This is an optimization exercise on Yosys and OpenROAD, whose aim is small area, not a production implementation. Only simulation tests tie the RTL to the original design; equivalence was not proved. The series may have gaps, and a smaller design here may also do less where the tests do not look.

File: flow/design.v
`timescale 1ns / 1ps
module button(
    input clk,
    input rst,
    input debounce_clk,
    input button,
    output reg pressed
    );
	reg [1:0] step;
	always @(posedge clk) begin
		if (rst) begin
			step <= 2'b0;
			pressed <= 0;
		end
		else begin
			if (debounce_clk) begin
				step <= {button, step[1]};
			end
			pressed <= step[1] & ~step[0] & debounce_clk;
		end
	end
endmodule
`timescale 1ns / 1ps
module switch(
    input clk,
    input rst,
    input debounce_clk,
    input switch,
    output reg state
    );
	reg [1:0] step;
	always @(posedge clk) begin
		if(rst) begin
			step <= 2'b0;
			state <= 0;
		end
		else begin
		if(debounce_clk) begin
			step <= {switch, step[1]};
		end
		if(step[1] && !step[0] && debounce_clk) begin
			state <= 1;
		end
		else if(!step[1] && step[0] && debounce_clk) begin
			state <= 0;
		end
		end
	end
endmodule
`timescale 1ns / 1ps
module debouncer(
    input clk,
    input rst,
    input debounce_clk,
    input increase_button,
    input decrease_button,
    input [7:0] sw,
    output increase,
    output decrease,
    output [7:0] color
    );
	 button inc(clk, rst, debounce_clk, increase_button, increase);
	 button dec(clk, rst, debounce_clk, decrease_button, decrease);
	 genvar i;
	 generate
	 for(i = 0; i < 8; i = i + 1) begin : switch_instantiation
		switch s(clk, rst, debounce_clk, sw[i], color[7-i]);
	 end
	 endgenerate
endmodule
`timescale 1ns / 1ps
module clock(
    input clk,
    input rst,
    output reg divided_clk
    );
	 parameter DIVIDER = 0;
	 reg [31:0] counter;
	always @(posedge clk) begin
		if(rst) begin
			counter <= 32'b0;
			divided_clk <= 0;
		end
		else if(counter + 32'b1 == DIVIDER) begin
			counter <= 32'b0;
			divided_clk <= 1;
		end
		else begin
			counter <= counter + 32'b1;
			divided_clk <= 0;
		end
	end
endmodule
`timescale 1ns / 1ps
module spi(
    input clk,
    input rst,
    input divided_clk,
    input miso,
    output reg ss,
    output reg mosi,
    output reg sck,
	 output reg valid,
	 output reg [39:0] data
    );
	 localparam IDLE = 3'd0;
	 localparam START = 3'd1;
	 localparam BYTE = 3'd2;
	 localparam STOP = 3'd3;
	 localparam END = 3'd4;
	 reg [2:0] state;
	 reg [2:0] byte_counter;
	 reg [4:0] counter;
	 always @(posedge clk) begin
		if(rst) begin
			ss <= 1;
			mosi <= 1;
			sck <= 0;
			valid <= 0;
			state <= IDLE;
			byte_counter <= 0;
			counter <= 0;
		end
		else if(divided_clk) begin
			case(state)
				IDLE: begin
					ss <= 0;
					sck <= 0;
					state <= START;
				end
				START: begin
					if(counter == 5'd30) begin
						state <= BYTE;
						counter <= 0;
					end
					else begin
						counter <= counter + 5'd1;
					end
				end
				BYTE: begin
					if(sck) begin
						sck <= 0;
						data <= {data[38:0], miso};
						if(counter == 5'd7) begin
							counter <= 0;
							state <= STOP;
						end
						else begin
							counter <= counter + 5'd1;
						end
					end
					else begin
						sck <= 1;
					end
				end
				STOP: begin
					if(counter == 5'd20) begin
						counter <= 0;
						if(byte_counter == 3'd4) begin
							state <= END;
							byte_counter <= 0;
							valid <= 1;
						end
						else begin
							byte_counter <= byte_counter + 3'd1;
							state <= BYTE;
						end
					end
					else begin
						counter <= counter + 5'd1;
					end
				end
				END: begin
					ss <= 1;
					state <= IDLE;
					valid <= 0;
				end
				default: begin
				end
			endcase
		end
	 end
endmodule
`timescale 1ns / 1ps
module joystick(
    input clk,
    input rst,
	 input valid,
	 input [39:0] data,
    output reg [4:0] x,
    output reg [4:0] y,
    output reg button
    );
	 parameter MAX_X = 16'd65535;
	 parameter MAX_Y = 16'd65535;
	 parameter SCREEN_WIDTH = MAX_X;
	 parameter SCREEN_HEIGHT = MAX_Y;
	 parameter SCALING_FACTOR = 0;
	 reg [9:0] x_reading;
	 reg [9:0] y_reading;
	 reg [2:0] buttons;
	 reg [9:0] v_x;
	 reg [9:0] v_y;
	 reg x_sign;
	 reg y_sign;
	 reg [17:0] internal_x;
	 reg [17:0] internal_y;
	 always @* begin
		x_reading = {data[25:24], data[39:32]};
		y_reading = {data[9:8], data[23:16]};
		buttons = data[2:0];
		v_x = (x_reading >= 10'd512) ? (x_reading - 10'd512) / 10'd128 : (10'd511 - x_reading) / 10'd128;
		v_y = (y_reading >= 10'd512) ? (y_reading - 10'd512) / 10'd128 : (10'd511 - y_reading) / 10'd128;
		x_sign = x_reading < 10'd512;
		y_sign = y_reading < 10'd512;
	 end
	 always @(posedge clk) begin
		if(rst) begin
			button <= 0;
			internal_x <= 0;
			internal_y <= 0;
			x <= 0;
			y <= 0;
		end
		else if(valid) begin
			button <= buttons[1];
			if(x_sign) begin
				internal_x <= (internal_x >= v_x) ? internal_x - v_x : 11'd0;
			end
			else begin
				internal_x <= (internal_x <= MAX_X - v_x - 4*SCALING_FACTOR) ? internal_x + v_x : MAX_X;
			end
			if(!y_sign) begin
				internal_y <= (internal_y >= v_y) ? internal_y - v_y : 11'd0;
			end
			else begin
				internal_y <= (internal_y <= MAX_Y - v_y - 4*SCALING_FACTOR) ? internal_y + v_y : MAX_Y;
			end
		end
		else begin
			x <= internal_x / (MAX_X / SCREEN_WIDTH);
			y <= internal_y / (MAX_X / SCREEN_HEIGHT);
		end
	 end
endmodule
`timescale 1ns / 1ps
module vga(
    input clk,  
    input rst,
	 input divided_clk,
	 input [2399:0] image,
    output hsync,
    output vsync,
    output reg [2:0] red,
    output reg [2:0] green,
    output reg [1:0] blue
    );
parameter hpixels = 800; 
parameter vlines = 521;  
parameter hpulse = 96; 	 
parameter vpulse = 2; 	 
parameter hbp = 144; 	 
parameter hfp = 784; 	 
parameter vbp = 31; 		 
parameter vfp = 511; 	 
localparam SCREEN_WIDTH = 20;
localparam SCALING_FACTOR = 640 / SCREEN_WIDTH;
reg [9:0] hc;
reg [9:0] vc;
always @(posedge clk)
begin
	if(rst) begin
		hc <= 0;
		vc <= 0;
	end
	else if(divided_clk) begin
		if (hc < hpixels - 1)
			hc <= hc + 10'd1;
		else
		begin
			hc <= 0;
			if (vc < vlines - 1)
				vc <= vc + 10'd1;
			else
				vc <= 0;
		end
	end
end
assign hsync = (hc < hpulse) ? 1'b0:1'b1;
assign vsync = (vc < vpulse) ? 1'b0:1'b1;
reg [7:0] pixel;
always @(*)
begin
	pixel = 8'd0;
	if (vc >= vbp && vc < vfp)
	begin
		if (hc >= hbp && hc < hfp)
		begin
			pixel = image[8*((vc-vbp)/SCALING_FACTOR*SCREEN_WIDTH+(hc-hbp)/SCALING_FACTOR)+:8];
			red = pixel[2:0];
			green = pixel[5:3];
			blue = pixel[7:6];
		end
		else
		begin
			red = 0;
			green = 0;
			blue = 0;
		end
	end
	else
	begin
		red = 0;
		green = 0;
		blue = 0;
	end
end
endmodule
`timescale 1ns / 1ps
module radius(
    input clk,
    input rst,
    input increase,
    input decrease,
    output reg [4:0] radius
    );
	 parameter MAX_RADIUS = 10;
	 always @(posedge clk) begin
		if(rst) begin
			radius <= 0;
		end
		else if(increase && !decrease && radius < MAX_RADIUS) begin
			radius <= radius + 4'd1;
		end
		else if(decrease && !increase && radius > 0) begin
			radius <= radius - 4'd1;
		end
	 end
endmodule
`timescale 1ns / 1ps
module image(
    clk,
    rst,
    draw,
    draw_image,
	 image
    );
localparam SCREEN_WIDTH = 20;
localparam SCREEN_HEIGHT = 15;
localparam SCREEN_SIZE = SCREEN_WIDTH * SCREEN_HEIGHT;
	 parameter WIDTH = SCREEN_SIZE*8;
	 input clk;
	 input rst;
	 input draw;
	 input [WIDTH-1:0] draw_image;
    output reg [WIDTH-1:0] image;
	 always @(posedge clk) begin
		if(rst) begin
			image <= 0;
		end
		else if(draw) begin
			image <= draw_image;
		end
	 end
endmodule
`timescale 1ns / 1ps
module draw(
		image,
		x,
		y,
		radius,
		color,
		output_image
    );
	 parameter WIDTH = 40;
	 parameter HEIGHT = 30;
    input [WIDTH*HEIGHT*8-1:0] image;
    input [4:0] x;
    input [4:0] y;
    input [4:0] radius;
	 input [7:0] color;
    output reg [WIDTH*HEIGHT*8-1:0] output_image;
	 reg [4:0] i;
	 reg [4:0] j;
	 reg [4:0] x_dist;
	 reg [4:0] y_dist;
	 always @* begin
		for(i = 0; i < HEIGHT; i = i + 1) begin
			for(j = 0; j < WIDTH; j = j + 1) begin
				x_dist = (x > j) ? x - j : j - x;
				y_dist = (y > i) ? y - i : i - y;
				if(x_dist <= radius && y_dist <= radius) begin
					output_image[(i*WIDTH+j)*8+:8] = color;
				end
				else begin
					output_image[(i*WIDTH+j)*8+:8] = image[(i*WIDTH+j)*8+:8];
				end
			end
		end
	 end
endmodule
`timescale 1ns / 1ps
module extra_sketchy(
    input clk,
	 input rst,
	 input [7:0] sw,
	 input btnL,
	 input btnR,
	 input MISO,
	 output SS,
	 output MOSI,
	 output SCK,
	 output Hsync,
	 output Vsync,
	 output [2:0] vgaRed,
	 output [2:0] vgaGreen,
	 output [1:0] vgaBlue
    );
localparam SCREEN_WIDTH = 20;
localparam SCREEN_HEIGHT = 15;
localparam SCREEN_SIZE = SCREEN_WIDTH * SCREEN_HEIGHT;
localparam SCALING_FACTOR = 640 / SCREEN_WIDTH;
localparam MAX_X = 1920;
localparam MAX_Y = 1080;
	 wire [39:0] data;
	 wire [4:0] x;
	 wire [4:0] y;
	 wire debounce_clk;
	 wire pixel_clk;
	 wire spi_clk;
	 wire increase;
	 wire decrease;
	 wire [7:0] color;
	 wire [4:0] radius;
	 wire [SCREEN_SIZE*8-1:0] screen;
	 wire left_button;
	 wire valid;
	 wire [SCREEN_SIZE*8-1:0] draw_image;
	clock #(32'd256) divider(clk, rst, debounce_clk);
	clock #(32'd4) vga_divider(clk, rst, pixel_clk);
	clock #(32'd4) spi_divider(clk, rst, spi_clk);
	debouncer debounce(clk, rst, debounce_clk, btnL, btnR, sw, increase, decrease, color);
	spi spi_controller(clk, rst, spi_clk, MISO, SS, MOSI, SCK, valid, data);
	joystick #(18'd1023, 18'd1023, SCREEN_WIDTH, SCREEN_HEIGHT, SCALING_FACTOR) jstk(clk, rst, valid, data, x, y, left_button);
	vga vga_controller(clk, rst, pixel_clk, draw_image, Hsync, Vsync, vgaRed, vgaGreen, vgaBlue);
	radius #(10) radius_controller(clk, rst, increase, decrease, radius);
	image #(SCREEN_SIZE*8) memory(clk, rst, left_button, draw_image, screen);
	draw #(SCREEN_WIDTH, SCREEN_HEIGHT) drawer(screen, x, y, radius, color, draw_image);
endmodule
File: flow/run.sh
#!/bin/bash
# synth_recipe.tcl (not shown) runs the flow's synth.tcl, then flattens the netlist and writes it again
# the make line also repeats each setting of config.mk as NAME=value (left out here)
make -C /OpenROAD-flow-scripts/flow DESIGN_CONFIG=/design/flow/config.mk WORK_HOME=/design/flow/orfs CLKGATE_MAP_FILE= SYNTH_SCRIPT=/design/flow/synth_recipe.tcl finish
File: flow/config.mk
export PLATFORM = sky130hd
export DESIGN_NAME = extra_sketchy
export DESIGN_NICKNAME = extra_sketchy
export VERILOG_FILES = /design/flow/design.v
export SDC_FILE = /design/flow/constraint.sdc
export NUM_CORES = 8
export LEC_CHECK = 0
export CAP_MARGIN = 20
export CORE_MARGIN = 2
export CORE_UTILIZATION = 30
export SLEW_MARGIN = 20
File: flow/constraint.sdc
create_clock -name core_clock -period 12.0 [get_ports {clk}]
set_input_delay 2.4000 -clock core_clock [delete_from_list [all_inputs] [get_ports {clk}]]
set_output_delay 2.4000 -clock core_clock [all_outputs]
set_load 0.01 [all_outputs]
==> run_1/registers.png <==
Other sequential cells in the stronger gray, the rest of the logic in the fainter gray.
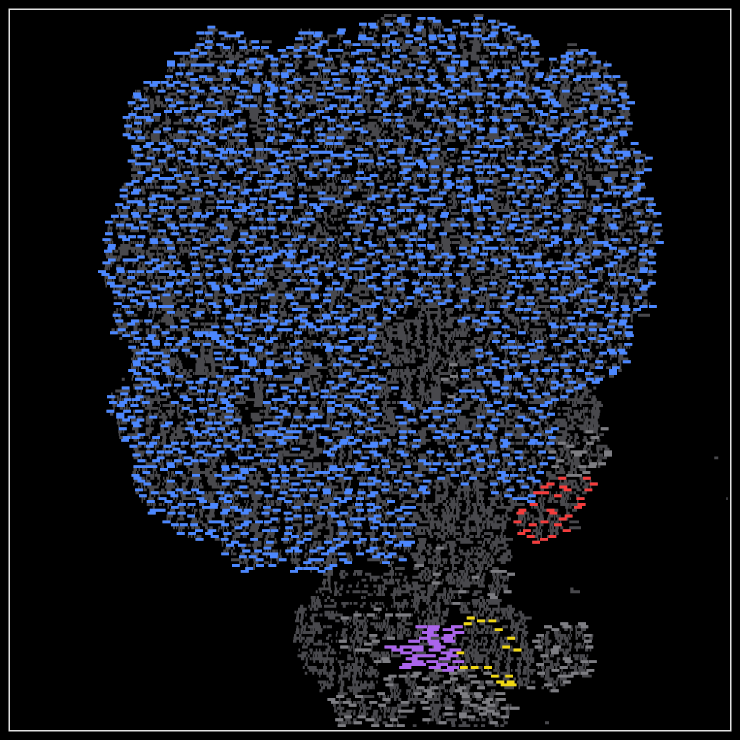
spi_controller.data -> purple  # sequential cells 40, where bottom middle
memory.image -> blue  # sequential cells 2,400
vga_divider.counter -> red  # sequential cells 32

==> run_1/met1.png <==
Bar = 200 um.
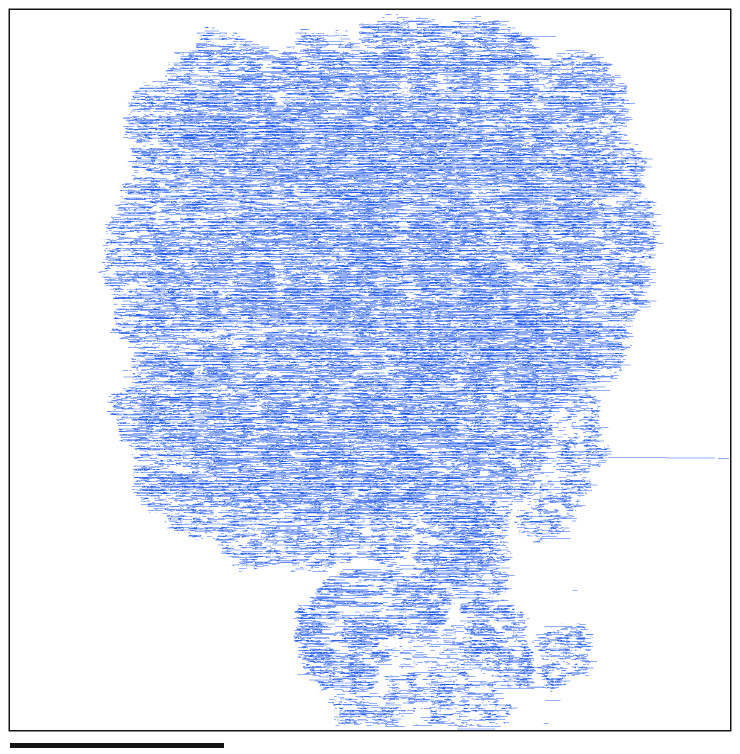
wire length on this layer = 213 mm
longest straight run = 107 um
main direction = horizontal

==> run_1/final_congestion.png <==
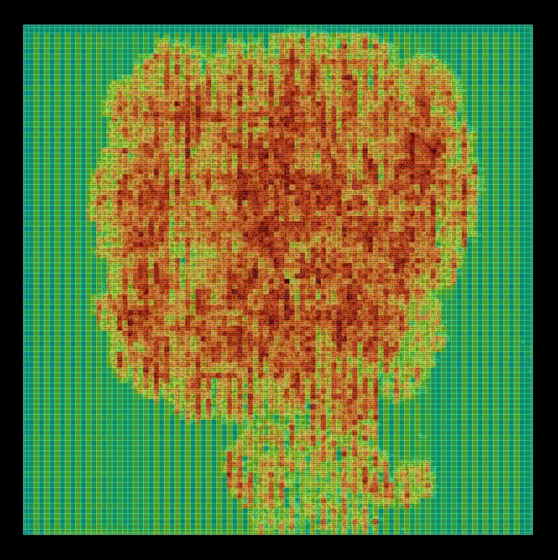
M2 GR Usage: 0.342
Avg WL per Cell: 24.1 um
met1 Use GR: 0.297

==> summary.md, run 1 <==
| Metric | Value |
|---|---|
| Worst EP required | `~9600 ps` |
| Worst r2r path cells | `36` |
| Outcome | `finished clean` |
| Gr ovfl total | `0` |
| Vias | `between 100k and 150k` |
| Final min period | `~12,000 ps` |
| Worst path bufs/invs | `5` |
| Max Clock Skew | `91.5 ps` |
| Starting Density | `0.301` |
| RSZ-0062 raised after global routing | `false` |
| First-pass GRT wire length | `roughly 810,000 um` |
| Final setup viols | `0` |
| GR Util All Layers | `0.230` |
| EDFF count, synth | `40` |
| YS warnings | `10` |
| Initial drt markers | `approximately 23,000` |
| Fmax | `84.3 MHz` |
| Setup crit end kind | `output pin` |
| Ys async rst share | `0` |
| Area after DPL | `roughly 140,000 um^2` |
| Top cells by count, synth | `nand2_1, a21oi_1, dfxtp_1` |
| FF+latch count, synth | `between 2,000 and 3,000` |
| Crit Path Class | `flip-flop to output pin` |
| Total CTS buffers | `291` |
| Synth cell types | `~120` |
| Longest Clk Path Bufs | `4` |
| Mapped Nets | `~17,000` |
| Initial antenna violation count | `37` |
| Multi-input gate area | `around 76,000 um^2` |
| Crit path depth | `26` |
| Slew headroom | `0.150` |
| Critical path origin | `jstk.x[3]$_SDFFE_PP0N_` |
| Post-Place Setup Slack | `around 740 ps` |
| Synth Flop Type | `dfxtp_1` |
| Largest net degree at the start of global routing | `about 220` |
| PortBufs | `24` |
| Post-Syn Area per Cell | `7.78 um^2` |
| Clock net sink count | `2,655` |
| Core Footprint | `about 450,000 um^2` |
| Placed cell count | `roughly 22,000` |
| Gp weighted congestion | `about 0.95` |
| Fin cells | `about 23,000` |
| Layout Nets | `16,800` |
| CP max-delay cell | `clkdlybuf4s50_1` |
| Top cells by area, synth | `dfxtp_1, nand2_1, a21oi_1` |
| Die width | `around 670 um` |
## run 1: layout make-up
cell class              instances  area share
multi-input cells           13200       0.505
flip-flops and latches       2655       0.355
clock buffers                 408      0.0560
well taps                    5928      0.0492
repair buffers                306      0.0195
clock inverters               112      0.0103
inverters                     165     0.00414
diodes                         24    0.000398
## run 1: worst register-to-register path, delay by kind of cell, from the launching register on
| family | cells | cell delay (ps) |
|---|---|---|
| AOI/OAI and AO/OA | 20 | 5020 |
| adders and majority gates | 1 | 310 |
| and+or+nand+nor | 9 | 2280 |
| xor gates and xnor gates | 2 | 920 |
| muxes | 4 | 1720 |
| DFF | 1 | 780 |
## run 1: cell usage in the layout, fill, tap and decap left out, drive strengths merged, types with 138 or more instances in the layout
| cell type | count |
|---|---|
| mux2i | 181 |
| o221ai | 142 |
| nor3 | 138 |
| ha | 225 |
| nand2 | 5134 |
| buf | 283 |
| clkbuf | 408 |
| inv | 173 |
| xnor2 | 172 |
| nor2 | 1074 |
| o21ai | 339 |
| mux4 | 272 |
| a222oi | 919 |
| o21a | 213 |
| a21oi | 2764 |
| dfxtp | 2615 |
| nand3 | 330 |
## run 1: per-layer routing
metal  vias up  GRT usage  wire [um]
li1      60900          -          -
met1     63700      0.297     213000
met2      8224      0.342     232000
met3      1587     0.0569      66200
met4        36      0.141      37600
met5         -          0        214
## run 1: worst min path at each step
| stage | startpoint | end | slack, ps | cells past startpoint |
|---|---|---|---|---|
| after floorplan | debounce.dec.step[0]$_SDFFE_PP0P_ | debounce.dec.pressed$_SDFF_PP0_ | 400 | 1 |
| after global placement | spi_controller.data[2]$_DFFE_PP_ | spi_controller.data[3]$_DFFE_PP_ | 400 | 0 |
| after detailed placement | spi_controller.data[12]$_DFFE_PP_ | spi_controller.data[13]$_DFFE_PP_ | 400 | 0 |
| after CTS | spi_controller.data[10]$_DFFE_PP_ | spi_controller.data[11]$_DFFE_PP_ | 420 | 0 |
| after global routing | spi_controller.data[10]$_DFFE_PP_ | spi_controller.data[11]$_DFFE_PP_ | 420 | 0 |
| final | spi_controller.data[10]$_DFFE_PP_ | spi_controller.data[11]$_DFFE_PP_ | 410 | 0 |
## run 1: what timing repair did
item                       CTS  global route
buffers inserted             0             0
resized for setup            1             4
setup endpoints to repair    1             6
hold endpoints to repair     0             0
## run 1: registers in the layout (all words and copies together) (netlist names), 2 cells and up
signal	flops
spi_controller.byte_counter	3
vga_controller.hc	10
debounce.switch_instantiation.s.step	16
jstk.x	5
debounce.inc.step	2
spi_divider.counter	32
spi_controller.state	3
debounce.switch_instantiation.s.state	8
vga_controller.vc	10
spi_controller.counter	5
jstk.y	5
jstk.internal_x	18
memory.image	2400
vga_divider.counter	32
spi_controller.data	40
jstk.internal_y	18
debounce.dec.step	2
divider.counter	32
radius_controller.radius	5
## run 1: kinds of logic after synthesis
| kind of cell | Yosys count | share of synthesized area |
|---|---|---|
| flip-flops | 2655 | 0.399 |
| adder cells (fa/ha/maj) | 239 | 0.0225 |
| AO/OA/AOI/OAI | 5072 | 0.247 |
| buffers and inverters | 1423 | 0.0402 |
| multiplexers | 475 | 0.0612 |
| other | 1 | 0.0000279 |
| XOR/XNOR | 252 | 0.0164 |
| AND/OR/NAND/NOR | 7136 | 0.214 |
## run 1: stage by stage
stage,util,hold WS [ps]
2_1_floorplan,-,398
3_3_place_gp,0.316,403
3_5_place_dp,0.316,405
4_1_cts,0.338,419
5_1_grt,0.338,419
6_report,0.339,415
==> run_1/met2.png <==
Bar = 200 um.
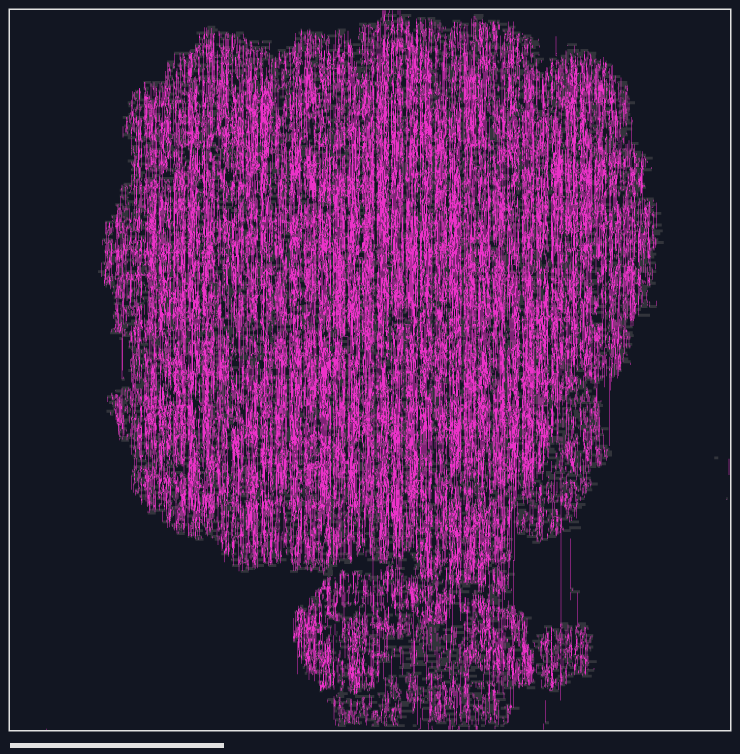

## Run 2: files that changed since run 1, shown whole
==> flow/design.v <==
`timescale 1ns / 1ps
module extra_sketchy(
    input clk,
    input rst,
    input [7:0] sw,
    input btnL,
    input btnR,
    input MISO,
    output SS,
    output MOSI,
    output SCK,
    output Hsync,
    output Vsync,
    output [2:0] vgaRed,
    output [2:0] vgaGreen,
    output [1:0] vgaBlue
    );
    reg [7:0] c8;
    reg started;             
    reg fresh;               
    always @(posedge clk) begin
        if (rst) begin
            c8 <= 8'd0;
            started <= 1'b0;
            fresh <= 1'b1;
        end
        else begin
            c8 <= c8 + 8'd1;
            started <= 1'b1;
            if (c8 == 8'd99)
                fresh <= 1'b0;
        end
    end
    wire pix = started & (c8[1:0] == 2'd0);      
    wire db = started & (c8 == 8'd0);            
    reg [1:0] bl, br;
    reg pl, pr;
    reg [7:0] s1, s0;
    always @(posedge clk) begin
        if (rst) begin
            bl <= 2'd0;
            br <= 2'd0;
            pl <= 1'b0;
            pr <= 1'b0;
            s1 <= 8'd0;
            s0 <= 8'd0;
        end
        else begin
            if (db) begin
                bl <= {btnL, bl[1]};
                br <= {btnR, br[1]};
                s1 <= sw;
                s0 <= s1;
            end
            pl <= bl[1] & ~bl[0] & db;
            pr <= br[1] & ~br[0] & db;
        end
    end
    wire [7:0] C = {s0[0], s0[1], s0[2], s0[3], s0[4], s0[5], s0[6], s0[7]};
    reg [3:0] R;
    always @(posedge clk) begin
        if (rst)
            R <= 4'd0;
        else if (pl && !pr && R < 4'd10)
            R <= R + 4'd1;
        else if (pr && !pl && R != 4'd0)
            R <= R - 4'd1;
    end
    reg [7:0] pC;
    reg [3:0] pR;
    always @(posedge clk) begin
        if (c8 == 8'd0)
            pC <= C;
        if (c8 == 8'd1)
            pR <= R;
    end
    reg [2:0] sb;
    reg [5:0] sw6;
    always @(posedge clk) begin
        if (rst) begin
            sb <= 3'd5;
            sw6 <= 6'd0;
        end
        else if (pix) begin
            if (sb == 3'd5) begin
                if (sw6 == 6'd31) begin
                    sb <= 3'd0;
                    sw6 <= 6'd0;
                end
                else
                    sw6 <= sw6 + 6'd1;
            end
            else if ((sw6 == 6'd36 && sb != 3'd4) || sw6 == 6'd37) begin
                sb <= (sb == 3'd4) ? 3'd5 : sb + 3'd1;
                sw6 <= 6'd0;
            end
            else
                sw6 <= sw6 + 6'd1;
        end
    end
    assign SS = (sb == 3'd5) && (sw6 == 6'd0);
    assign SCK = (sb != 3'd5) && (sw6 < 6'd16) && sw6[0];
    assign MOSI = 1'b1;
    reg xb7, x1, x0, yb7, y1, y0, bt;
    always @(posedge clk) begin
        if (pix) begin
            if (sb == 3'd0 && sw6 == 6'd1) xb7 <= MISO;
            if (sb == 3'd1 && sw6 == 6'd13) x1 <= MISO;
            if (sb == 3'd1 && sw6 == 6'd15) x0 <= MISO;
            if (sb == 3'd2 && sw6 == 6'd1) yb7 <= MISO;
            if (sb == 3'd3 && sw6 == 6'd13) y1 <= MISO;
            if (sb == 3'd3 && sw6 == 6'd15) y0 <= MISO;
            if (sb == 3'd4 && sw6 == 6'd13) bt <= MISO;
        end
    end
    wire b_edge = (sb == 3'd4) && (sw6 == 6'd37) && (c8[1:0] == 2'd1);
    wire p_edge = (sb == 3'd5) && (sw6 == 6'd0) && (c8[1:0] == 2'd1) && !fresh;
    reg B, pB;
    reg [6:0] aB;            
    reg [4:0] qx, pX;
    reg [5:0] rx;
    reg [3:0] qy, pY;
    reg [6:0] ry;
    wire [1:0] vx = x1 ? {x0, xb7} : ~{x0, xb7};
    wire [1:0] vy = y1 ? {y0, yb7} : ~{y0, yb7};
    wire [5:0] stx = {2'b0, vx, 2'b0};
    wire [6:0] sty = {3'b0, vy, 2'b0};
    wire [5:0] rxs = rx + stx;
    wire [6:0] rys = ry + sty;
    always @(posedge clk) begin
        if (rst) begin
            B <= 1'b0;
            aB <= 7'd127;
            qx <= 5'd0;
            rx <= 6'd0;
            qy <= 4'd0;
            ry <= 7'd0;
        end
        else begin
            if (b_edge) begin
                B <= bt;
                aB <= 7'd0;
            end
            else if (aB != 7'd127)
                aB <= aB + 7'd1;
            if (p_edge) begin
                if (!x1) begin
                    if (rx >= stx)
                        rx <= rx - stx;
                    else if (qx != 5'd0) begin
                        qx <= qx - 5'd1;
                        rx <= rx + 6'd51 - stx;
                    end
                    else
                        rx <= 6'd0;
                end
                else begin
                    if (qx < 5'd17 || (qx == 5'd17 && rxs <= 6'd28)) begin
                        if (rxs >= 6'd51) begin
                            qx <= qx + 5'd1;
                            rx <= rxs - 6'd51;
                        end
                        else
                            rx <= rxs;
                    end
                    else begin
                        qx <= 5'd20;
                        rx <= 6'd3;
                    end
                end
                if (y1) begin
                    if (ry >= sty)
                        ry <= ry - sty;
                    else if (qy != 4'd0) begin
                        qy <= qy - 4'd1;
                        ry <= ry + 7'd68 - sty;
                    end
                    else
                        ry <= 7'd0;
                end
                else begin
                    if (qy < 4'd13 || (qy == 4'd13 && rys <= 7'd11)) begin
                        if (rys >= 7'd68) begin
                            qy <= qy + 4'd1;
                            ry <= rys - 7'd68;
                        end
                        else
                            ry <= rys;
                    end
                    else begin
                        qy <= 4'd15;
                        ry <= 7'd3;
                    end
                end
            end
        end
    end
    always @(posedge clk) begin
        if (b_edge)
            pB <= B;
        if (p_edge) begin
            pX <= qx;
            pY <= qy;
        end
    end
    wire [4:0] X = qx;
    wire [3:0] Y = qy;
    function cov;
        input [4:0] a;
        input [4:0] b;
        input [3:0] r;
        reg [5:0] d;
        begin
            d = (a > b) ? a - b : b - a;
            cov = d <= {2'b0, r};
        end
    endfunction
    reg [9:0] hc, vc;
    always @(posedge clk) begin
        if (rst) begin
            hc <= 10'd0;
            vc <= 10'd0;
        end
        else if (pix) begin
            if (hc == 10'd799) begin
                hc <= 10'd0;
                vc <= (vc == 10'd520) ? 10'd0 : vc + 10'd1;
            end
            else
                hc <= hc + 10'd1;
        end
    end
    assign Hsync = !(hc < 10'd96);
    assign Vsync = !(vc < 10'd2);
    wire active = (hc >= 10'd144) && (hc < 10'd784) && (vc >= 10'd31) && (vc < 10'd511);
    wire [9:0] hx = hc - 10'd144;
    wire [9:0] vy10 = vc - 10'd31;
    wire [4:0] cc = hx[9:5];
    wire [4:0] ncc = (hc < 10'd144) ? 5'd0 : cc + 5'd1;
    wire [3:0] dr = vy10[8:5];
    wire swev = pix && (hc[4:0] == 5'd15) && (hc >= 10'd143) && (hc <= 10'd751);
    reg [4:0] hcol;
    reg [2:0] rr;
    always @(posedge clk) begin
        if (rst) begin
            hcol <= 5'd0;
            rr <= 3'd0;
        end
        else if (hcol == 5'd19) begin
            hcol <= 5'd0;
            rr <= (rr == 3'd4) ? 3'd0 : rr + 3'd1;
        end
        else
            hcol <= hcol + 5'd1;
    end
    wire [7:0] aCf = c8 - 8'd1;
    wire [6:0] aC = aCf[7] ? 7'd127 : aCf[6:0];
    wire [7:0] aC8 = {1'b0, aC};
    wire [7:0] aB8 = {1'b0, aB};
    wire eC_in = aC <= 7'd98;
    wire eC_b = (aC8 >= aB8) ? pB : B;
    wire eC_xo = (aB >= 7'd4) && (aC8 + 8'd4 >= aB8);
    wire eC_ro = aC >= 7'd1;
    wire eR_in = (aC >= 7'd1) && (aC <= 7'd99);
    wire eR_b = (aC8 > aB8) ? pB : B;
    wire eR_xo = (aB >= 7'd4) && (aC8 + 8'd4 > aB8);
    wire eB_in = aB <= 7'd98;
    wire eB_xo = aB >= 7'd4;
    wire eB_cn = !(aB8 >= aC8);
    wire eB_ro = (aC >= 7'd1) && (aC8 <= aB8 + 8'd1);
    wire eX_in = (aB >= 7'd4) && (aB <= 7'd102);
    wire eX_cn = !(aB8 > aC8 + 8'd3);
    wire eX_ro = (aC >= 7'd1) && (aB8 > aC8 + 8'd2);
    reg [3:0] G, Gn;
    integer k;
    always @* begin
        for (k = 0; k < 4; k = k + 1) begin
            G[k] = (B && k == 0)
                || (eC_in && eC_b && k == {eC_xo, eC_ro})
                || (eR_in && eR_b && k == {eR_xo, 1'b1})
                || (eB_in && pB && k == {eB_xo, eB_ro})
                || (eX_in && B && k == {1'b1, eX_ro});
            Gn[k] = (B && k == 0)
                || (eR_in && eR_b && k == {eR_xo, 1'b1})
                || (eB_in && pB && eB_cn && k == {eB_xo, eB_ro})
                || (eX_in && B && eX_cn && k == {1'b1, eX_ro});
        end
    end
    reg [799:0] ring0, ring1, ring2;
    wire [7:0] hd0 = ring0[7:0];
    wire [7:0] hd1 = ring1[7:0];
    wire [7:0] hd2 = ring2[7:0];
    reg [3:0] colK;
    reg [3:0] rowK0, rowK1, rowK2;
    always @* begin
        for (k = 0; k < 4; k = k + 1) begin
            colK[k] = cov(k[1] ? pX : X, hcol, k[0] ? pR : R);
            rowK0[k] = cov({1'b0, k[1] ? pY : Y}, {2'b0, rr}, k[0] ? pR : R);
            rowK1[k] = cov({1'b0, k[1] ? pY : Y}, {2'b0, rr} + 5'd5, k[0] ? pR : R);
            rowK2[k] = cov({1'b0, k[1] ? pY : Y}, {2'b0, rr} + 5'd10, k[0] ? pR : R);
        end
    end
    wire any0 = |(G & colK & rowK0);
    wire any1 = |(G & colK & rowK1);
    wire any2 = |(G & colK & rowK2);
    wire nw0 = |(Gn & colK & rowK0);
    wire nw1 = |(Gn & colK & rowK1);
    wire nw2 = |(Gn & colK & rowK2);
    wire [7:0] wb0 = fresh ? 8'd0 : any0 ? (nw0 ? C : pC) : hd0;
    wire [7:0] wb1 = fresh ? 8'd0 : any1 ? (nw1 ? C : pC) : hd1;
    wire [7:0] wb2 = fresh ? 8'd0 : any2 ? (nw2 ? C : pC) : hd2;
    always @(posedge clk) begin
        ring0 <= {wb0, ring0[799:8]};
        ring1 <= {wb1, ring1[799:8]};
        ring2 <= {wb2, ring2[799:8]};
    end
    wire [1:0] di = (dr < 4'd5) ? 2'd0 : (dr < 4'd10) ? 2'd1 : (dr < 4'd15) ? 2'd2 : 2'd3;
    wire [2:0] drr = (dr < 4'd5) ? dr[2:0] : (dr < 4'd10) ? dr - 4'd5 : dr - 4'd10;
    wire pmatch = (hcol == ncc) && (rr == drr) && (di != 2'd3);
    wire [7:0] wbd = (di == 2'd0) ? wb0 : (di == 2'd1) ? wb1 : wb2;
    wire rowD = cov({1'b0, Y}, {1'b0, dr}, R);
    wire covQ = rowD && cov(X, cc, R);
    wire covP = rowD && cov(X, ncc, R);
    reg [7:0] P, Q;
    wire [7:0] Pt = (B && covP) ? C : P;
    always @(posedge clk) begin
        P <= pmatch ? wbd : Pt;
        Q <= swev ? Pt : (B && covQ) ? C : Q;
    end
    wire [7:0] pixel = active ? (covQ ? C : Q) : 8'd0;
    assign vgaRed = pixel[2:0];
    assign vgaGreen = pixel[5:3];
    assign vgaBlue = pixel[7:6];
endmodule
==> run_2/met2.png <==
Bar = 100 um.
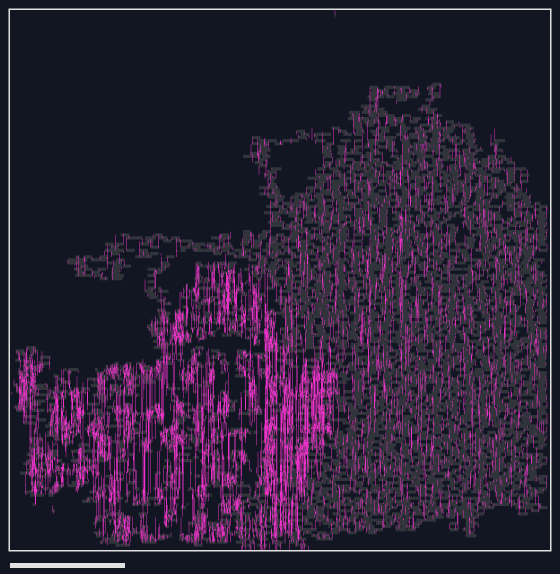
share of all routed wire = 42%
wire length on this layer = 44.3 mm
nets with wire on the layer = 4,207
main direction = vertical
longest straight run = 107 um

==> run_2/registers.png <==
Other sequential cells in the stronger gray, the rest of the logic in the fainter gray.
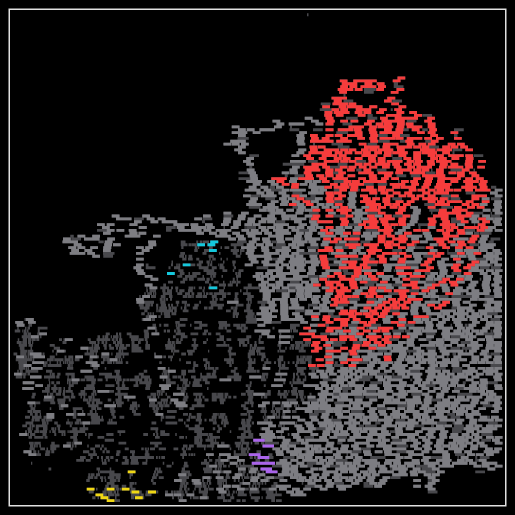
hc -> yellow  # sequential cells 10, where bottom left
ring2 -> red  # sequential cells 800
Q -> purple  # sequential cells 8, where bottom middle
aB -> cyan  # sequential cells 7, where middle
not colored = 1,722

==> run_2/met1.png <==
Bar = 100 um.
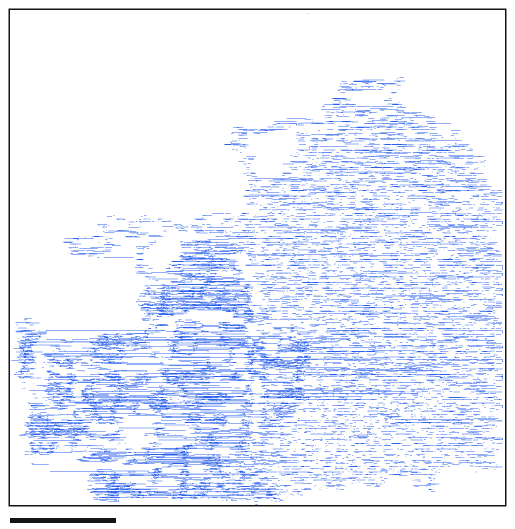
wire length on this layer = 53.0 mm
nets with wire on the layer = 4,776
share of all routed wire = 51%
main direction = horizontal
longest straight run = 132 um

==> run_2/cts_layout.png <==
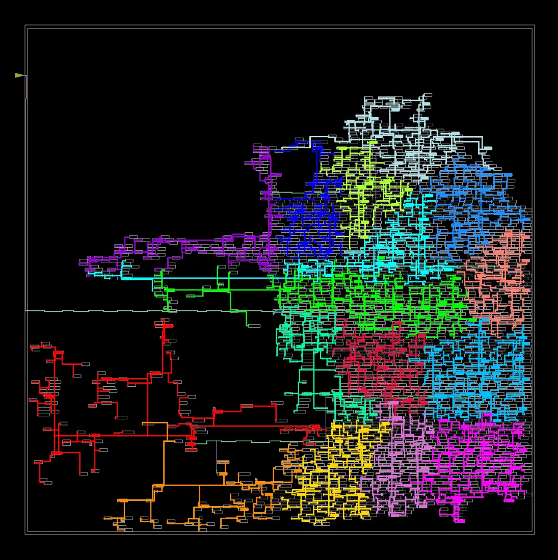
CTS root buf: clkbuf_16
FF+latch count: 2,547
total CTS buffers: 220
clock net sink count: 2,547
H-tree depth: 4

==> summary.md, run 2 <==
| Metric | Value |
|---|---|
| EDFF count, synth | `37 (was 40)` |
| First-pass GRT wire length | `169,000 um (was 805,000 um)` |
| Outcome | `finished clean (unchanged)` |
| Top flop regs | `ring0: 800 flops, ring1: 800 flops, ring2: 800 flops (was memory.image: 2400 flops, spi_controller.data: 40 flops)` |
| Fmax | `108 MHz (was 84.3 MHz)` |
| Final min period | `9270 ps (was 11,860 ps)` |
| Gr ovfl total | `0 (unchanged)` |
| Initial drt markers | `1,808 (was 22,500)` |
| Largest net degree at the start of global routing | `47 (was 222)` |
| GR Util All Layers | `0.0962 (was 0.230)` |
| FF+latch count, synth | `2,547 (was 2,655)` |
| Synth cell types | `83 (was 117)` |
| PostCTS Resize Cnt | `0 (was 1)` |
| Max-slew violations | `0 (unchanged)` |
| First-pass DRT Iterations | `7 (was 17)` |
| Slew headroom | `0.278 (was 0.150)` |
| Hold_ws | `237 ps (was 415 ps)` |
| Placed cell count | `7,248 (was 22,200)` |
| Area after DPL | `68,300 um^2 (was 141,000 um^2)` |
| Gp weighted congestion | `0.822 (was 0.946)` |
| Synth Flop Type | `dfxtp_1 (unchanged)` |
| Core Footprint | `214,000 um^2 (was 445,000 um^2)` |
| Ys async rst share | `0 (unchanged)` |
| Multi-input gate area | `12,500 um^2 (was 76,200 um^2)` |
| Final core occ | `0.355 (was 0.339)` |
| RSZ-0062 raised after global routing | `false (unchanged)` |
| Avg WL per Cell | `13.7 um (was 24.1 um)` |
| Crit Path Class | `flip-flop to output pin (unchanged)` |
| Starting Density | `0.302 (was 0.301)` |
| CP arrival | `6870 ps (was 9460 ps)` |
| Longest Clk Path Bufs | `3 (was 4)` |
| Fillers | `20,300 (was 46,100)` |
| Die width | `468 um (was 673 um)` |
| Top cells by area, synth | `dfxtp_1, ha_1, edfxtp_1 (was dfxtp_1, nand2_1, a21oi_1)` |
| Post-Place Setup Slack | `3520 ps (was 736 ps)` |
| Final setup viols | `0 (unchanged)` |
| Setup crit end kind | `output pin (unchanged)` |
| Mapped Nets | `4,755 (was 17,500)` |
| Setup Buffers After CTS | `0 (unchanged)` |
| Max Clock Skew | `99.2 ps (was 91.5 ps)` |
| YS warnings | `1 (was 10)` |
| Top-area cell type share of the netlist area | `0.777 (was 0.390)` |
| Worst path bufs/invs | `2 (was 5)` |
| Most frequent cells in the layout | `dfxtp_1, ha_1, clkbuf_16, nor2_1, nand2_1 (was nand2_1, a21oi_1, dfxtp_1, nor2_1, a222oi_1)` |
| PortBufs | `24 (unchanged)` |
| CP max-delay cell | `o2111a_1 (was clkdlybuf4s50_1)` |
| Worst EP required | `9600 ps (about the same)` |
| Layout Nets | `4,949 (was 16,800)` |
| Vias | `30,300 (was 134,000)` |
| Fin cells | `7,665 (was 22,800)` |
| CP Max Fanout | `9 (was 16)` |
| Initial antenna violation count | `1 (was 37)` |
| Leading cell type in the layout, fill and taps excluded | `dfxtp_1 (was nand2_1)` |
| Post-Syn Area per Cell | `14.6 um^2 (was 7.78 um^2)` |
| Post-synthesis instance total | `4,438 (was 17,300)` |
| Top cells by count, synth | `dfxtp_1, ha_1, nor2_1 (was nand2_1, a21oi_1, dfxtp_1)` |
-- run 2: layout make-up --
type,instances,share of cell area
Multi-Input combinational cell,1673,0.164
Clock inverter,106,0.0197
Sequential cell,2547,0.675
Tap cell,2838,0.0467
Antenna cell,3,0.0000987
Inverter,153,0.00755
Clock buffer,308,0.0827
Timing Repair Buffer,37,0.00437
-- run 2: final timing paths --
check / startpoint / end / slack [ps] / cells after the start
setup / recovery: vc[0]$_SDFFE_PP0P_ / vgaRed[2] / 2730 / 22
hold / removal: ring1[220]$_DFF_P_ / ring1[212]$_DFF_P_ / 240 / 0
setup reg to reg: qx[1]$_SDFFE_PP0P_ / P[4]$_DFF_P_ / 5080 / 18
hold reg to reg: ring1[220]$_DFF_P_ / ring1[212]$_DFF_P_ / 240 / 0
-- run 2: metal layers --
layer	track usage	vias to the layer above	routed length (um)
met5	0	-	0
met4	0.0363	0	2730
met3	0.0231	199	4780
met2	0.142	529	44300
met1	0.135	14400	53000
li1	-	15200	-
-- run 2: cells by family (layout without fill, tap and decap cells) --
group	Yosys count	after routing	synth area share
flops	2547	2547	0.794
simple gates	636	636	0.0487
compound gates	567	567	0.0577
fa+ha+maj	304	304	0.0621
buf+inv	218	604	0.0132
xor+xnor	109	109	0.0148
mux	56	56	0.00919
other cells	1	4	0.0000580
==> run_2/final_congestion.png <==
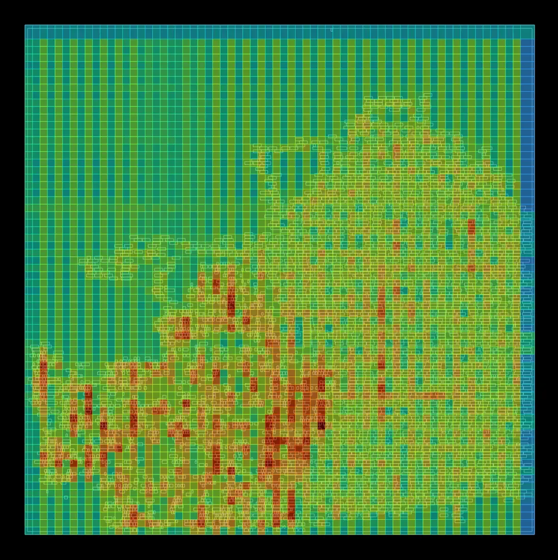

## Run 3: files that changed since run 2, shown whole
==> flow/design.v <==
`timescale 1ns / 1ps
module button(
    input clk,
    input rst,
    input debounce_clk,
    input button,
    output reg pressed
    );
    reg [1:0] step;
    always @(posedge clk) begin
        if (rst) begin
            step <= 2'b0;
            pressed <= 1'b0;
        end
        else begin
            if (debounce_clk)
                step <= {button, step[1]};
            pressed <= step[1] & ~step[0] & debounce_clk;
        end
    end
endmodule
`timescale 1ns / 1ps
module switch(
    input clk,
    input rst,
    input debounce_clk,
    input switch,
    output state
    );
    reg [1:0] step;
    always @(posedge clk) begin
        if (rst)
            step <= 2'b0;
        else if (debounce_clk)
            step <= {switch, step[1]};
    end
    assign state = step[0];
endmodule
`timescale 1ns / 1ps
module debouncer(
    input clk,
    input rst,
    input debounce_clk,
    input increase_button,
    input decrease_button,
    input [7:0] sw,
    output increase,
    output decrease,
    output [7:0] color
    );
    button inc(clk, rst, debounce_clk, increase_button, increase);
    button dec(clk, rst, debounce_clk, decrease_button, decrease);
    genvar i;
    generate
        for (i = 0; i < 8; i = i + 1) begin : switch_instantiation
            switch s(clk, rst, debounce_clk, sw[i], color[7-i]);
        end
    endgenerate
endmodule
`timescale 1ns / 1ps
module clock(
    input clk,
    input rst,
    output reg [7:0] c8,
    output reg fresh,         
    output pix,               
    output db                 
    );
    reg started;
    always @(posedge clk) begin
        if (rst) begin
            c8 <= 8'd0;
            started <= 1'b0;
            fresh <= 1'b1;
        end
        else begin
            c8 <= c8 + 8'd1;
            started <= 1'b1;
            if (c8 == 8'd99)
                fresh <= 1'b0;
        end
    end
    assign pix = started & (c8[1:0] == 2'd0);
    assign db = started & (c8 == 8'd0);
endmodule
`timescale 1ns / 1ps
module spi(
    input clk,
    input rst,
    input tick,
    input [1:0] phase,        
    input fresh,
    input miso,
    output ss,
    output sck,
    output reg xb7, x1, x0, yb7, y1, y0, bt,
    output b_edge,            
    output p_edge             
    );
    reg [2:0] sb;
    reg [5:0] w;
    always @(posedge clk) begin
        if (rst) begin
            sb <= 3'd5;
            w <= 6'd0;
        end
        else if (tick) begin
            if (sb == 3'd5) begin
                if (w == 6'd31) begin
                    sb <= 3'd0;
                    w <= 6'd0;
                end
                else
                    w <= w + 6'd1;
            end
            else if ((w == 6'd36 && sb != 3'd4) || w == 6'd37) begin
                sb <= (sb == 3'd4) ? 3'd5 : sb + 3'd1;
                w <= 6'd0;
            end
            else
                w <= w + 6'd1;
        end
    end
    assign ss = (sb == 3'd5) && (w == 6'd0);
    assign sck = (sb != 3'd5) && (w < 6'd16) && w[0];
    always @(posedge clk) begin
        if (tick) begin
            if (sb == 3'd0 && w == 6'd1) xb7 <= miso;
            if (sb == 3'd1 && w == 6'd13) x1 <= miso;
            if (sb == 3'd1 && w == 6'd15) x0 <= miso;
            if (sb == 3'd2 && w == 6'd1) yb7 <= miso;
            if (sb == 3'd3 && w == 6'd13) y1 <= miso;
            if (sb == 3'd3 && w == 6'd15) y0 <= miso;
            if (sb == 3'd4 && w == 6'd13) bt <= miso;
        end
    end
    assign b_edge = (sb == 3'd4) && (w == 6'd37) && (phase == 2'd1);
    assign p_edge = (sb == 3'd5) && (w == 6'd0) && (phase == 2'd1) && !fresh;
endmodule
`timescale 1ns / 1ps
module joystick(
    input clk,
    input rst,
    input b_edge,
    input p_edge,
    input xb7, x1, x0, yb7, y1, y0, bt,
    output reg [4:0] x,
    output reg [3:0] y,
    output reg button,
    output reg [4:0] px,      
    output reg [3:0] py,
    output reg pbutton,       
    output reg [6:0] bage     
    );
    reg [5:0] rx;
    reg [6:0] ry;
    wire [1:0] vx = x1 ? {x0, xb7} : ~{x0, xb7};
    wire [1:0] vy = y1 ? {y0, yb7} : ~{y0, yb7};
    wire [5:0] stx = {2'b0, vx, 2'b0};
    wire [6:0] sty = {3'b0, vy, 2'b0};
    wire [5:0] rxs = rx + stx;
    wire [6:0] rys = ry + sty;
    always @(posedge clk) begin
        if (rst) begin
            button <= 1'b0;
            bage <= 7'd127;
            x <= 5'd0;
            rx <= 6'd0;
            y <= 4'd0;
            ry <= 7'd0;
        end
        else begin
            if (b_edge) begin
                button <= bt;
                bage <= 7'd1;
            end
            else if (bage != 7'd127)
                bage <= bage + 7'd1;
            if (p_edge) begin
                if (!x1) begin
                    if (rx >= stx)
                        rx <= rx - stx;
                    else if (x != 5'd0) begin
                        x <= x - 5'd1;
                        rx <= rx + 6'd51 - stx;
                    end
                    else
                        rx <= 6'd0;
                end
                else if (x < 5'd17 || (x == 5'd17 && rxs <= 6'd28)) begin
                    if (rxs >= 6'd51) begin
                        x <= x + 5'd1;
                        rx <= rxs - 6'd51;
                    end
                    else
                        rx <= rxs;
                end
                else begin
                    x <= 5'd20;
                    rx <= 6'd3;
                end
                if (y1) begin
                    if (ry >= sty)
                        ry <= ry - sty;
                    else if (y != 4'd0) begin
                        y <= y - 4'd1;
                        ry <= ry + 7'd68 - sty;
                    end
                    else
                        ry <= 7'd0;
                end
                else if (y < 4'd13 || (y == 4'd13 && rys <= 7'd11)) begin
                    if (rys >= 7'd68) begin
                        y <= y + 4'd1;
                        ry <= rys - 7'd68;
                    end
                    else
                        ry <= rys;
                end
                else begin
                    y <= 4'd15;
                    ry <= 7'd3;
                end
            end
        end
    end
    always @(posedge clk) begin
        if (b_edge)
            pbutton <= button;
        if (p_edge) begin
            px <= x;
            py <= y;
        end
    end
endmodule
`timescale 1ns / 1ps
module vga(
    input clk,
    input rst,
    input tick,
    output hsync,
    output vsync,
    output active,
    output [4:0] col,         
    output [4:0] ncol,        
    output [3:0] row,         
    output next_cell          
    );
    reg [9:0] h, v;
    always @(posedge clk) begin
        if (rst) begin
            h <= 10'd656;
            v <= 10'd490;
        end
        else if (tick) begin
            h <= (h == 10'd799) ? 10'd0 : h + 10'd1;
            if (h == 10'd655)
                v <= (v == 10'd520) ? 10'd0 : v + 10'd1;
        end
    end
    assign hsync = !(h >= 10'd656 && h < 10'd752);
    assign vsync = !(v == 10'd490 || v == 10'd491);
    assign col = h[9:5];
    assign row = v[8:5];
    assign active = (h < 10'd640) && (v < 10'd480);
    assign ncol = (col >= 5'd20) ? 5'd0 : col + 5'd1;
    assign next_cell = tick && (h[4:0] == 5'd31) && (col < 5'd19 || col == 5'd24);
endmodule
`timescale 1ns / 1ps
module radius(
    input clk,
    input rst,
    input increase,
    input decrease,
    input capture,
    output reg [3:0] radius,
    output reg [3:0] prev
    );
    parameter MAX_RADIUS = 10;
    always @(posedge clk) begin
        if (rst)
            radius <= 4'd0;
        else if (increase && !decrease && radius < MAX_RADIUS)
            radius <= radius + 4'd1;
        else if (decrease && !increase && radius != 4'd0)
            radius <= radius - 4'd1;
    end
    always @(posedge clk)
        if (capture)
            prev <= radius;
endmodule
`timescale 1ns / 1ps
module image(
    input clk,
    input rst,
    input fresh,              
    input [7:0] c8,           
    input [4:0] x, px,
    input [3:0] y, py,
    input [3:0] r, pr,
    input b, pb,
    input [6:0] bage,
    input [7:0] color, pcolor,
    output reg [4:0] hcol,
    output reg [3:0] k3,
    output [7:0] wb0, wb1, wb2
    );
    always @(posedge clk) begin
        if (rst) begin
            hcol <= 5'd0;
            k3 <= 4'd0;
        end
        else if (hcol == 5'd19) begin
            hcol <= 5'd0;
            k3 <= (k3 == 4'd12) ? 4'd0 : k3 + 4'd3;
        end
        else
            hcol <= hcol + 5'd1;
    end
    function le;
        input [5:0] a;
        input [5:0] b;
        integer i;
        reg t;
        begin
            t = 1'b1;
            for (i = 0; i < 6; i = i + 1)
                t = (~a[i] & b[i]) | (~(a[i] & ~b[i]) & t);
            le = t;
        end
    endfunction
    function ac;
        input [5:0] d;
        input [3:0] r;
        reg [5:0] a;
        begin
            a = d[5] ? -d : d;
            ac = le(a, {2'b0, r});
        end
    endfunction
    function [2:0] rw;
        input [5:0] d;
        input [3:0] r;
        reg [6:0] lo, hi;
        begin
            lo = {d[5], d} - {3'b0, r};
            hi = {d[5], d} + {3'b0, r};
            rw[0] = lo[6] | (lo == 7'd0);
            rw[1] = (lo[6] | (lo <= 7'd1)) && !hi[6] && (hi >= 7'd1);
            rw[2] = (lo[6] | (lo <= 7'd2)) && !hi[6] && (hi >= 7'd2);
            rw[0] = rw[0] && !hi[6];
        end
    endfunction
    wire c8z = c8 == 8'd0;
    wire neg = c8z | (bage < c8);                        
    wire big = !c8z && ({2'b0, bage} > {1'b0, c8} + 9'd3);
    wire xyold = bage >= 7'd5;                           
    wire rchg = c8 != 8'd1;                              
    wire mid_on = xyold && (neg || !rchg);               
    wire sR_in = (c8 >= 8'd2) && (c8 <= 8'd100);
    wire sR_g = sR_in && (neg ? pb : b);
    wire sR_oo = xyold && !big;
    wire sB_g = (bage <= 7'd99) && pb;
    wire sB_ro = rchg && !neg;
    wire sB_oo = xyold && sB_ro;
    wire sB_nn = !xyold && !sB_ro;
    wire sX_g = xyold && (bage <= 7'd103) && b;
    wire sX_ro = rchg && !neg;
    wire [2:0] G, Gn;
    assign G[0] = b | (sB_g && sB_nn);
    assign G[1] = (sR_g && sR_oo) | (sB_g && sB_oo) | (sX_g && sX_ro);
    assign G[2] = (sR_g && !sR_oo) | (sB_g && !sB_oo && !sB_nn) | (sX_g && !sX_ro);
    assign Gn[0] = b | (sB_g && sB_nn && neg);
    assign Gn[1] = (sR_g && sR_oo) | (sB_g && sB_oo && neg) | (sX_g && sX_ro && !big);
    assign Gn[2] = (sR_g && !sR_oo) | (sB_g && !sB_oo && !sB_nn && neg) | (sX_g && !sX_ro && !big);
    wire [5:0] dxn = {1'b0, x} - {1'b0, hcol};
    wire [5:0] dxo = {1'b0, px} - {1'b0, hcol};
    wire [5:0] dyn = {2'b0, y} - {2'b0, k3};
    wire [5:0] dyo = {2'b0, py} - {2'b0, k3};
    wire [5:0] dxm = mid_on ? dxo : dxn;
    wire [5:0] dym = mid_on ? dyo : dyn;
    wire [3:0] rm = mid_on ? r : pr;
    wire [2:0] colK = {ac(dxm, rm), ac(dxo, pr), ac(dxn, r)};
    wire [2:0] rn = rw(dyn, r);
    wire [2:0] ro = rw(dyo, pr);
    wire [2:0] rmm = rw(dym, rm);
    wire [2:0] rowK0 = {rmm[0], ro[0], rn[0]};
    wire [2:0] rowK1 = {rmm[1], ro[1], rn[1]};
    wire [2:0] rowK2 = {rmm[2], ro[2], rn[2]};
    wire [2:0] h0 = colK & rowK0;
    wire [2:0] h1 = colK & rowK1;
    wire [2:0] h2 = colK & rowK2;
    reg [799:0] ring0, ring1, ring2;
    assign wb0 = fresh ? 8'd0 : |(G & h0) ? (|(Gn & h0) ? color : pcolor) : ring0[7:0];
    assign wb1 = fresh ? 8'd0 : |(G & h1) ? (|(Gn & h1) ? color : pcolor) : ring1[7:0];
    assign wb2 = fresh ? 8'd0 : |(G & h2) ? (|(Gn & h2) ? color : pcolor) : ring2[7:0];
    always @(posedge clk) begin
        ring0 <= {wb0, ring0[799:8]};
        ring1 <= {wb1, ring1[799:8]};
        ring2 <= {wb2, ring2[799:8]};
    end
endmodule
`timescale 1ns / 1ps
module draw(
    input clk,
    input active,
    input [4:0] col,
    input [4:0] ncol,
    input [3:0] row,
    input next_cell,
    input [4:0] hcol,
    input [3:0] k3,
    input [7:0] wb0, wb1, wb2,
    input [4:0] x,
    input [3:0] y,
    input [3:0] r,
    input b,
    input [7:0] color,
    output [7:0] pixel
    );
    function le;
        input [5:0] a;
        input [5:0] b;
        integer i;
        reg t;
        begin
            t = 1'b1;
            for (i = 0; i < 6; i = i + 1)
                t = (~a[i] & b[i]) | (~(a[i] & ~b[i]) & t);
            le = t;
        end
    endfunction
    function ac;
        input [5:0] d;
        input [3:0] r;
        reg [5:0] a;
        begin
            a = d[5] ? -d : d;
            ac = le(a, {2'b0, r});
        end
    endfunction
    reg [1:0] ri;
    reg [3:0] rk3;
    always @* begin
        case (row)
            4'd0, 4'd3, 4'd6, 4'd9, 4'd12: ri = 2'd0;
            4'd1, 4'd4, 4'd7, 4'd10, 4'd13: ri = 2'd1;
            4'd2, 4'd5, 4'd8, 4'd11, 4'd14: ri = 2'd2;
            default: ri = 2'd3;
        endcase
        rk3 = row - {2'b0, ri};
    end
    wire pmatch = (hcol == ncol) && (k3 == rk3) && (ri != 2'd3);
    wire [7:0] wbd = (ri == 2'd0) ? wb0 : (ri == 2'd1) ? wb1 : wb2;
    wire rowc = ac({2'b0, y} - {2'b0, row}, r);
    wire covq = rowc && ac({1'b0, x} - {1'b0, col}, r);
    wire covp = rowc && ac({1'b0, x} - {1'b0, ncol}, r);
    reg [7:0] P, Q;
    wire [7:0] pt = (b && covp) ? color : P;
    always @(posedge clk) begin
        P <= pmatch ? wbd : pt;
        Q <= next_cell ? pt : (b && covq) ? color : Q;
    end
    assign pixel = active ? (covq ? color : Q) : 8'd0;
endmodule
`timescale 1ns / 1ps
module extra_sketchy(
    input clk,
    input rst,
    input [7:0] sw,
    input btnL,
    input btnR,
    input MISO,
    output SS,
    output MOSI,
    output SCK,
    output Hsync,
    output Vsync,
    output [2:0] vgaRed,
    output [2:0] vgaGreen,
    output [1:0] vgaBlue
    );
    wire [7:0] c8;
    wire fresh, pix, db;
    wire increase, decrease;
    wire [7:0] color;
    reg [7:0] pcolor;
    wire [3:0] radius, pradius;
    wire xb7, x1, x0, yb7, y1, y0, bt, b_edge, p_edge;
    wire [4:0] x, px;
    wire [3:0] y, py;
    wire button, pbutton;
    wire [6:0] bage;
    wire active, next_cell;
    wire [4:0] col, ncol, hcol;
    wire [3:0] row, k3;
    wire [7:0] wb0, wb1, wb2, pixel;
    clock divider(clk, rst, c8, fresh, pix, db);
    debouncer debounce(clk, rst, db, btnL, btnR, sw, increase, decrease, color);
    always @(posedge clk)
        if (c8 == 8'd0)
            pcolor <= color;
    radius #(10) radius_controller(clk, rst, increase, decrease, c8 == 8'd1, radius, pradius);
    spi spi_controller(clk, rst, pix, c8[1:0], fresh, MISO, SS, SCK, xb7, x1, x0, yb7, y1, y0, bt, b_edge, p_edge);
    assign MOSI = 1'b1;
    joystick jstk(clk, rst, b_edge, p_edge, xb7, x1, x0, yb7, y1, y0, bt, x, y, button, px, py, pbutton, bage);
    vga vga_controller(clk, rst, pix, Hsync, Vsync, active, col, ncol, row, next_cell);
    image memory(clk, rst, fresh, c8, x, px, y, py, radius, pradius, button, pbutton, bage, color, pcolor, hcol, k3, wb0, wb1, wb2);
    draw drawer(clk, active, col, ncol, row, next_cell, hcol, k3, wb0, wb1, wb2, x, y, radius, button, color, pixel);
    assign vgaRed = pixel[2:0];
    assign vgaGreen = pixel[5:3];
    assign vgaBlue = pixel[7:6];
endmodule
==> run_3/final_congestion.png <==
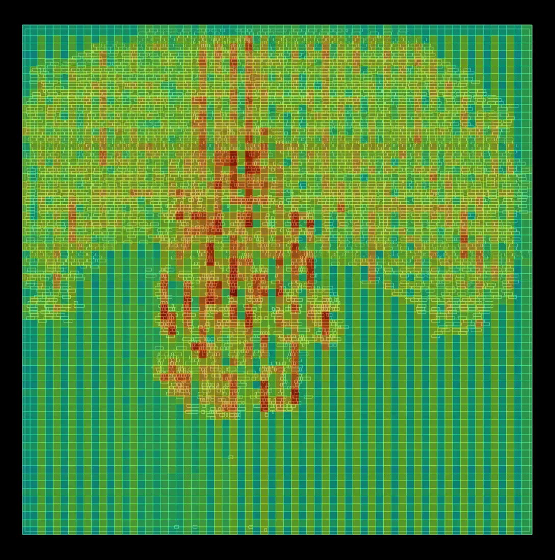
GR Util All Layers: 0.0856
final core occ: 0.355
M2 GR Usage: 0.126
Avg WL per Cell: 12.6 um

==> run_3/cts_layout.png <==
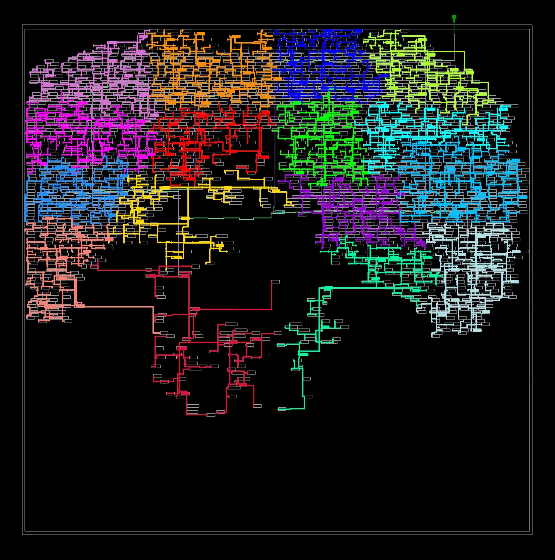
total CTS buffers: 208
clock net sink count: 2,550
FF+latch count: 2,550

==> summary.md, run 3 <==
| Metric | Value |
|---|---|
| Outcome | `finished clean (unchanged)` |
| Max-cap violations | `0 (unchanged)` |
| Final ANT Viol Nets | `0 (unchanged)` |
| PostCTS Resize Cnt | `0 (unchanged)` |
| Layout Area Growth over Synthesis | `17.4% (was 17.7%)` |
| RSZ-0062 raised after global routing | `false (unchanged)` |
| Worst slew pin tran | `975 ps (was 1080 ps)` |
| Starting Density | `0.302 (about the same)` |
| Gr ovfl total | `0 (unchanged)` |
| Initial antenna violation count | `3 (was 1)` |
| Area after DPL | `65,100 um^2 (was 68,300 um^2)` |
| YS warnings | `10 (was 1)` |
| Die area | `210,000 um^2 (was 219,000 um^2)` |
| Crit Path Class | `flip-flop to output pin (unchanged)` |
| CP arrival | `5770 ps (was 6870 ps)` |
| PortBufs | `24 (unchanged)` |
| Layout Nets | `4,431 (was 4,949)` |
| Top cells by area, synth | `dfxtp_1, ha_1, edfxtp_1 (unchanged)` |
| TritonCTS clock tree | `yes (unchanged)` |
| Max-slew violations | `0 (unchanged)` |
| Worst-path clk slew | `70 ps (was 60 ps)` |
| FF+latch count, synth | `2,550 (was 2,547)` |
| Post-route DRC violation count | `0 (unchanged)` |
| Most frequent cells in the layout | `dfxtp_1, clkbuf_16, nor2_1, ha_1, nand2_1 (was dfxtp_1, ha_1, clkbuf_16, nor2_1, nand2_1)` |
| Most frequent cell after synthesis | `dfxtp_1 (unchanged)` |
| CP startpoint kind | `flip-flop (unchanged)` |
| Setup Buffers After CTS | `0 (unchanged)` |
| Post-Syn Area per Cell | `15.2 um^2 (was 14.6 um^2)` |
| Num ports | `26 (unchanged)` |
| Slew headroom | `0.350 (was 0.278)` |
| Core Footprint | `205,000 um^2 (was 214,000 um^2)` |
| Worst r2r path cells | `20 (was 18)` |
| Post-synthesis instance total | `4,075 (was 4,438)` |
| Final min period | `8170 ps (was 9270 ps)` |
| Setup TNS | `0 ps (unchanged)` |
| Hold_sp | `memory.ring2[273]$_DFF_P_ (was ring1[220]$_DFF_P_)` |
| Mapped Area | `61,800 um^2 (was 64,700 um^2)` |
| Setup crit end kind | `output pin (unchanged)` |
| Vias per inst | `3.85 (was 3.96)` |
| Initial drt markers | `1,341 (was 1,808)` |
| Vias | `27,400 (was 30,300)` |
| CTS root buf | `clkbuf_16 (unchanged)` |
| EDFF count, synth | `37 (unchanged)` |
| H-tree depth | `4 (unchanged)` |
| Largest net degree at the start of global routing | `75 (was 47)` |
| Number of global-route vias before repair | `27,200 (was 30,600)` |
| Hold Path Class | `flip-flop to flip-flop (unchanged)` |
| Gp weighted congestion | `0.813 (was 0.822)` |
| Fmax | `122 MHz (was 108 MHz)` |
| CTS Hold Bufs | `0 (unchanged)` |
| Ratio of cells with drive above 1 in the final layout | `0.0926 (was 0.0920)` |
| Final Instance Area | `72,500 um^2 (was 76,100 um^2)` |
| Final WL | `89,600 um (was 105,000 um)` |
| Final setup viols | `0 (unchanged)` |
| Area leader, netlist | `dfxtp_1 (unchanged)` |
| Top cells by count, synth | `dfxtp_1, nor2_1, ha_1 (was dfxtp_1, ha_1, nor2_1)` |
| Crit share post-route | `0.681 (was 0.772)` |
| First-pass DRT Iterations | `6 (was 7)` |
| Critical path origin | `jstk.y[0]$_SDFFE_PP0P_ (was vc[0]$_SDFFE_PP0P_)` |
| First-pass GRT wire length | `146,000 um (was 169,000 um)` |
| Die Y | `458 um (was 468 um)` |
| Seq/Total Area, Yosys | `0.832 (was 0.794)` |
| Top flop regs | `memory.ring0: 800 flops, memory.ring1: 800 flops, memory.ring2: 800 flops (was ring0: 800 flops, ring1: 800 flops, ring2: 800 flops)` |
| CP Max Fanout | `9 (unchanged)` |
| Mapped Nets | `4,251 (was 4,755)` |
| Synth Flop Type | `dfxtp_1 (unchanged)` |
| WHS Path Cells | `0 (unchanged)` |
| Synth cell types | `101 (was 83)` |
| Final setup margin | `3830 ps (was 2730 ps)` |
| Clk latency of the worst-skew pair | `810 ps (was 890 ps)` |
| Top-area cell type share of the netlist area | `0.814 (was 0.777)` |
| Ys async rst share | `0 (unchanged)` |
| Max Clock Skew | `50.3 ps (was 99.2 ps)` |
| Worst EP required | `9600 ps (about the same)` |
| Post-Place Setup Slack | `4610 ps (was 3520 ps)` |
| Leading cell type in the layout, fill and taps excluded | `dfxtp_1 (unchanged)` |
| Longest Clk Path Bufs | `3 (unchanged)` |
| Final HPWL DP | `52,900 um (was 64,800 um)` |
| Reg-to-reg startpoint | `divider.c8[5]$_SDFF_PP0_ (was qx[1]$_SDFFE_PP0P_)` |
| Die width | `458 um (was 468 um)` |
==> run_3/met1.png <==
Bar = 100 um.
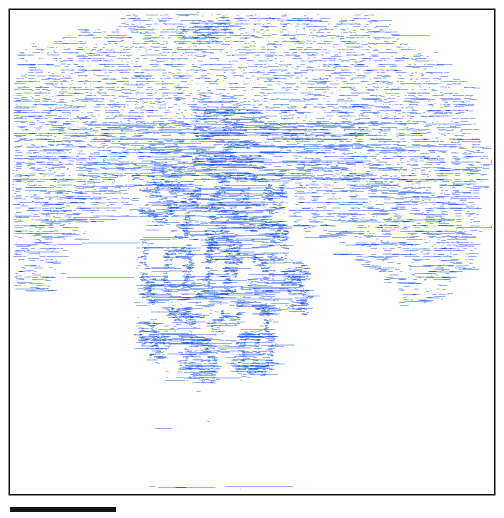
longest straight run = 116 um
share of all routed wire = 51%
nets with wire on the layer = 4,318
wire length on this layer = 46.0 mm
main direction = horizontal

==> run_3/met2.png <==
Bar = 100 um.
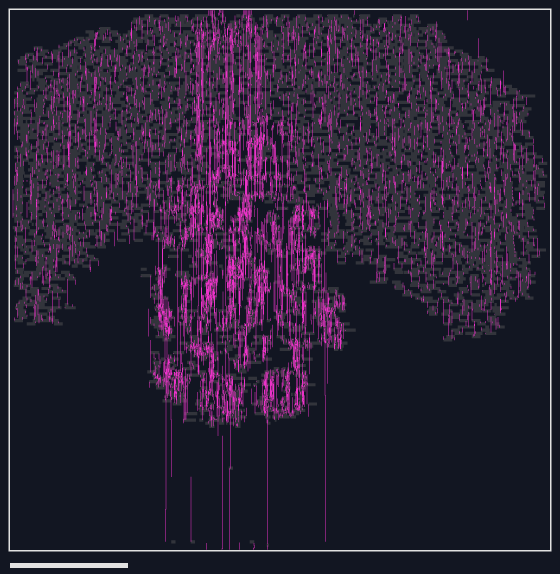
wire length on this layer = 37.3 mm
main direction = vertical
nets with wire on the layer = 3,760
share of all routed wire = 42%
longest straight run = 138 um

## run 3: changes by cell type after synthesis, moves of 15 or more
cell,change
o21a_1,+18
a21oi_1,-43
nor2b_1,-28
a311oi_1,-16
o41ai_1,-15
ha_1,-133
nand2b_1,-20
mux2_2,-19
xor2_1,-15
o21ai_0,-55
nand2_1,-16
inv_1,-15
o221ai_1,+15
nor2_1,-19
## run 3: per-stage QoR
| step | hold slack (ps) | std cells |
|---|---|---|
| after floorplan | 310 | 4075 |
| after CTS | 299 | 7116 |
| after global placement | 309 | 6733 |
| final | 298 | 7118 |
| after global routing | 314 | 7116 |
| after detailed placement | 312 | 6733 |
## run 3: cells by family after synthesis
family / count (synthesis) / share of synthesized area
buffers and inverters: 207 / 0.0139
adders and majority gates: 167 / 0.0361
xor gates and xnor gates: 102 / 0.0146
and+or+nand+nor: 539 / 0.0428
muxes: 32 / 0.00593
other: 1 / 0.0000607
AOI/OAI and AO/OA: 477 / 0.0544
DFF: 2550 / 0.832
## run 3: final timing paths
| path | endpoint | slack, ps |
|---|---|---|
| worst max-delay path | vgaRed[1] | 3830 |
| worst max register to register | drawer.P[3]$_DFF_P_ | 6330 |
| worst min-delay path | memory.ring2[265]$_DFF_P_ | 300 |
| worst min register to register | memory.ring2[265]$_DFF_P_ | 300 |
## run 3: layout make-up
class | instances | area, um^2
fill | 19200 | 132000
sequential | 2550 | 51400
multi-input combinational | 1318 | 9520
clock buffer | 291 | 6020
tap | 2688 | 3360
clock inverter | 92 | 1370
inverter | 144 | 541
timing repair buffer | 33 | 303
antenna | 2 | 5.00
## run 3: routing by layer
| layer | vias up | GRT usage | routed length, um |
|---|---|---|---|
| met5 | - | 0 | 0 |
| met4 | 0 | 0.0406 | 2760 |
| met2 | 437 | 0.126 | 37300 |
| met1 | 12900 | 0.120 | 46000 |
| li1 | 13900 | - | - |
| met3 | 165 | 0.0180 | 3530 |
## run 3: worst max-delay path: stages, from the launching register on
cell             delay, ps
dfxtp_1                390
inv_1                  170
ha_1                   170
inv_1                   70
fa_1                   450
a21o_1                 170
a21oi_1                270
mux2_2                 370
maj3_1                 330
maj3_1                 360
o21ai_0                190
o211ai_1               220
nand2b_1               220
a21oi_2                680
mux2i_1                180
nor2_1                 140
clkdlybuf4s50_1        580
==> run_3/registers.png <==
Other sequential cells in the stronger gray, the rest of the logic in the fainter gray.
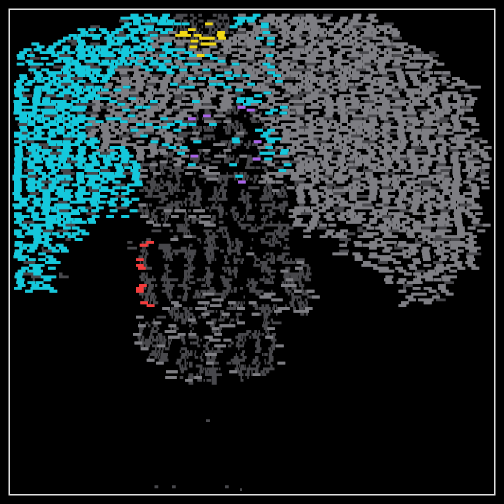

==> run 3 -> run 4 <==
--- a/flow/design.v
+++ b/flow/design.v
@@ -97,3 +97,7 @@
     output b_edge,            
-    output p_edge             
+    output p_edge,            
+    output age_ge4,
+    output age_ge5,
+    output age_le99,
+    output age_le103
     );
@@ -138,2 +142,7 @@
     assign p_edge = (sb == 3'd5) && (w == 6'd0) && (phase == 2'd1) && !fresh;
+    wire young = (sb == 3'd4) && (w == 6'd37) && (phase != 2'd1);
+    assign age_ge4 = !young;
+    assign age_ge5 = !young && !((sb == 3'd5) && (w == 6'd0) && (phase == 2'd1));
+    assign age_le99 = young || ((sb == 3'd5) && (w <= 6'd23));
+    assign age_le103 = young || ((sb == 3'd5) && (w <= 6'd24));
 endmodule
@@ -151,4 +160,3 @@
     output reg [3:0] py,
-    output reg pbutton,       
-    output reg [6:0] bage     
+    output reg pbutton        
     );
@@ -158,6 +166,14 @@
     wire [1:0] vy = y1 ? {y0, yb7} : ~{y0, yb7};
-    wire [5:0] stx = {2'b0, vx, 2'b0};
-    wire [6:0] sty = {3'b0, vy, 2'b0};
-    wire [5:0] rxs = rx + stx;
-    wire [6:0] rys = ry + sty;
+    wire xup = x1;
+    wire [6:0] tx = xup ? {1'b0, rx} + {3'b0, vx, 2'b0} : {1'b0, rx} - {3'b0, vx, 2'b0};
+    wire xover = !tx[6] && tx[5:0] >= 6'd51;
+    wire xunder = tx[6];
+    wire xclamp = xup && (x > 5'd17 || (x == 5'd17 && tx[5:0] > 6'd28));
+    wire [5:0] txc = tx[5:0] + (xover ? 6'd13 : xunder ? 6'd51 : 6'd0);
+    wire yup = !y1;
+    wire [7:0] ty = yup ? {1'b0, ry} + {4'b0, vy, 2'b0} : {1'b0, ry} - {4'b0, vy, 2'b0};
+    wire yover = !ty[7] && ty[6:0] >= 7'd68;
+    wire yunder = ty[7];
+    wire yclamp = yup && (y > 4'd13 || (y == 4'd13 && ty[6:0] > 7'd11));
+    wire [6:0] tyc = ty[6:0] + (yover ? 7'd60 : yunder ? 7'd68 : 7'd0);
     always @(posedge clk) begin
@@ -165,3 +181,2 @@
             button <= 1'b0;
-            bage <= 7'd127;
             x <= 5'd0;
@@ -172,28 +187,6 @@
         else begin
-            if (b_edge) begin
+            if (b_edge)
                 button <= bt;
-                bage <= 7'd1;
-            end
-            else if (bage != 7'd127)
-                bage <= bage + 7'd1;
             if (p_edge) begin
-                if (!x1) begin
-                    if (rx >= stx)
-                        rx <= rx - stx;
-                    else if (x != 5'd0) begin
-                        x <= x - 5'd1;
-                        rx <= rx + 6'd51 - stx;
-                    end
-                    else
-                        rx <= 6'd0;
-                end
-                else if (x < 5'd17 || (x == 5'd17 && rxs <= 6'd28)) begin
-                    if (rxs >= 6'd51) begin
-                        x <= x + 5'd1;
-                        rx <= rxs - 6'd51;
-                    end
-                    else
-                        rx <= rxs;
-                end
-                else begin
+                if (xclamp) begin
                     x <= 5'd20;
@@ -201,21 +194,12 @@
                 end
-                if (y1) begin
-                    if (ry >= sty)
-                        ry <= ry - sty;
-                    else if (y != 4'd0) begin
-                        y <= y - 4'd1;
-                        ry <= ry + 7'd68 - sty;
-                    end
-                    else
-                        ry <= 7'd0;
-                end
-                else if (y < 4'd13 || (y == 4'd13 && rys <= 7'd11)) begin
-                    if (rys >= 7'd68) begin
-                        y <= y + 4'd1;
-                        ry <= rys - 7'd68;
-                    end
-                    else
-                        ry <= rys;
-                end
+                else if (xunder && x == 5'd0)
+                    rx <= 6'd0;
                 else begin
+                    rx <= txc;
+                    if (xover)
+                        x <= x + 5'd1;
+                    else if (xunder)
+                        x <= x - 5'd1;
+                end
+                if (yclamp) begin
                     y <= 4'd15;
@@ -223,2 +207,11 @@
                 end
+                else if (yunder && y == 4'd0)
+                    ry <= 7'd0;
+                else begin
+                    ry <= tyc;
+                    if (yover)
+                        y <= y + 4'd1;
+                    else if (yunder)
+                        y <= y - 4'd1;
+                end
             end
@@ -243,4 +236,4 @@
     output active,
+    output blank,             
     output [4:0] col,         
-    output [4:0] ncol,        
     output [3:0] row,         
@@ -264,5 +257,5 @@
     assign row = v[8:5];
-    assign active = (h < 10'd640) && (v < 10'd480);
-    assign ncol = (col >= 5'd20) ? 5'd0 : col + 5'd1;
-    assign next_cell = tick && (h[4:0] == 5'd31) && (col < 5'd19 || col == 5'd24);
+    assign blank = h >= 10'd640;
+    assign active = !blank && (v < 10'd480);
+    assign next_cell = tick && (h[4:0] == 5'd31) && (col < 5'd19);
 endmodule
@@ -301,3 +294,4 @@
     input b, pb,
-    input [6:0] bage,
+    input b_edge,             
+    input age_ge4, age_ge5, age_le99, age_le103,    
     input [7:0] color, pcolor,
@@ -353,6 +347,18 @@
     endfunction
-    wire c8z = c8 == 8'd0;
-    wire neg = c8z | (bage < c8);                        
-    wire big = !c8z && ({2'b0, bage} > {1'b0, c8} + 9'd3);
-    wire xyold = bage >= 7'd5;                           
+    reg neg, big;
+    always @(posedge clk) begin
+        if (rst) begin
+            neg <= 1'b0;
+            big <= 1'b0;
+        end
+        else if (b_edge) begin
+            neg <= 1'b1;
+            big <= 1'b0;
+        end
+        else if (c8 == 8'd0) begin
+            neg <= 1'b0;
+            big <= age_ge4;
+        end
+    end
+    wire xyold = age_ge5;                                
     wire rchg = c8 != 8'd1;                              
@@ -362,3 +368,3 @@
     wire sR_oo = xyold && !big;
-    wire sB_g = (bage <= 7'd99) && pb;
+    wire sB_g = age_le99 && pb;
     wire sB_ro = rchg && !neg;
@@ -366,3 +372,3 @@
     wire sB_nn = !xyold && !sB_ro;
-    wire sX_g = xyold && (bage <= 7'd103) && b;
+    wire sX_g = xyold && age_le103 && b;
     wire sX_ro = rchg && !neg;
@@ -379,6 +385,8 @@
     wire [5:0] dyo = {2'b0, py} - {2'b0, k3};
-    wire [5:0] dxm = mid_on ? dxo : dxn;
     wire [5:0] dym = mid_on ? dyo : dyn;
     wire [3:0] rm = mid_on ? r : pr;
-    wire [2:0] colK = {ac(dxm, rm), ac(dxo, pr), ac(dxn, r)};
+    wire [5:0] axn = dxn[5] ? -dxn : dxn;
+    wire [5:0] axo = dxo[5] ? -dxo : dxo;
+    wire [5:0] axm = mid_on ? axo : axn;
+    wire [2:0] colK = {le(axm, {2'b0, rm}), le(axo, {2'b0, pr}), le(axn, {2'b0, r})};
     wire [2:0] rn = rw(dyn, r);
@@ -406,4 +414,4 @@
     input active,
+    input blank,
     input [4:0] col,
-    input [4:0] ncol,
     input [3:0] row,
@@ -420,23 +428,2 @@
     );
-    function le;
-        input [5:0] a;
-        input [5:0] b;
-        integer i;
-        reg t;
-        begin
-            t = 1'b1;
-            for (i = 0; i < 6; i = i + 1)
-                t = (~a[i] & b[i]) | (~(a[i] & ~b[i]) & t);
-            le = t;
-        end
-    endfunction
-    function ac;
-        input [5:0] d;
-        input [3:0] r;
-        reg [5:0] a;
-        begin
-            a = d[5] ? -d : d;
-            ac = le(a, {2'b0, r});
-        end
-    endfunction
     reg [1:0] ri;
@@ -452,7 +439,14 @@
     end
-    wire pmatch = (hcol == ncol) && (k3 == rk3) && (ri != 2'd3);
+    wire [4:0] qcol = blank ? 5'd0 : col;
+    wire [4:0] tcol = blank ? 5'd0 : col + 5'd1;
+    wire match = (hcol == tcol) && (k3 == rk3) && (ri != 2'd3);
     wire [7:0] wbd = (ri == 2'd0) ? wb0 : (ri == 2'd1) ? wb1 : wb2;
-    wire rowc = ac({2'b0, y} - {2'b0, row}, r);
-    wire covq = rowc && ac({1'b0, x} - {1'b0, col}, r);
-    wire covp = rowc && ac({1'b0, x} - {1'b0, ncol}, r);
+    wire [6:0] d = {2'b0, x} - {2'b0, qcol};
+    wire [6:0] lo = d + {3'b0, r};           
+    wire [6:0] hi = {3'b0, r} - d;           
+    wire [5:0] dy = {2'b0, y} - {2'b0, row};
+    wire [5:0] ay = dy[5] ? -dy : dy;
+    wire rowc = ay <= {2'b0, r};
+    wire covq = rowc && !lo[6] && !hi[6];
+    wire covp = rowc && !lo[6] && (lo != 7'd0) && (!hi[6] || hi == 7'h7f);
     reg [7:0] P, Q;
@@ -460,4 +454,4 @@
     always @(posedge clk) begin
-        P <= pmatch ? wbd : pt;
-        Q <= next_cell ? pt : (b && covq) ? color : Q;
+        P <= (match && !blank) ? wbd : pt;
+        Q <= (match && blank) ? wbd : next_cell ? pt : (b && covq) ? color : Q;
     end
@@ -492,5 +486,6 @@
     wire button, pbutton;
-    wire [6:0] bage;
+    wire age_ge4, age_ge5, age_le99, age_le103;
     wire active, next_cell;
-    wire [4:0] col, ncol, hcol;
+    wire [4:0] col, hcol;
+    wire blank;
     wire [3:0] row, k3;
@@ -503,8 +498,8 @@
     radius #(10) radius_controller(clk, rst, increase, decrease, c8 == 8'd1, radius, pradius);
-    spi spi_controller(clk, rst, pix, c8[1:0], fresh, MISO, SS, SCK, xb7, x1, x0, yb7, y1, y0, bt, b_edge, p_edge);
+    spi spi_controller(clk, rst, pix, c8[1:0], fresh, MISO, SS, SCK, xb7, x1, x0, yb7, y1, y0, bt, b_edge, p_edge, age_ge4, age_ge5, age_le99, age_le103);
     assign MOSI = 1'b1;
-    joystick jstk(clk, rst, b_edge, p_edge, xb7, x1, x0, yb7, y1, y0, bt, x, y, button, px, py, pbutton, bage);
-    vga vga_controller(clk, rst, pix, Hsync, Vsync, active, col, ncol, row, next_cell);
-    image memory(clk, rst, fresh, c8, x, px, y, py, radius, pradius, button, pbutton, bage, color, pcolor, hcol, k3, wb0, wb1, wb2);
-    draw drawer(clk, active, col, ncol, row, next_cell, hcol, k3, wb0, wb1, wb2, x, y, radius, button, color, pixel);
+    joystick jstk(clk, rst, b_edge, p_edge, xb7, x1, x0, yb7, y1, y0, bt, x, y, button, px, py, pbutton);
+    vga vga_controller(clk, rst, pix, Hsync, Vsync, active, blank, col, row, next_cell);
+    image memory(clk, rst, fresh, c8, x, px, y, py, radius, pradius, button, pbutton, b_edge, age_ge4, age_ge5, age_le99, age_le103, color, pcolor, hcol, k3, wb0, wb1, wb2);
+    draw drawer(clk, active, blank, col, row, next_cell, hcol, k3, wb0, wb1, wb2, x, y, radius, button, color, pixel);
     assign vgaRed = pixel[2:0];
--- a/flow/config.mk
+++ b/flow/config.mk
@@ -9,3 +9,6 @@
 export CORE_MARGIN = 2
-export CORE_UTILIZATION = 30
+export CORE_UTILIZATION = 50
+export CTS_BUF_LIST = sky130_fd_sc_hd__clkbuf_8
+export CTS_CLUSTER_DIAMETER = 60
+export CTS_CLUSTER_SIZE = 20
 export SLEW_MARGIN = 20
==> run_4/registers.png <==
Other sequential cells in the stronger gray, the rest of the logic in the fainter gray.
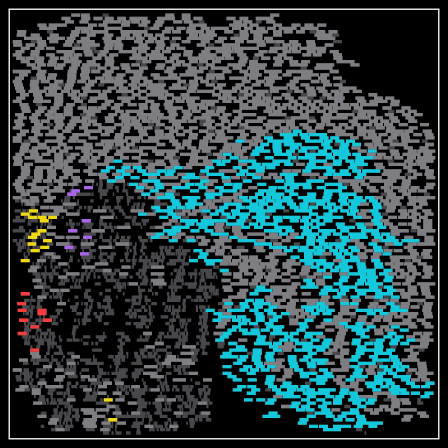
vga_controller.h -> red  # sequential cells 10, where bottom left
memory.ring1 -> cyan  # sequential cells 800
drawer.P -> purple  # sequential cells 8, where left middle
debounce.switch_instantiation.s.step -> yellow  # sequential cells 16, where left middle

==> run_4/met1.png <==
Bar = 100 um.
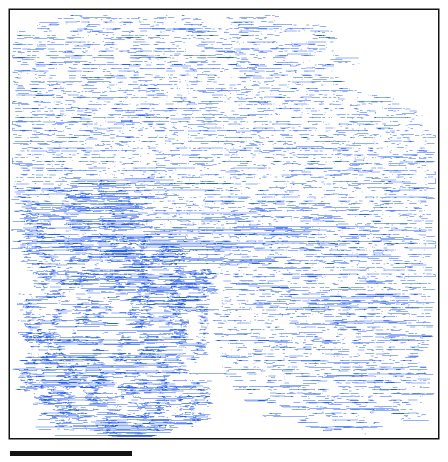
met1 Use GR: 0.203
vias: 25,200

==> run_4/final_congestion.png <==
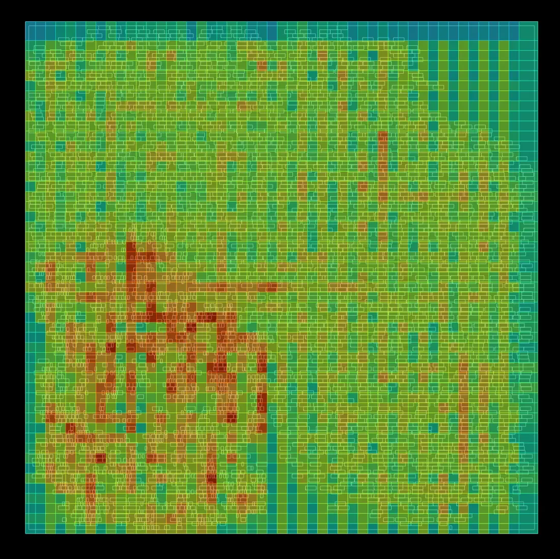
final core occ: 0.542
Avg WL per Cell: 14.1 um
GR Layer Usage met3: 0.0334

==> run_4/met2.png <==
Bar = 100 um.
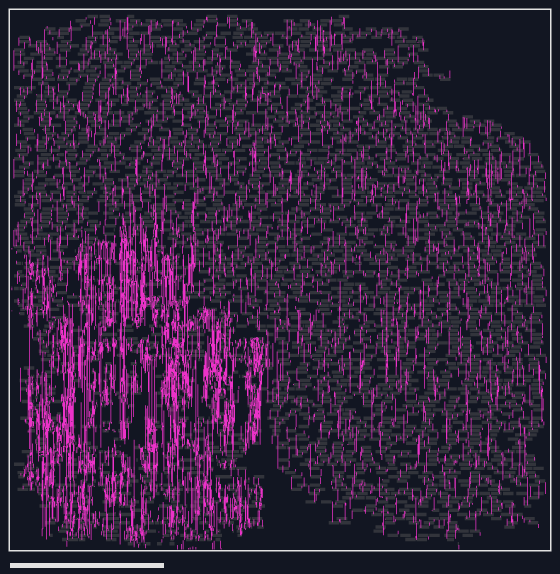
main direction = vertical
nets with wire on the layer = 3,526
longest straight run = 90.8 um
wire length on this layer = 30.3 mm
share of all routed wire = 38%

==> summary.md, run 4 <==
| Metric | Value |
|---|---|
| EDFF count, synth | `37 (unchanged)` |
| WHS Path Cells | `0 (unchanged)` |
| Number of global-route vias before repair | `24,400 (was 27,200)` |
| Outcome | `finished clean (unchanged)` |
| Worst-path clk slew | `100 ps (was 70 ps)` |
| Starting Density | `0.503 (was 0.302)` |
| Most frequent cells in the layout | `dfxtp_1, clkbuf_8, inv_1, nor2_1, nand2_1 (was dfxtp_1, clkbuf_16, nor2_1, ha_1, nand2_1)` |
| PortBufs | `24 (unchanged)` |
| Initial antenna violation count | `1 (was 3)` |
| Leading cell type in the layout, fill and taps excluded | `dfxtp_1 (unchanged)` |
| First-pass DRT Iterations | `5 (was 6)` |
| Capturing point of the worst reg2reg path | `drawer.Q[4]$_DFFE_PP_ (was drawer.P[3]$_DFF_P_)` |
| GR Util All Layers | `0.133 (was 0.0856)` |
| Final WL | `79,700 um (was 89,600 um)` |
| Final setup margin | `4060 ps (was 3830 ps)` |
| Vias per inst | `4.45 (was 3.85)` |
| Ys async rst share | `0 (unchanged)` |
| Worst Hold End | `memory.ring1[442]$_DFF_P_ (was memory.ring2[265]$_DFF_P_)` |
| Post-Syn Area per Cell | `15.5 um^2 (was 15.2 um^2)` |
| Setup Buffers After CTS | `0 (unchanged)` |
| Highest Signal Layer | `met4 (unchanged)` |
| Post-synthesis instance total | `3,891 (was 4,075)` |
| Max-cap violations | `0 (unchanged)` |
| Worst r2r path cells | `21 (was 20)` |
| Final Instance Area | `64,900 um^2 (was 72,500 um^2)` |
| Crit Path Class | `flip-flop to output pin (unchanged)` |
| YS warnings | `10 (unchanged)` |
| FF+latch count, synth | `2,544 (was 2,550)` |
| Final min period | `7940 ps (was 8170 ps)` |
| Largest net degree at the start of global routing | `40 (was 75)` |
| Top flop regs | `memory.ring0: 800 flops, memory.ring1: 800 flops, memory.ring2: 800 flops (unchanged)` |
| Reg-to-reg startpoint | `spi_controller.sb[1]$_SDFFE_PP0P_ (was divider.c8[5]$_SDFF_PP0_)` |
| Initial drt markers | `1,313 (was 1,341)` |
| CP arrival | `5540 ps (was 5770 ps)` |
| Total CTS buffers | `155 (was 208)` |
| Synth Flop Type | `dfxtp_1 (unchanged)` |
| CP startpoint kind | `flip-flop (unchanged)` |
| Fin. Hold Viols | `0 (unchanged)` |
| CTS Hold Bufs | `0 (unchanged)` |
| Num ports | `26 (unchanged)` |
| Die area | `123,000 um^2 (was 210,000 um^2)` |
| Hold_ws | `314 ps (was 298 ps)` |
| First-pass GRT wire length | `129,000 um (was 146,000 um)` |
| Max-slew violations | `0 (unchanged)` |
| Synth cell types | `88 (was 101)` |
| Seq/Total Area, Yosys | `0.852 (was 0.832)` |
| CTS root buf | `clkbuf_8 (was clkbuf_16)` |
| Core Rows | `127 (was 166)` |
| Most frequent cell after synthesis | `dfxtp_1 (unchanged)` |
| Crit share post-route | `0.662 (was 0.681)` |
| Area leader, netlist | `dfxtp_1 (unchanged)` |
| Final HPWL DP | `47,900 um (was 52,900 um)` |
| Routed met2 length | `30,300 um (was 37,300 um)` |
| PostCTS Resize Cnt | `0 (unchanged)` |
| Clk latency of the worst-skew pair | `890 ps (was 810 ps)` |
| Max Clock Skew | `32.6 ps (was 50.3 ps)` |
| Area after DPL | `62,300 um^2 (was 65,100 um^2)` |
| Worst slew pin tran | `944 ps (was 975 ps)` |
| Top cells by count, synth | `dfxtp_1, inv_1, nor2_1 (was dfxtp_1, nor2_1, ha_1)` |
| Final setup viols | `0 (unchanged)` |
| Worst EP required | `9600 ps (about the same)` |
| Top-area cell type share of the netlist area | `0.833 (was 0.814)` |
| Mapped Area | `60,200 um^2 (was 61,800 um^2)` |
| Layout Nets | `4,173 (was 4,431)` |
| H-tree depth | `4 (unchanged)` |
| Final ANT Viol Nets | `0 (unchanged)` |
| CP Max Fanout | `11 (was 9)` |
| Gp weighted congestion | `0.824 (was 0.813)` |
| Gr ovfl total | `0 (unchanged)` |
| Fmax | `126 MHz (was 122 MHz)` |
| Top cells by area, synth | `dfxtp_1, ha_1, edfxtp_1 (unchanged)` |
| Metal-1 WL | `42,900 um (was 46,000 um)` |
| Setup TNS | `0 ps (unchanged)` |
| Ratio of cells with drive above 1 in the final layout | `0.0562 (was 0.0926)` |
| Post-Place Setup Slack | `4980 ps (was 4610 ps)` |
| Core Footprint | `120,000 um^2 (was 205,000 um^2)` |
| RSZ-0062 raised after global routing | `false (unchanged)` |
| Die width | `351 um (was 458 um)` |
| Setup crit end kind | `output pin (unchanged)` |
| Met3 WL post-DR | `3950 um (was 3530 um)` |
| Longest Clk Path Bufs | `3 (unchanged)` |
| Hold_sp | `memory.ring1[450]$_DFF_P_ (was memory.ring2[273]$_DFF_P_)` |
| Clock net sink count | `2,544 (was 2,550)` |
| Hold Path Class | `flip-flop to flip-flop (unchanged)` |
| Reg2Reg Setup Slack | `6040 ps (was 6330 ps)` |
| Die Y | `351 um (was 458 um)` |
| Layout Area Growth over Synthesis | `7.76% (was 17.4%)` |
| Slew headroom | `0.369 (was 0.350)` |
| TritonCTS clock tree | `yes (unchanged)` |
| Post-route DRC violation count | `0 (unchanged)` |
| Mapped Nets | `4,043 (was 4,251)` |
-- run 4: cell types whose count changed in the layout (fill, tap and decap cells not counted), sizes merged, moves of 17 or more --
cell,delta
a211oi,-17
bufinv,-20
nor2,-17
o21a,-20
clkinv,-50
clkbuf,-129
ha,-26
nor3,-20
-- run 4: worst max-delay path by stage --
| stage | startpoint | end | cells after the start |
|---|---|---|---|
| after floorplan | vga_controller.h[7]$_SDFFE_PP1P_ | vgaBlue[0] | 17 |
| after global placement | vga_controller.h[7]$_SDFFE_PP1P_ | vgaRed[0] | 16 |
| after detailed placement | vga_controller.h[7]$_SDFFE_PP1P_ | vgaRed[0] | 16 |
| after CTS | vga_controller.h[7]$_SDFFE_PP1P_ | vgaRed[0] | 16 |
| after global routing | vga_controller.h[7]$_SDFFE_PP1P_ | vgaRed[0] | 16 |
| final | vga_controller.h[7]$_SDFFE_PP1P_ | vgaRed[0] | 16 |
-- run 4: cells by family after synthesis --
group                      count (synthesis)  synth area share
and+or+nand+nor                          485            0.0405
muxes                                     26           0.00443
buffers and inverters                    198            0.0126
xor gates and xnor gates                  93            0.0135
AOI/OAI and AO/OA                        403            0.0449
adders and majority gates                141            0.0320
other                                      1         0.0000623
DFF                                     2544             0.852
-- run 4: per-stage QoR --
step	std cells	util
after floorplan	3891	-
after global placement	5475	0.520
after detailed placement	5476	0.521
after CTS	5666	0.542
after global routing	5667	0.542
final	5667	0.542
-- run 4: routing by layer --
| layer | vias up | track usage |
|---|---|---|
| li1 | 12800 | - |
| met5 | - | 0 |
| met4 | 0 | 0.0568 |
| met1 | 11900 | 0.203 |
| met3 | 167 | 0.0334 |
| met2 | 369 | 0.176 |
-- run 4: worst max-delay path: stages (launching register included) --
cell,delay (ps)
dfxtp_1,420
o21ai_1,540
and2_1,250
ha_1,180
inv_1,60
fa_1,430
xor2_1,270
ha_1,360
a21o_1,210
nand2_1,120
a21oi_1,100
o221a_2,280
nor2b_1,130
buf_4,210
mux2i_1,140
nor2_1,360
clkdlybuf4s50_1,620
-- run 4: final cells by class --
cell class,instances,area [um^2]
antenna,1,2.50
sequential,2544,51300
timing repair buffer,30,280
clock inverter,28,375
tap,1612,2020
inverter,141,529
multi-input combinational,1149,8150
clock buffer,162,2230
fill,9707,54800
==> run_4/cts_layout.png <==
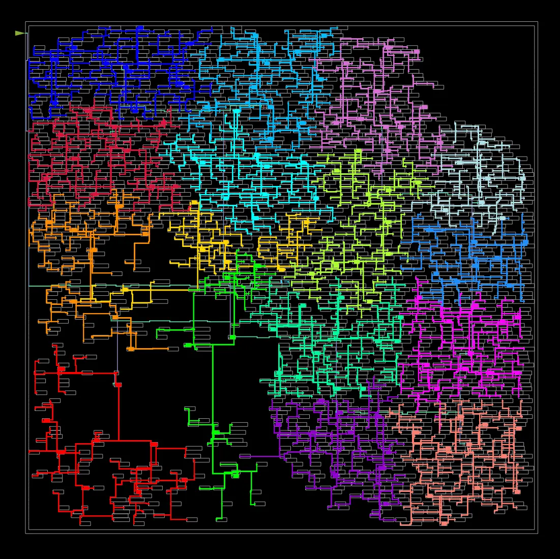

==> run 4 -> run 5 <==
==> flow/flow/run.sh (new file) <==
#!/bin/bash
# The standard ORFS flow (standard.sh, all steps) with two changes:
# the clock tree is built from clkbuf_8 cells in clusters of up to 20 sinks
# and without dummy loads, and the port buffers are buf_1 cells.
# make's full output goes to flow.log; ORFS keeps each step's log under orfs/logs.
set -euo pipefail
bash standard.sh \
  "CTS_ARGS=-sink_clustering_enable -repair_clock_nets -sink_clustering_size 20 -sink_clustering_max_diameter 60 -buf_list sky130_fd_sc_hd__clkbuf_8 -dont_use_dummy_load" \
  "BUFFER_PORTS_ARGS=-buffer_cell sky130_fd_sc_hd__buf_1" \
  finish > flow.log 2>&1
==> flow/standard.sh (new file) <==
#!/bin/bash
# synth_recipe.tcl (not shown) runs the flow's synth.tcl, then flattens the netlist and writes it again
# the make line also repeats each setting of config.mk as NAME=value (left out here)
make -C /OpenROAD-flow-scripts/flow DESIGN_CONFIG=/design/flow/config.mk WORK_HOME=/design/flow/orfs CLKGATE_MAP_FILE= SYNTH_SCRIPT=/design/flow/synth_recipe.tcl "${@:-finish}"
--- a/flow/config.mk
+++ b/flow/config.mk
@@ -10,5 +10,2 @@
 export CORE_UTILIZATION = 50
-export CTS_BUF_LIST = sky130_fd_sc_hd__clkbuf_8
-export CTS_CLUSTER_DIAMETER = 60
-export CTS_CLUSTER_SIZE = 20
 export SLEW_MARGIN = 20
removed: flow/run.sh
==> run_5/cts_layout.png <==
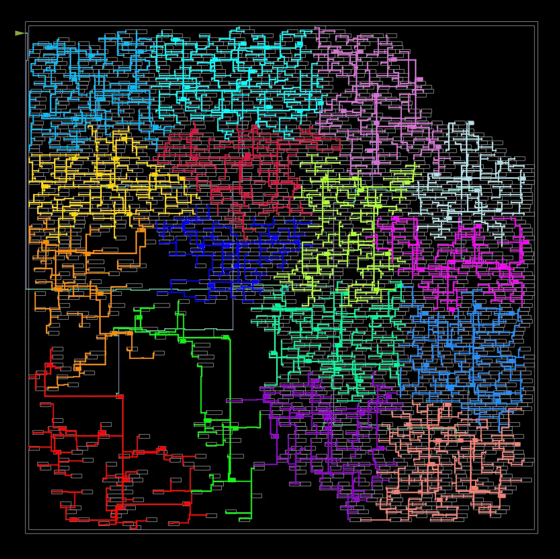
FF+latch count: 2,544
total CTS buffers: 160
clock net sink count: 2,544
CTS root buf: clkbuf_8

==> run_5/registers.png <==
Other sequential cells in the stronger gray, the rest of the logic in the fainter gray.
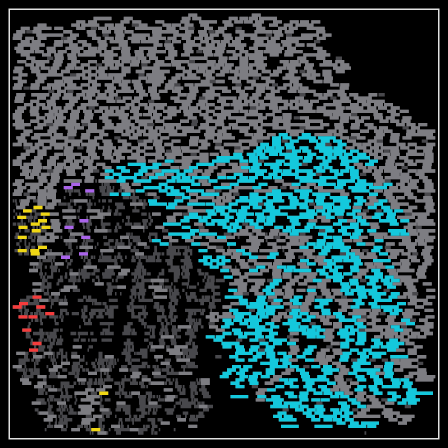
debounce.switch_instantiation.s.step -> yellow  # sequential cells 16, where left middle
memory.ring1 -> cyan  # sequential cells 800
drawer.P -> purple  # sequential cells 8, where left middle
vga_controller.h -> red  # sequential cells 10

==> summary.md, run 5 <==
| Metric | Value |
|---|---|
| Outcome | `finished clean (unchanged)` |
| Final WL | `80,300 um (was 79,700 um)` |
| Worst r2r path cells | `19 (was 21)` |
| PortBufs | `24 (unchanged)` |
| Die width | `351 um (unchanged)` |
| Setup Buffers After CTS | `0 (unchanged)` |
| Fillers | `9,758 (was 9,707)` |
| Top flop regs | `memory.ring0: 800 flops, memory.ring1: 800 flops, memory.ring2: 800 flops (unchanged)` |
| Starting Density | `0.503 (unchanged)` |
| Post-route DRC violation count | `0 (unchanged)` |
| Crit share post-route | `0.624 (was 0.662)` |
| Cell Chain, Critical Path | `o21ai_1 -> and2_1 -> ha_1 -> inv_1 -> fa_1 -> xor2_1 -> ha_1 -> a21o_1 -> nand2_1 -> a21oi_1 -> o221a_2 -> nor2b_1 -> buf_4 -> mux2i_1 -> nor2_1 -> buf_1 (was o21ai_1 -> and2_1 -> ha_1 -> inv_1 -> fa_1 -> xor2_1 -> ha_1 -> a21o_1 -> nand2_1 -> a21oi_1 -> o221a_2 -> nor2b_1 -> buf_4 -> mux2i_1 -> nor2_1 -> clkdlybuf4s50_1)` |
| Core Footprint | `120,000 um^2 (unchanged)` |
| Die area | `123,000 um^2 (unchanged)` |
| First-pass GRT wire length | `129,000 um (about the same)` |
| FF+latch count, synth | `2,544 (unchanged)` |
| Worst path bufs/invs | `3 (unchanged)` |
| Max Clock Skew | `101 ps (was 32.6 ps)` |
| Mapped Area | `60,200 um^2 (unchanged)` |
| Die Y | `351 um (unchanged)` |
| WHS Path Cells | `0 (unchanged)` |
| CTS Hold Bufs | `0 (unchanged)` |
| CP startpoint kind | `flip-flop (unchanged)` |
| Critical path origin | `vga_controller.h[7]$_SDFFE_PP1P_ (unchanged)` |
| CP endpoint | `vgaGreen[2] (was vgaRed[0])` |
| Setup TNS | `0 ps (unchanged)` |
| Vias per inst | `4.45 (about the same)` |
| Top cells by area, synth | `dfxtp_1, ha_1, edfxtp_1 (unchanged)` |
| PostCTS Resize Cnt | `0 (unchanged)` |
| CP delay by family, top | `compound AO/OA/AOI/OAI gates (unchanged)` |
| RSZ-0062 raised after global routing | `false (unchanged)` |
| Final setup margin | `4510 ps (was 4060 ps)` |
| Leading cell type in the layout, fill and taps excluded | `dfxtp_1 (unchanged)` |
| Final HPWL DP | `47,800 um (was 47,900 um)` |
| Ys async rst share | `0 (unchanged)` |
| CP max stage delay | `530 ps (was 620 ps)` |
| Num ports | `26 (unchanged)` |
| TritonCTS clock tree | `yes (unchanged)` |
| Most frequent cells in the layout | `dfxtp_1, clkbuf_8, inv_1, nor2_1, nand2_1 (unchanged)` |
| Top cells by count, synth | `dfxtp_1, inv_1, nor2_1 (unchanged)` |
| Capturing point of the worst reg2reg path | `drawer.Q[0]$_DFFE_PP_ (was drawer.Q[4]$_DFFE_PP_)` |
| Vias | `25,100 (was 25,200)` |
| CP max-delay cell | `o21ai_1 (was clkdlybuf4s50_1)` |
| Crit path top cell by count | `ha_1 (unchanged)` |
| Layout Nets | `4,177 (was 4,173)` |
| Largest net degree at the start of global routing | `40 (unchanged)` |
| First-pass DRT Iterations | `5 (unchanged)` |
| Area leader, netlist | `dfxtp_1 (unchanged)` |
| Worst slew pin tran | `943 ps (was 944 ps)` |
| Ratio of cells with drive above 1 in the final layout | `0.0497 (was 0.0562)` |
==> run_5/met2.png <==
Bar = 100 um.
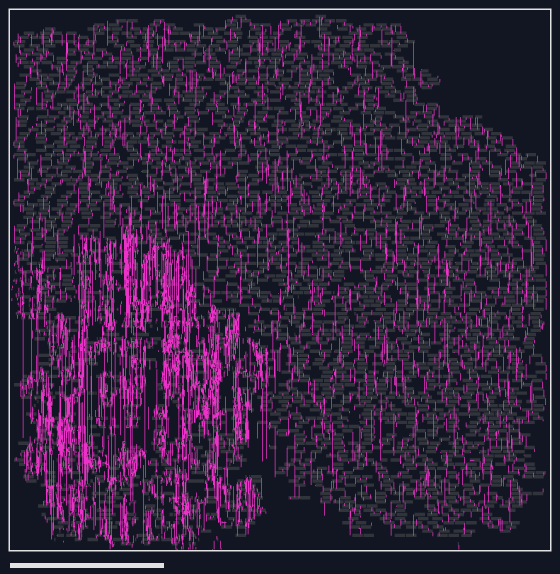
longest straight run = 94.2 um
wire length on this layer = 29.8 mm
main direction = vertical
nets with wire on the layer = 3,516
share of all routed wire = 37%

==> run_5/final_congestion.png <==
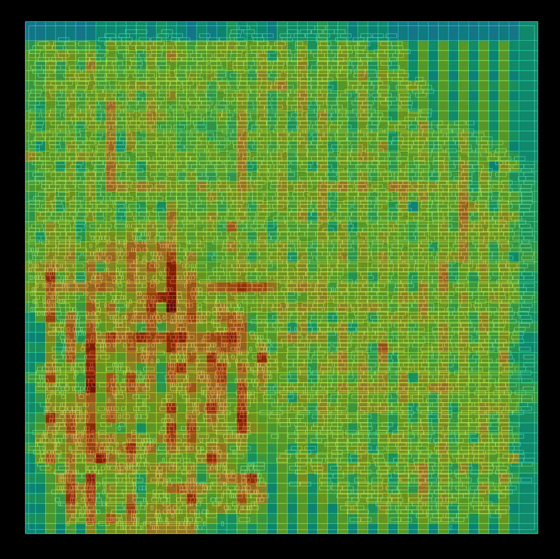
met1 Use GR: 0.202
GR Util All Layers: 0.133
GR Layer Usage met3: 0.0353
M2 GR Usage: 0.176
Most Crowded Layer GR: met1

==> run 5: changes by cell type in the layout (fill, tap and decap cells not counted), sizes merged <==
cell / before / now
clkinv: 9 / 0
clkinvlp: 3 / 0
clkdlybuf4s50: 23 / 0
clkbuf: 162 / 161
inv: 156 / 141
bufinv: 1 / 0
buf: 7 / 28
diode: 1 / 2
==> run 5: how the worst min path moves through the flow <==
stage                           endpoint  slack, ps                       from
2_1_floorplan    memory.ring0[0]$_DFF_P_        310    memory.ring0[8]$_DFF_P_
3_3_place_gp   memory.ring1[556]$_DFF_P_        310  memory.ring1[564]$_DFF_P_
3_5_place_dp   memory.ring0[245]$_DFF_P_        310  memory.ring0[253]$_DFF_P_
4_1_cts         memory.ring1[80]$_DFF_P_        260   memory.ring1[88]$_DFF_P_
5_1_grt         memory.ring2[80]$_DFF_P_        260   memory.ring2[88]$_DFF_P_
6_report        memory.ring1[80]$_DFF_P_        260   memory.ring1[88]$_DFF_P_
==> run 5: kinds of logic (layout without fill, tap and decap cells) <==
logic type	after synthesis	count (layout)	synth area share
multiplexers	26	26	0.00443
other	1	3	0.0000623
flip-flops	2544	2544	0.852
AO/OA/AOI/OAI	403	403	0.0449
AND/OR/NAND/NOR	485	485	0.0405
adder cells (fa/ha/maj)	141	141	0.0320
XOR/XNOR	93	93	0.0135
buffers and inverters	198	330	0.0126
==> run 5: worst reg2reg max path: cells and delay by family (launching register included) <==
family / cells / cell delay, ps
buffers and inverters: 1 / 80
DFF: 1 / 380
and+or+nand+nor: 9 / 2740
AOI/OAI and AO/OA: 7 / 1820
adders and majority gates: 2 / 560
==> run 5: layout make-up <==
class / count / share of cell area
diodes: 2 / 0.0000778
clock buffers: 160 / 0.0342
inverters: 141 / 0.00823
multi-input cells: 1149 / 0.127
flip-flops and latches: 2544 / 0.797
well taps: 1612 / 0.0313
repair buffers: 29 / 0.00196
==> run 5: through the flow <==
stage                     cell area, um^2  hold WS (ps)
final                               64300           259
after CTS                           64300           263
after global placement              62100           310
after floorplan                     60200           310
after global routing                64300           260
after detailed placement            62100           312
==> run 5: per-layer routing <==
| layer | part of all wire | up-vias | track usage | routed length [um] |
|---|---|---|---|---|
| li1 | - | 12800 | - | - |
| met1 | 0.54 | 11700 | 0.202 | 43700 |
| met2 | 0.37 | 396 | 0.176 | 29800 |
| met3 | 0.051 | 188 | 0.0353 | 4120 |
| met4 | 0.033 | 0 | 0.0549 | 2660 |
| met5 | 0 | - | 0 | 0 |
==> run_5/met1.png <==
Bar = 100 um.
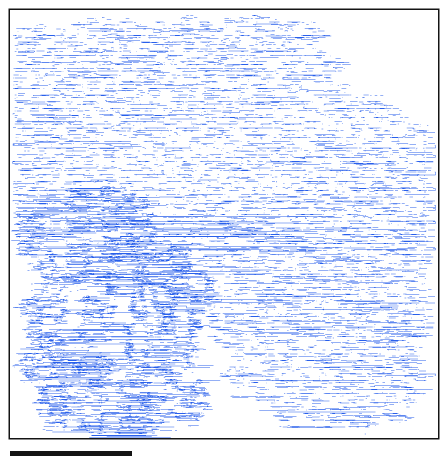

==> run 5 -> run 6 <==
==> flow/flow/run.sh (replaced) <==
#!/bin/bash
# The standard ORFS flow (standard.sh, all steps) with two changes:
# the clock tree is built from clkbuf_8 cells in clusters of up to 22 sinks
# and without dummy loads, and the port buffers are buf_1 cells.
# make's full output goes to flow.log; ORFS keeps each step's log under orfs/logs.
set -euo pipefail
bash standard.sh \
  "CTS_ARGS=-sink_clustering_enable -repair_clock_nets -sink_clustering_size 22 -sink_clustering_max_diameter 70 -buf_list sky130_fd_sc_hd__clkbuf_8 -dont_use_dummy_load" \
  "BUFFER_PORTS_ARGS=-buffer_cell sky130_fd_sc_hd__buf_1" \
  finish > flow.log 2>&1
==> run_6/met1.png <==
Bar = 100 um.
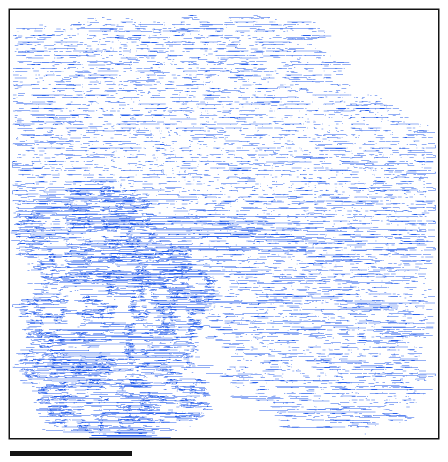
wire length on this layer = 43.2 mm
longest straight run = 95.2 um
main direction = horizontal

==> run_6/registers.png <==
Other sequential cells in the stronger gray, the rest of the logic in the fainter gray.
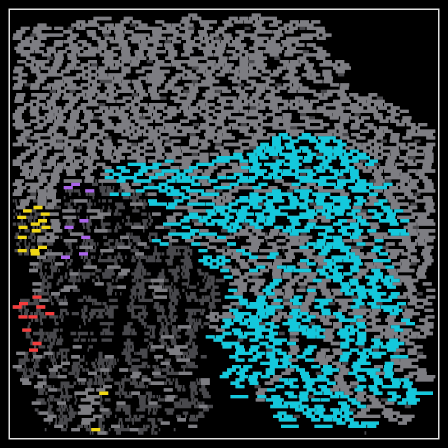
memory.ring1 -> cyan  # sequential cells 800
debounce.switch_instantiation.s.step -> yellow  # sequential cells 16, where left middle
vga_controller.h -> red  # sequential cells 10
drawer.P -> purple  # sequential cells 8, where left middle
not colored = 1,710

==> run_6/final_congestion.png <==
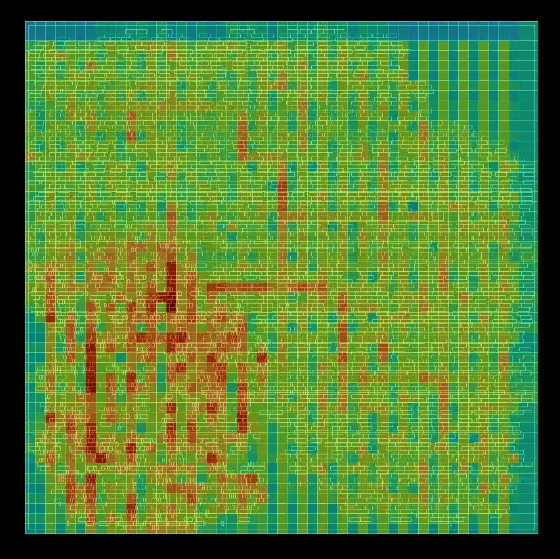
M2 GR Usage: 0.176
met1 Use GR: 0.202
Avg WL per Cell: 14.1 um
GR Layer Usage met3: 0.0309

==> run_6/cts_layout.png <==
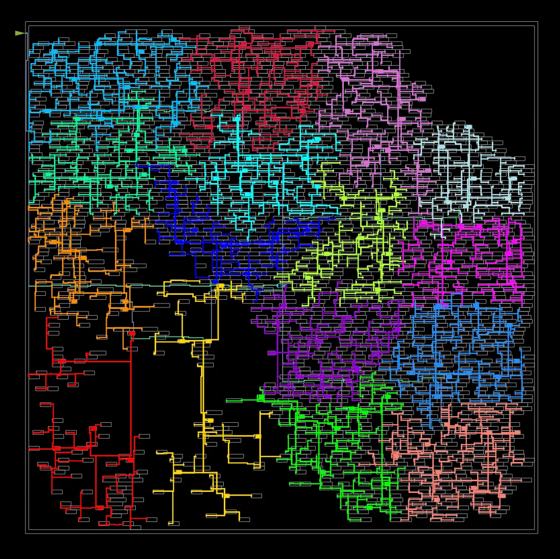
total CTS buffers: 141

==> summary.md, run 6 <==
| Metric | Value |
|---|---|
| Worst Hold End | `memory.ring1[64]$_DFF_P_ (was memory.ring1[80]$_DFF_P_)` |
| Mapped Nets | `4,043 (unchanged)` |
| Max Clock Skew | `64.4 ps (was 101 ps)` |
| Setup TNS | `0 ps (unchanged)` |
| Mapped Area | `60,200 um^2 (unchanged)` |
| Setup crit end kind | `output pin (unchanged)` |
| Core Rows | `127 (unchanged)` |
| FF+latch count, synth | `2,544 (unchanged)` |
| Core Footprint | `120,000 um^2 (unchanged)` |
| Synth Flop Type | `dfxtp_1 (unchanged)` |
| Worst path bufs/invs | `3 (unchanged)` |
| CP max-delay cell | `o21ai_1 (unchanged)` |
| Crit path top cell by count | `ha_1 (unchanged)` |
| Most frequent cells in the layout | `dfxtp_1, inv_1, clkbuf_8, nor2_1, nand2_1 (was dfxtp_1, clkbuf_8, inv_1, nor2_1, nand2_1)` |
| Outcome | `finished clean (unchanged)` |
| Post-Syn Area per Cell | `15.5 um^2 (unchanged)` |
| Final setup viols | `0 (unchanged)` |
| Starting Density | `0.503 (unchanged)` |
| PostCTS Resize Cnt | `0 (unchanged)` |
| Vias | `25,000 (was 25,100)` |
| Number of global-route vias before repair | `24,200 (was 24,300)` |
| Die area | `123,000 um^2 (unchanged)` |
| Slew headroom | `0.362 (was 0.370)` |
| First-pass GRT wire length | `128,000 um (was 129,000 um)` |
| Reg2Reg Setup Slack | `6020 ps (was 6080 ps)` |
| Hold_sp | `memory.ring1[72]$_DFF_P_ (was memory.ring1[88]$_DFF_P_)` |
| Top cells by area, synth | `dfxtp_1, ha_1, edfxtp_1 (unchanged)` |
| Synth cell types | `88 (unchanged)` |
| Seq/Total Area, Yosys | `0.852 (unchanged)` |
| Layout Nets | `4,158 (was 4,177)` |
| Most frequent cell after synthesis | `dfxtp_1 (unchanged)` |
| Final min period | `7410 ps (was 7490 ps)` |
| First-pass DRT Iterations | `5 (unchanged)` |
| Fin. Hold Viols | `0 (unchanged)` |
| Clock net sink count | `2,544 (unchanged)` |
| Largest net degree at the start of global routing | `40 (unchanged)` |
| Fmax | `135 MHz (was 134 MHz)` |
| CTS Hold Bufs | `0 (unchanged)` |
| H-tree depth | `4 (unchanged)` |
| CP Max Fanout | `11 (unchanged)` |
| RSZ-0062 raised after global routing | `false (unchanged)` |
| Crit Path Class | `flip-flop to output pin (unchanged)` |
| Leading cell type in the layout, fill and taps excluded | `dfxtp_1 (unchanged)` |
| Ratio of cells with drive above 1 in the final layout | `0.0452 (was 0.0497)` |
| Gr ovfl total | `0 (unchanged)` |
| Cell Chain, Critical Path | `o21ai_1 -> and2_1 -> ha_1 -> inv_1 -> fa_1 -> xor2_1 -> ha_1 -> a21o_1 -> nand2_1 -> a21oi_1 -> o221a_2 -> nor2b_1 -> buf_4 -> mux2i_1 -> nor2_1 -> buf_1 (unchanged)` |
| Longest Clk Path Bufs | `3 (unchanged)` |
| Reg-to-reg startpoint | `spi_controller.sb[1]$_SDFFE_PP0P_ (unchanged)` |
| Ys async rst share | `0 (unchanged)` |
| Top flop regs | `memory.ring0: 800 flops, memory.ring1: 800 flops, memory.ring2: 800 flops (unchanged)` |
| Max-slew violations | `0 (unchanged)` |
| Gp weighted congestion | `0.815 (unchanged)` |
| Top cells by count, synth | `dfxtp_1, inv_1, nor2_1 (unchanged)` |
| Final HPWL DP | `47,800 um (unchanged)` |
| CP arrival | `5010 ps (was 5090 ps)` |
| Hold Path Class | `flip-flop to flip-flop (unchanged)` |
| Die width | `351 um (unchanged)` |
| Clk latency of the worst-skew pair | `810 ps (was 870 ps)` |
| Num ports | `26 (unchanged)` |
| Post-route DRC violation count | `0 (unchanged)` |
| Initial drt markers | `1,347 (was 1,201)` |
| Crit share post-route | `0.618 (was 0.624)` |
| Setup Buffers After CTS | `0 (unchanged)` |
| Top-area cell type share of the netlist area | `0.833 (unchanged)` |
| WHS Path Cells | `0 (unchanged)` |
| CP delay by family, top | `compound AO/OA/AOI/OAI gates (unchanged)` |
| Max-cap violations | `0 (unchanged)` |
| Capturing point of the worst reg2reg path | `drawer.Q[3]$_DFFE_PP_ (was drawer.Q[0]$_DFFE_PP_)` |
| Vias per inst | `4.45 (about the same)` |
| PortBufs | `24 (unchanged)` |
| Final ANT Viol Nets | `0 (unchanged)` |
| CP startpoint kind | `flip-flop (unchanged)` |
run 6: cell counts after synthesis:
Identical to the previous run, type by type.
run 6: kinds of logic after synthesis:
group                    after synthesis  share of synthesized area
multiplexers                          26                    0.00443
AO/OA/AOI/OAI                        403                     0.0449
other                                  1                  0.0000623
flip-flops                          2544                      0.852
buffers and inverters                198                     0.0126
adder cells (fa/ha/maj)              141                     0.0320
XOR/XNOR                              93                     0.0135
AND/OR/NAND/NOR                      485                     0.0405
run 6: area by class of cell:
type | count | area, um^2 | share of cell area
antenna | 2 | 5.00 | 0.0000781
clock buffer | 141 | 1940 | 0.0303
inverter | 141 | 529 | 0.00826
multi-input combinational | 1149 | 8160 | 0.127
sequential | 2544 | 51300 | 0.801
tap | 1612 | 2020 | 0.0315
timing repair buffer | 29 | 126 | 0.00197
run 6: metrics by stage:
stage / util / setup slack (ps) / instance area, um^2 / instances / hold WS [ps]
after floorplan: - / 5840 / 60200 / 3891 / 310
after global placement: 0.519 / 5510 / 62100 / 5474 / 310
after global routing: 0.536 / 4160 / 64100 / 5618 / 250
final: 0.536 / 4590 / 64100 / 5618 / 252
after CTS: 0.535 / 4440 / 64100 / 5616 / 250
after detailed placement: 0.519 / 5400 / 62100 / 5475 / 312
run 6: routing by layer:
layer / share of wire / routed length [um] / up-vias / GRT usage
met5: 0 / 0 / - / 0
met4: 0.031 / 2490 / 0 / 0.0517
met3: 0.046 / 3660 / 161 / 0.0309
met2: 0.38 / 30000 / 385 / 0.176
met1: 0.54 / 43200 / 11700 / 0.202
li1: - / - / 12800 / -
run 6: how the worst max path moves through the flow:
stage	from	to	cells past startpoint	slack, ps
after CTS	vga_controller.h[7]$_SDFFE_PP1P_	vgaGreen[2]	16	4440
after floorplan	vga_controller.h[7]$_SDFFE_PP1P_	vgaBlue[0]	17	5840
after global placement	vga_controller.h[7]$_SDFFE_PP1P_	vgaRed[0]	15	5510
after global routing	vga_controller.h[7]$_SDFFE_PP1P_	vgaGreen[2]	16	4160
after detailed placement	vga_controller.h[7]$_SDFFE_PP1P_	vgaGreen[2]	16	5400
final	vga_controller.h[7]$_SDFFE_PP1P_	vgaGreen[2]	16	4590
run 6: worst register-to-register path, cell delays in order, from the launching register on:
cell and delay [ps]:
dfxtp_1 390, inv_1 80, ha_1 230, and2_1 190, and4_1 300, nor3_4 710, nor2_1 90, a21oi_1 450
ha_1 330, nor2b_1 150, a2111o_1 370, a31oi_1 220, or2_2 160, o211a_1 160, nor2_1 50, nand3_1 340
nor2b_1 750, o221ai_1 290, a32oi_2 340, o21ai_1 110

re-timing with driven ports:
No port has a modelled driver above. Below, the same layouts with a new extraction and two added sets of constraints.
Step 1, drivers: a clkbuf_16 drives clk and a buf_2 each remaining input, both assumed.
Step 2 moves the port delays by t, midway between the first and last clock arrival at a register: inputs arrive t later, outputs are due t later. That takes back most of the time a late clock gives input paths.
a / b / c = no drivers / after step 1 / after step 2; a / b = the first two.
| run | t (ns) | setup WS [ns] | hold slack, ns | clock arrival spread, ns | worst data-port slew with drivers (ns) |
|---|---|---|---|---|---|
| run 1 | 1.042 | 0.144 / 0.034 / 0.890 | 0.415 / 0.415 / 0.415 | 0.092 / 0.091 | 0.08 |
| run 2 | 0.910 | 2.731 / 2.652 / 3.562 | 0.237 / 0.237 / 0.237 | 0.112 / 0.113 | 0.03 |
| run 3 | 0.863 | 3.833 / 3.761 / 4.625 | 0.298 / 0.298 / 0.298 | 0.060 / 0.061 | 0.05 |
| run 4 | 0.936 | 4.059 / 3.989 / 4.925 | 0.314 / 0.314 / 0.314 | 0.047 / 0.047 | 0.06 |
| run 5 | 0.896 | 4.513 / 4.444 / 5.340 | 0.259 / 0.259 / 0.259 | 0.110 / 0.110 | 0.07 |
| run 6 | 0.861 | 4.587 / 4.515 / 5.376 | 0.252 / 0.252 / 0.252 | 0.089 / 0.090 | 0.07 |
After both steps setup and hold are still met in every run listed.
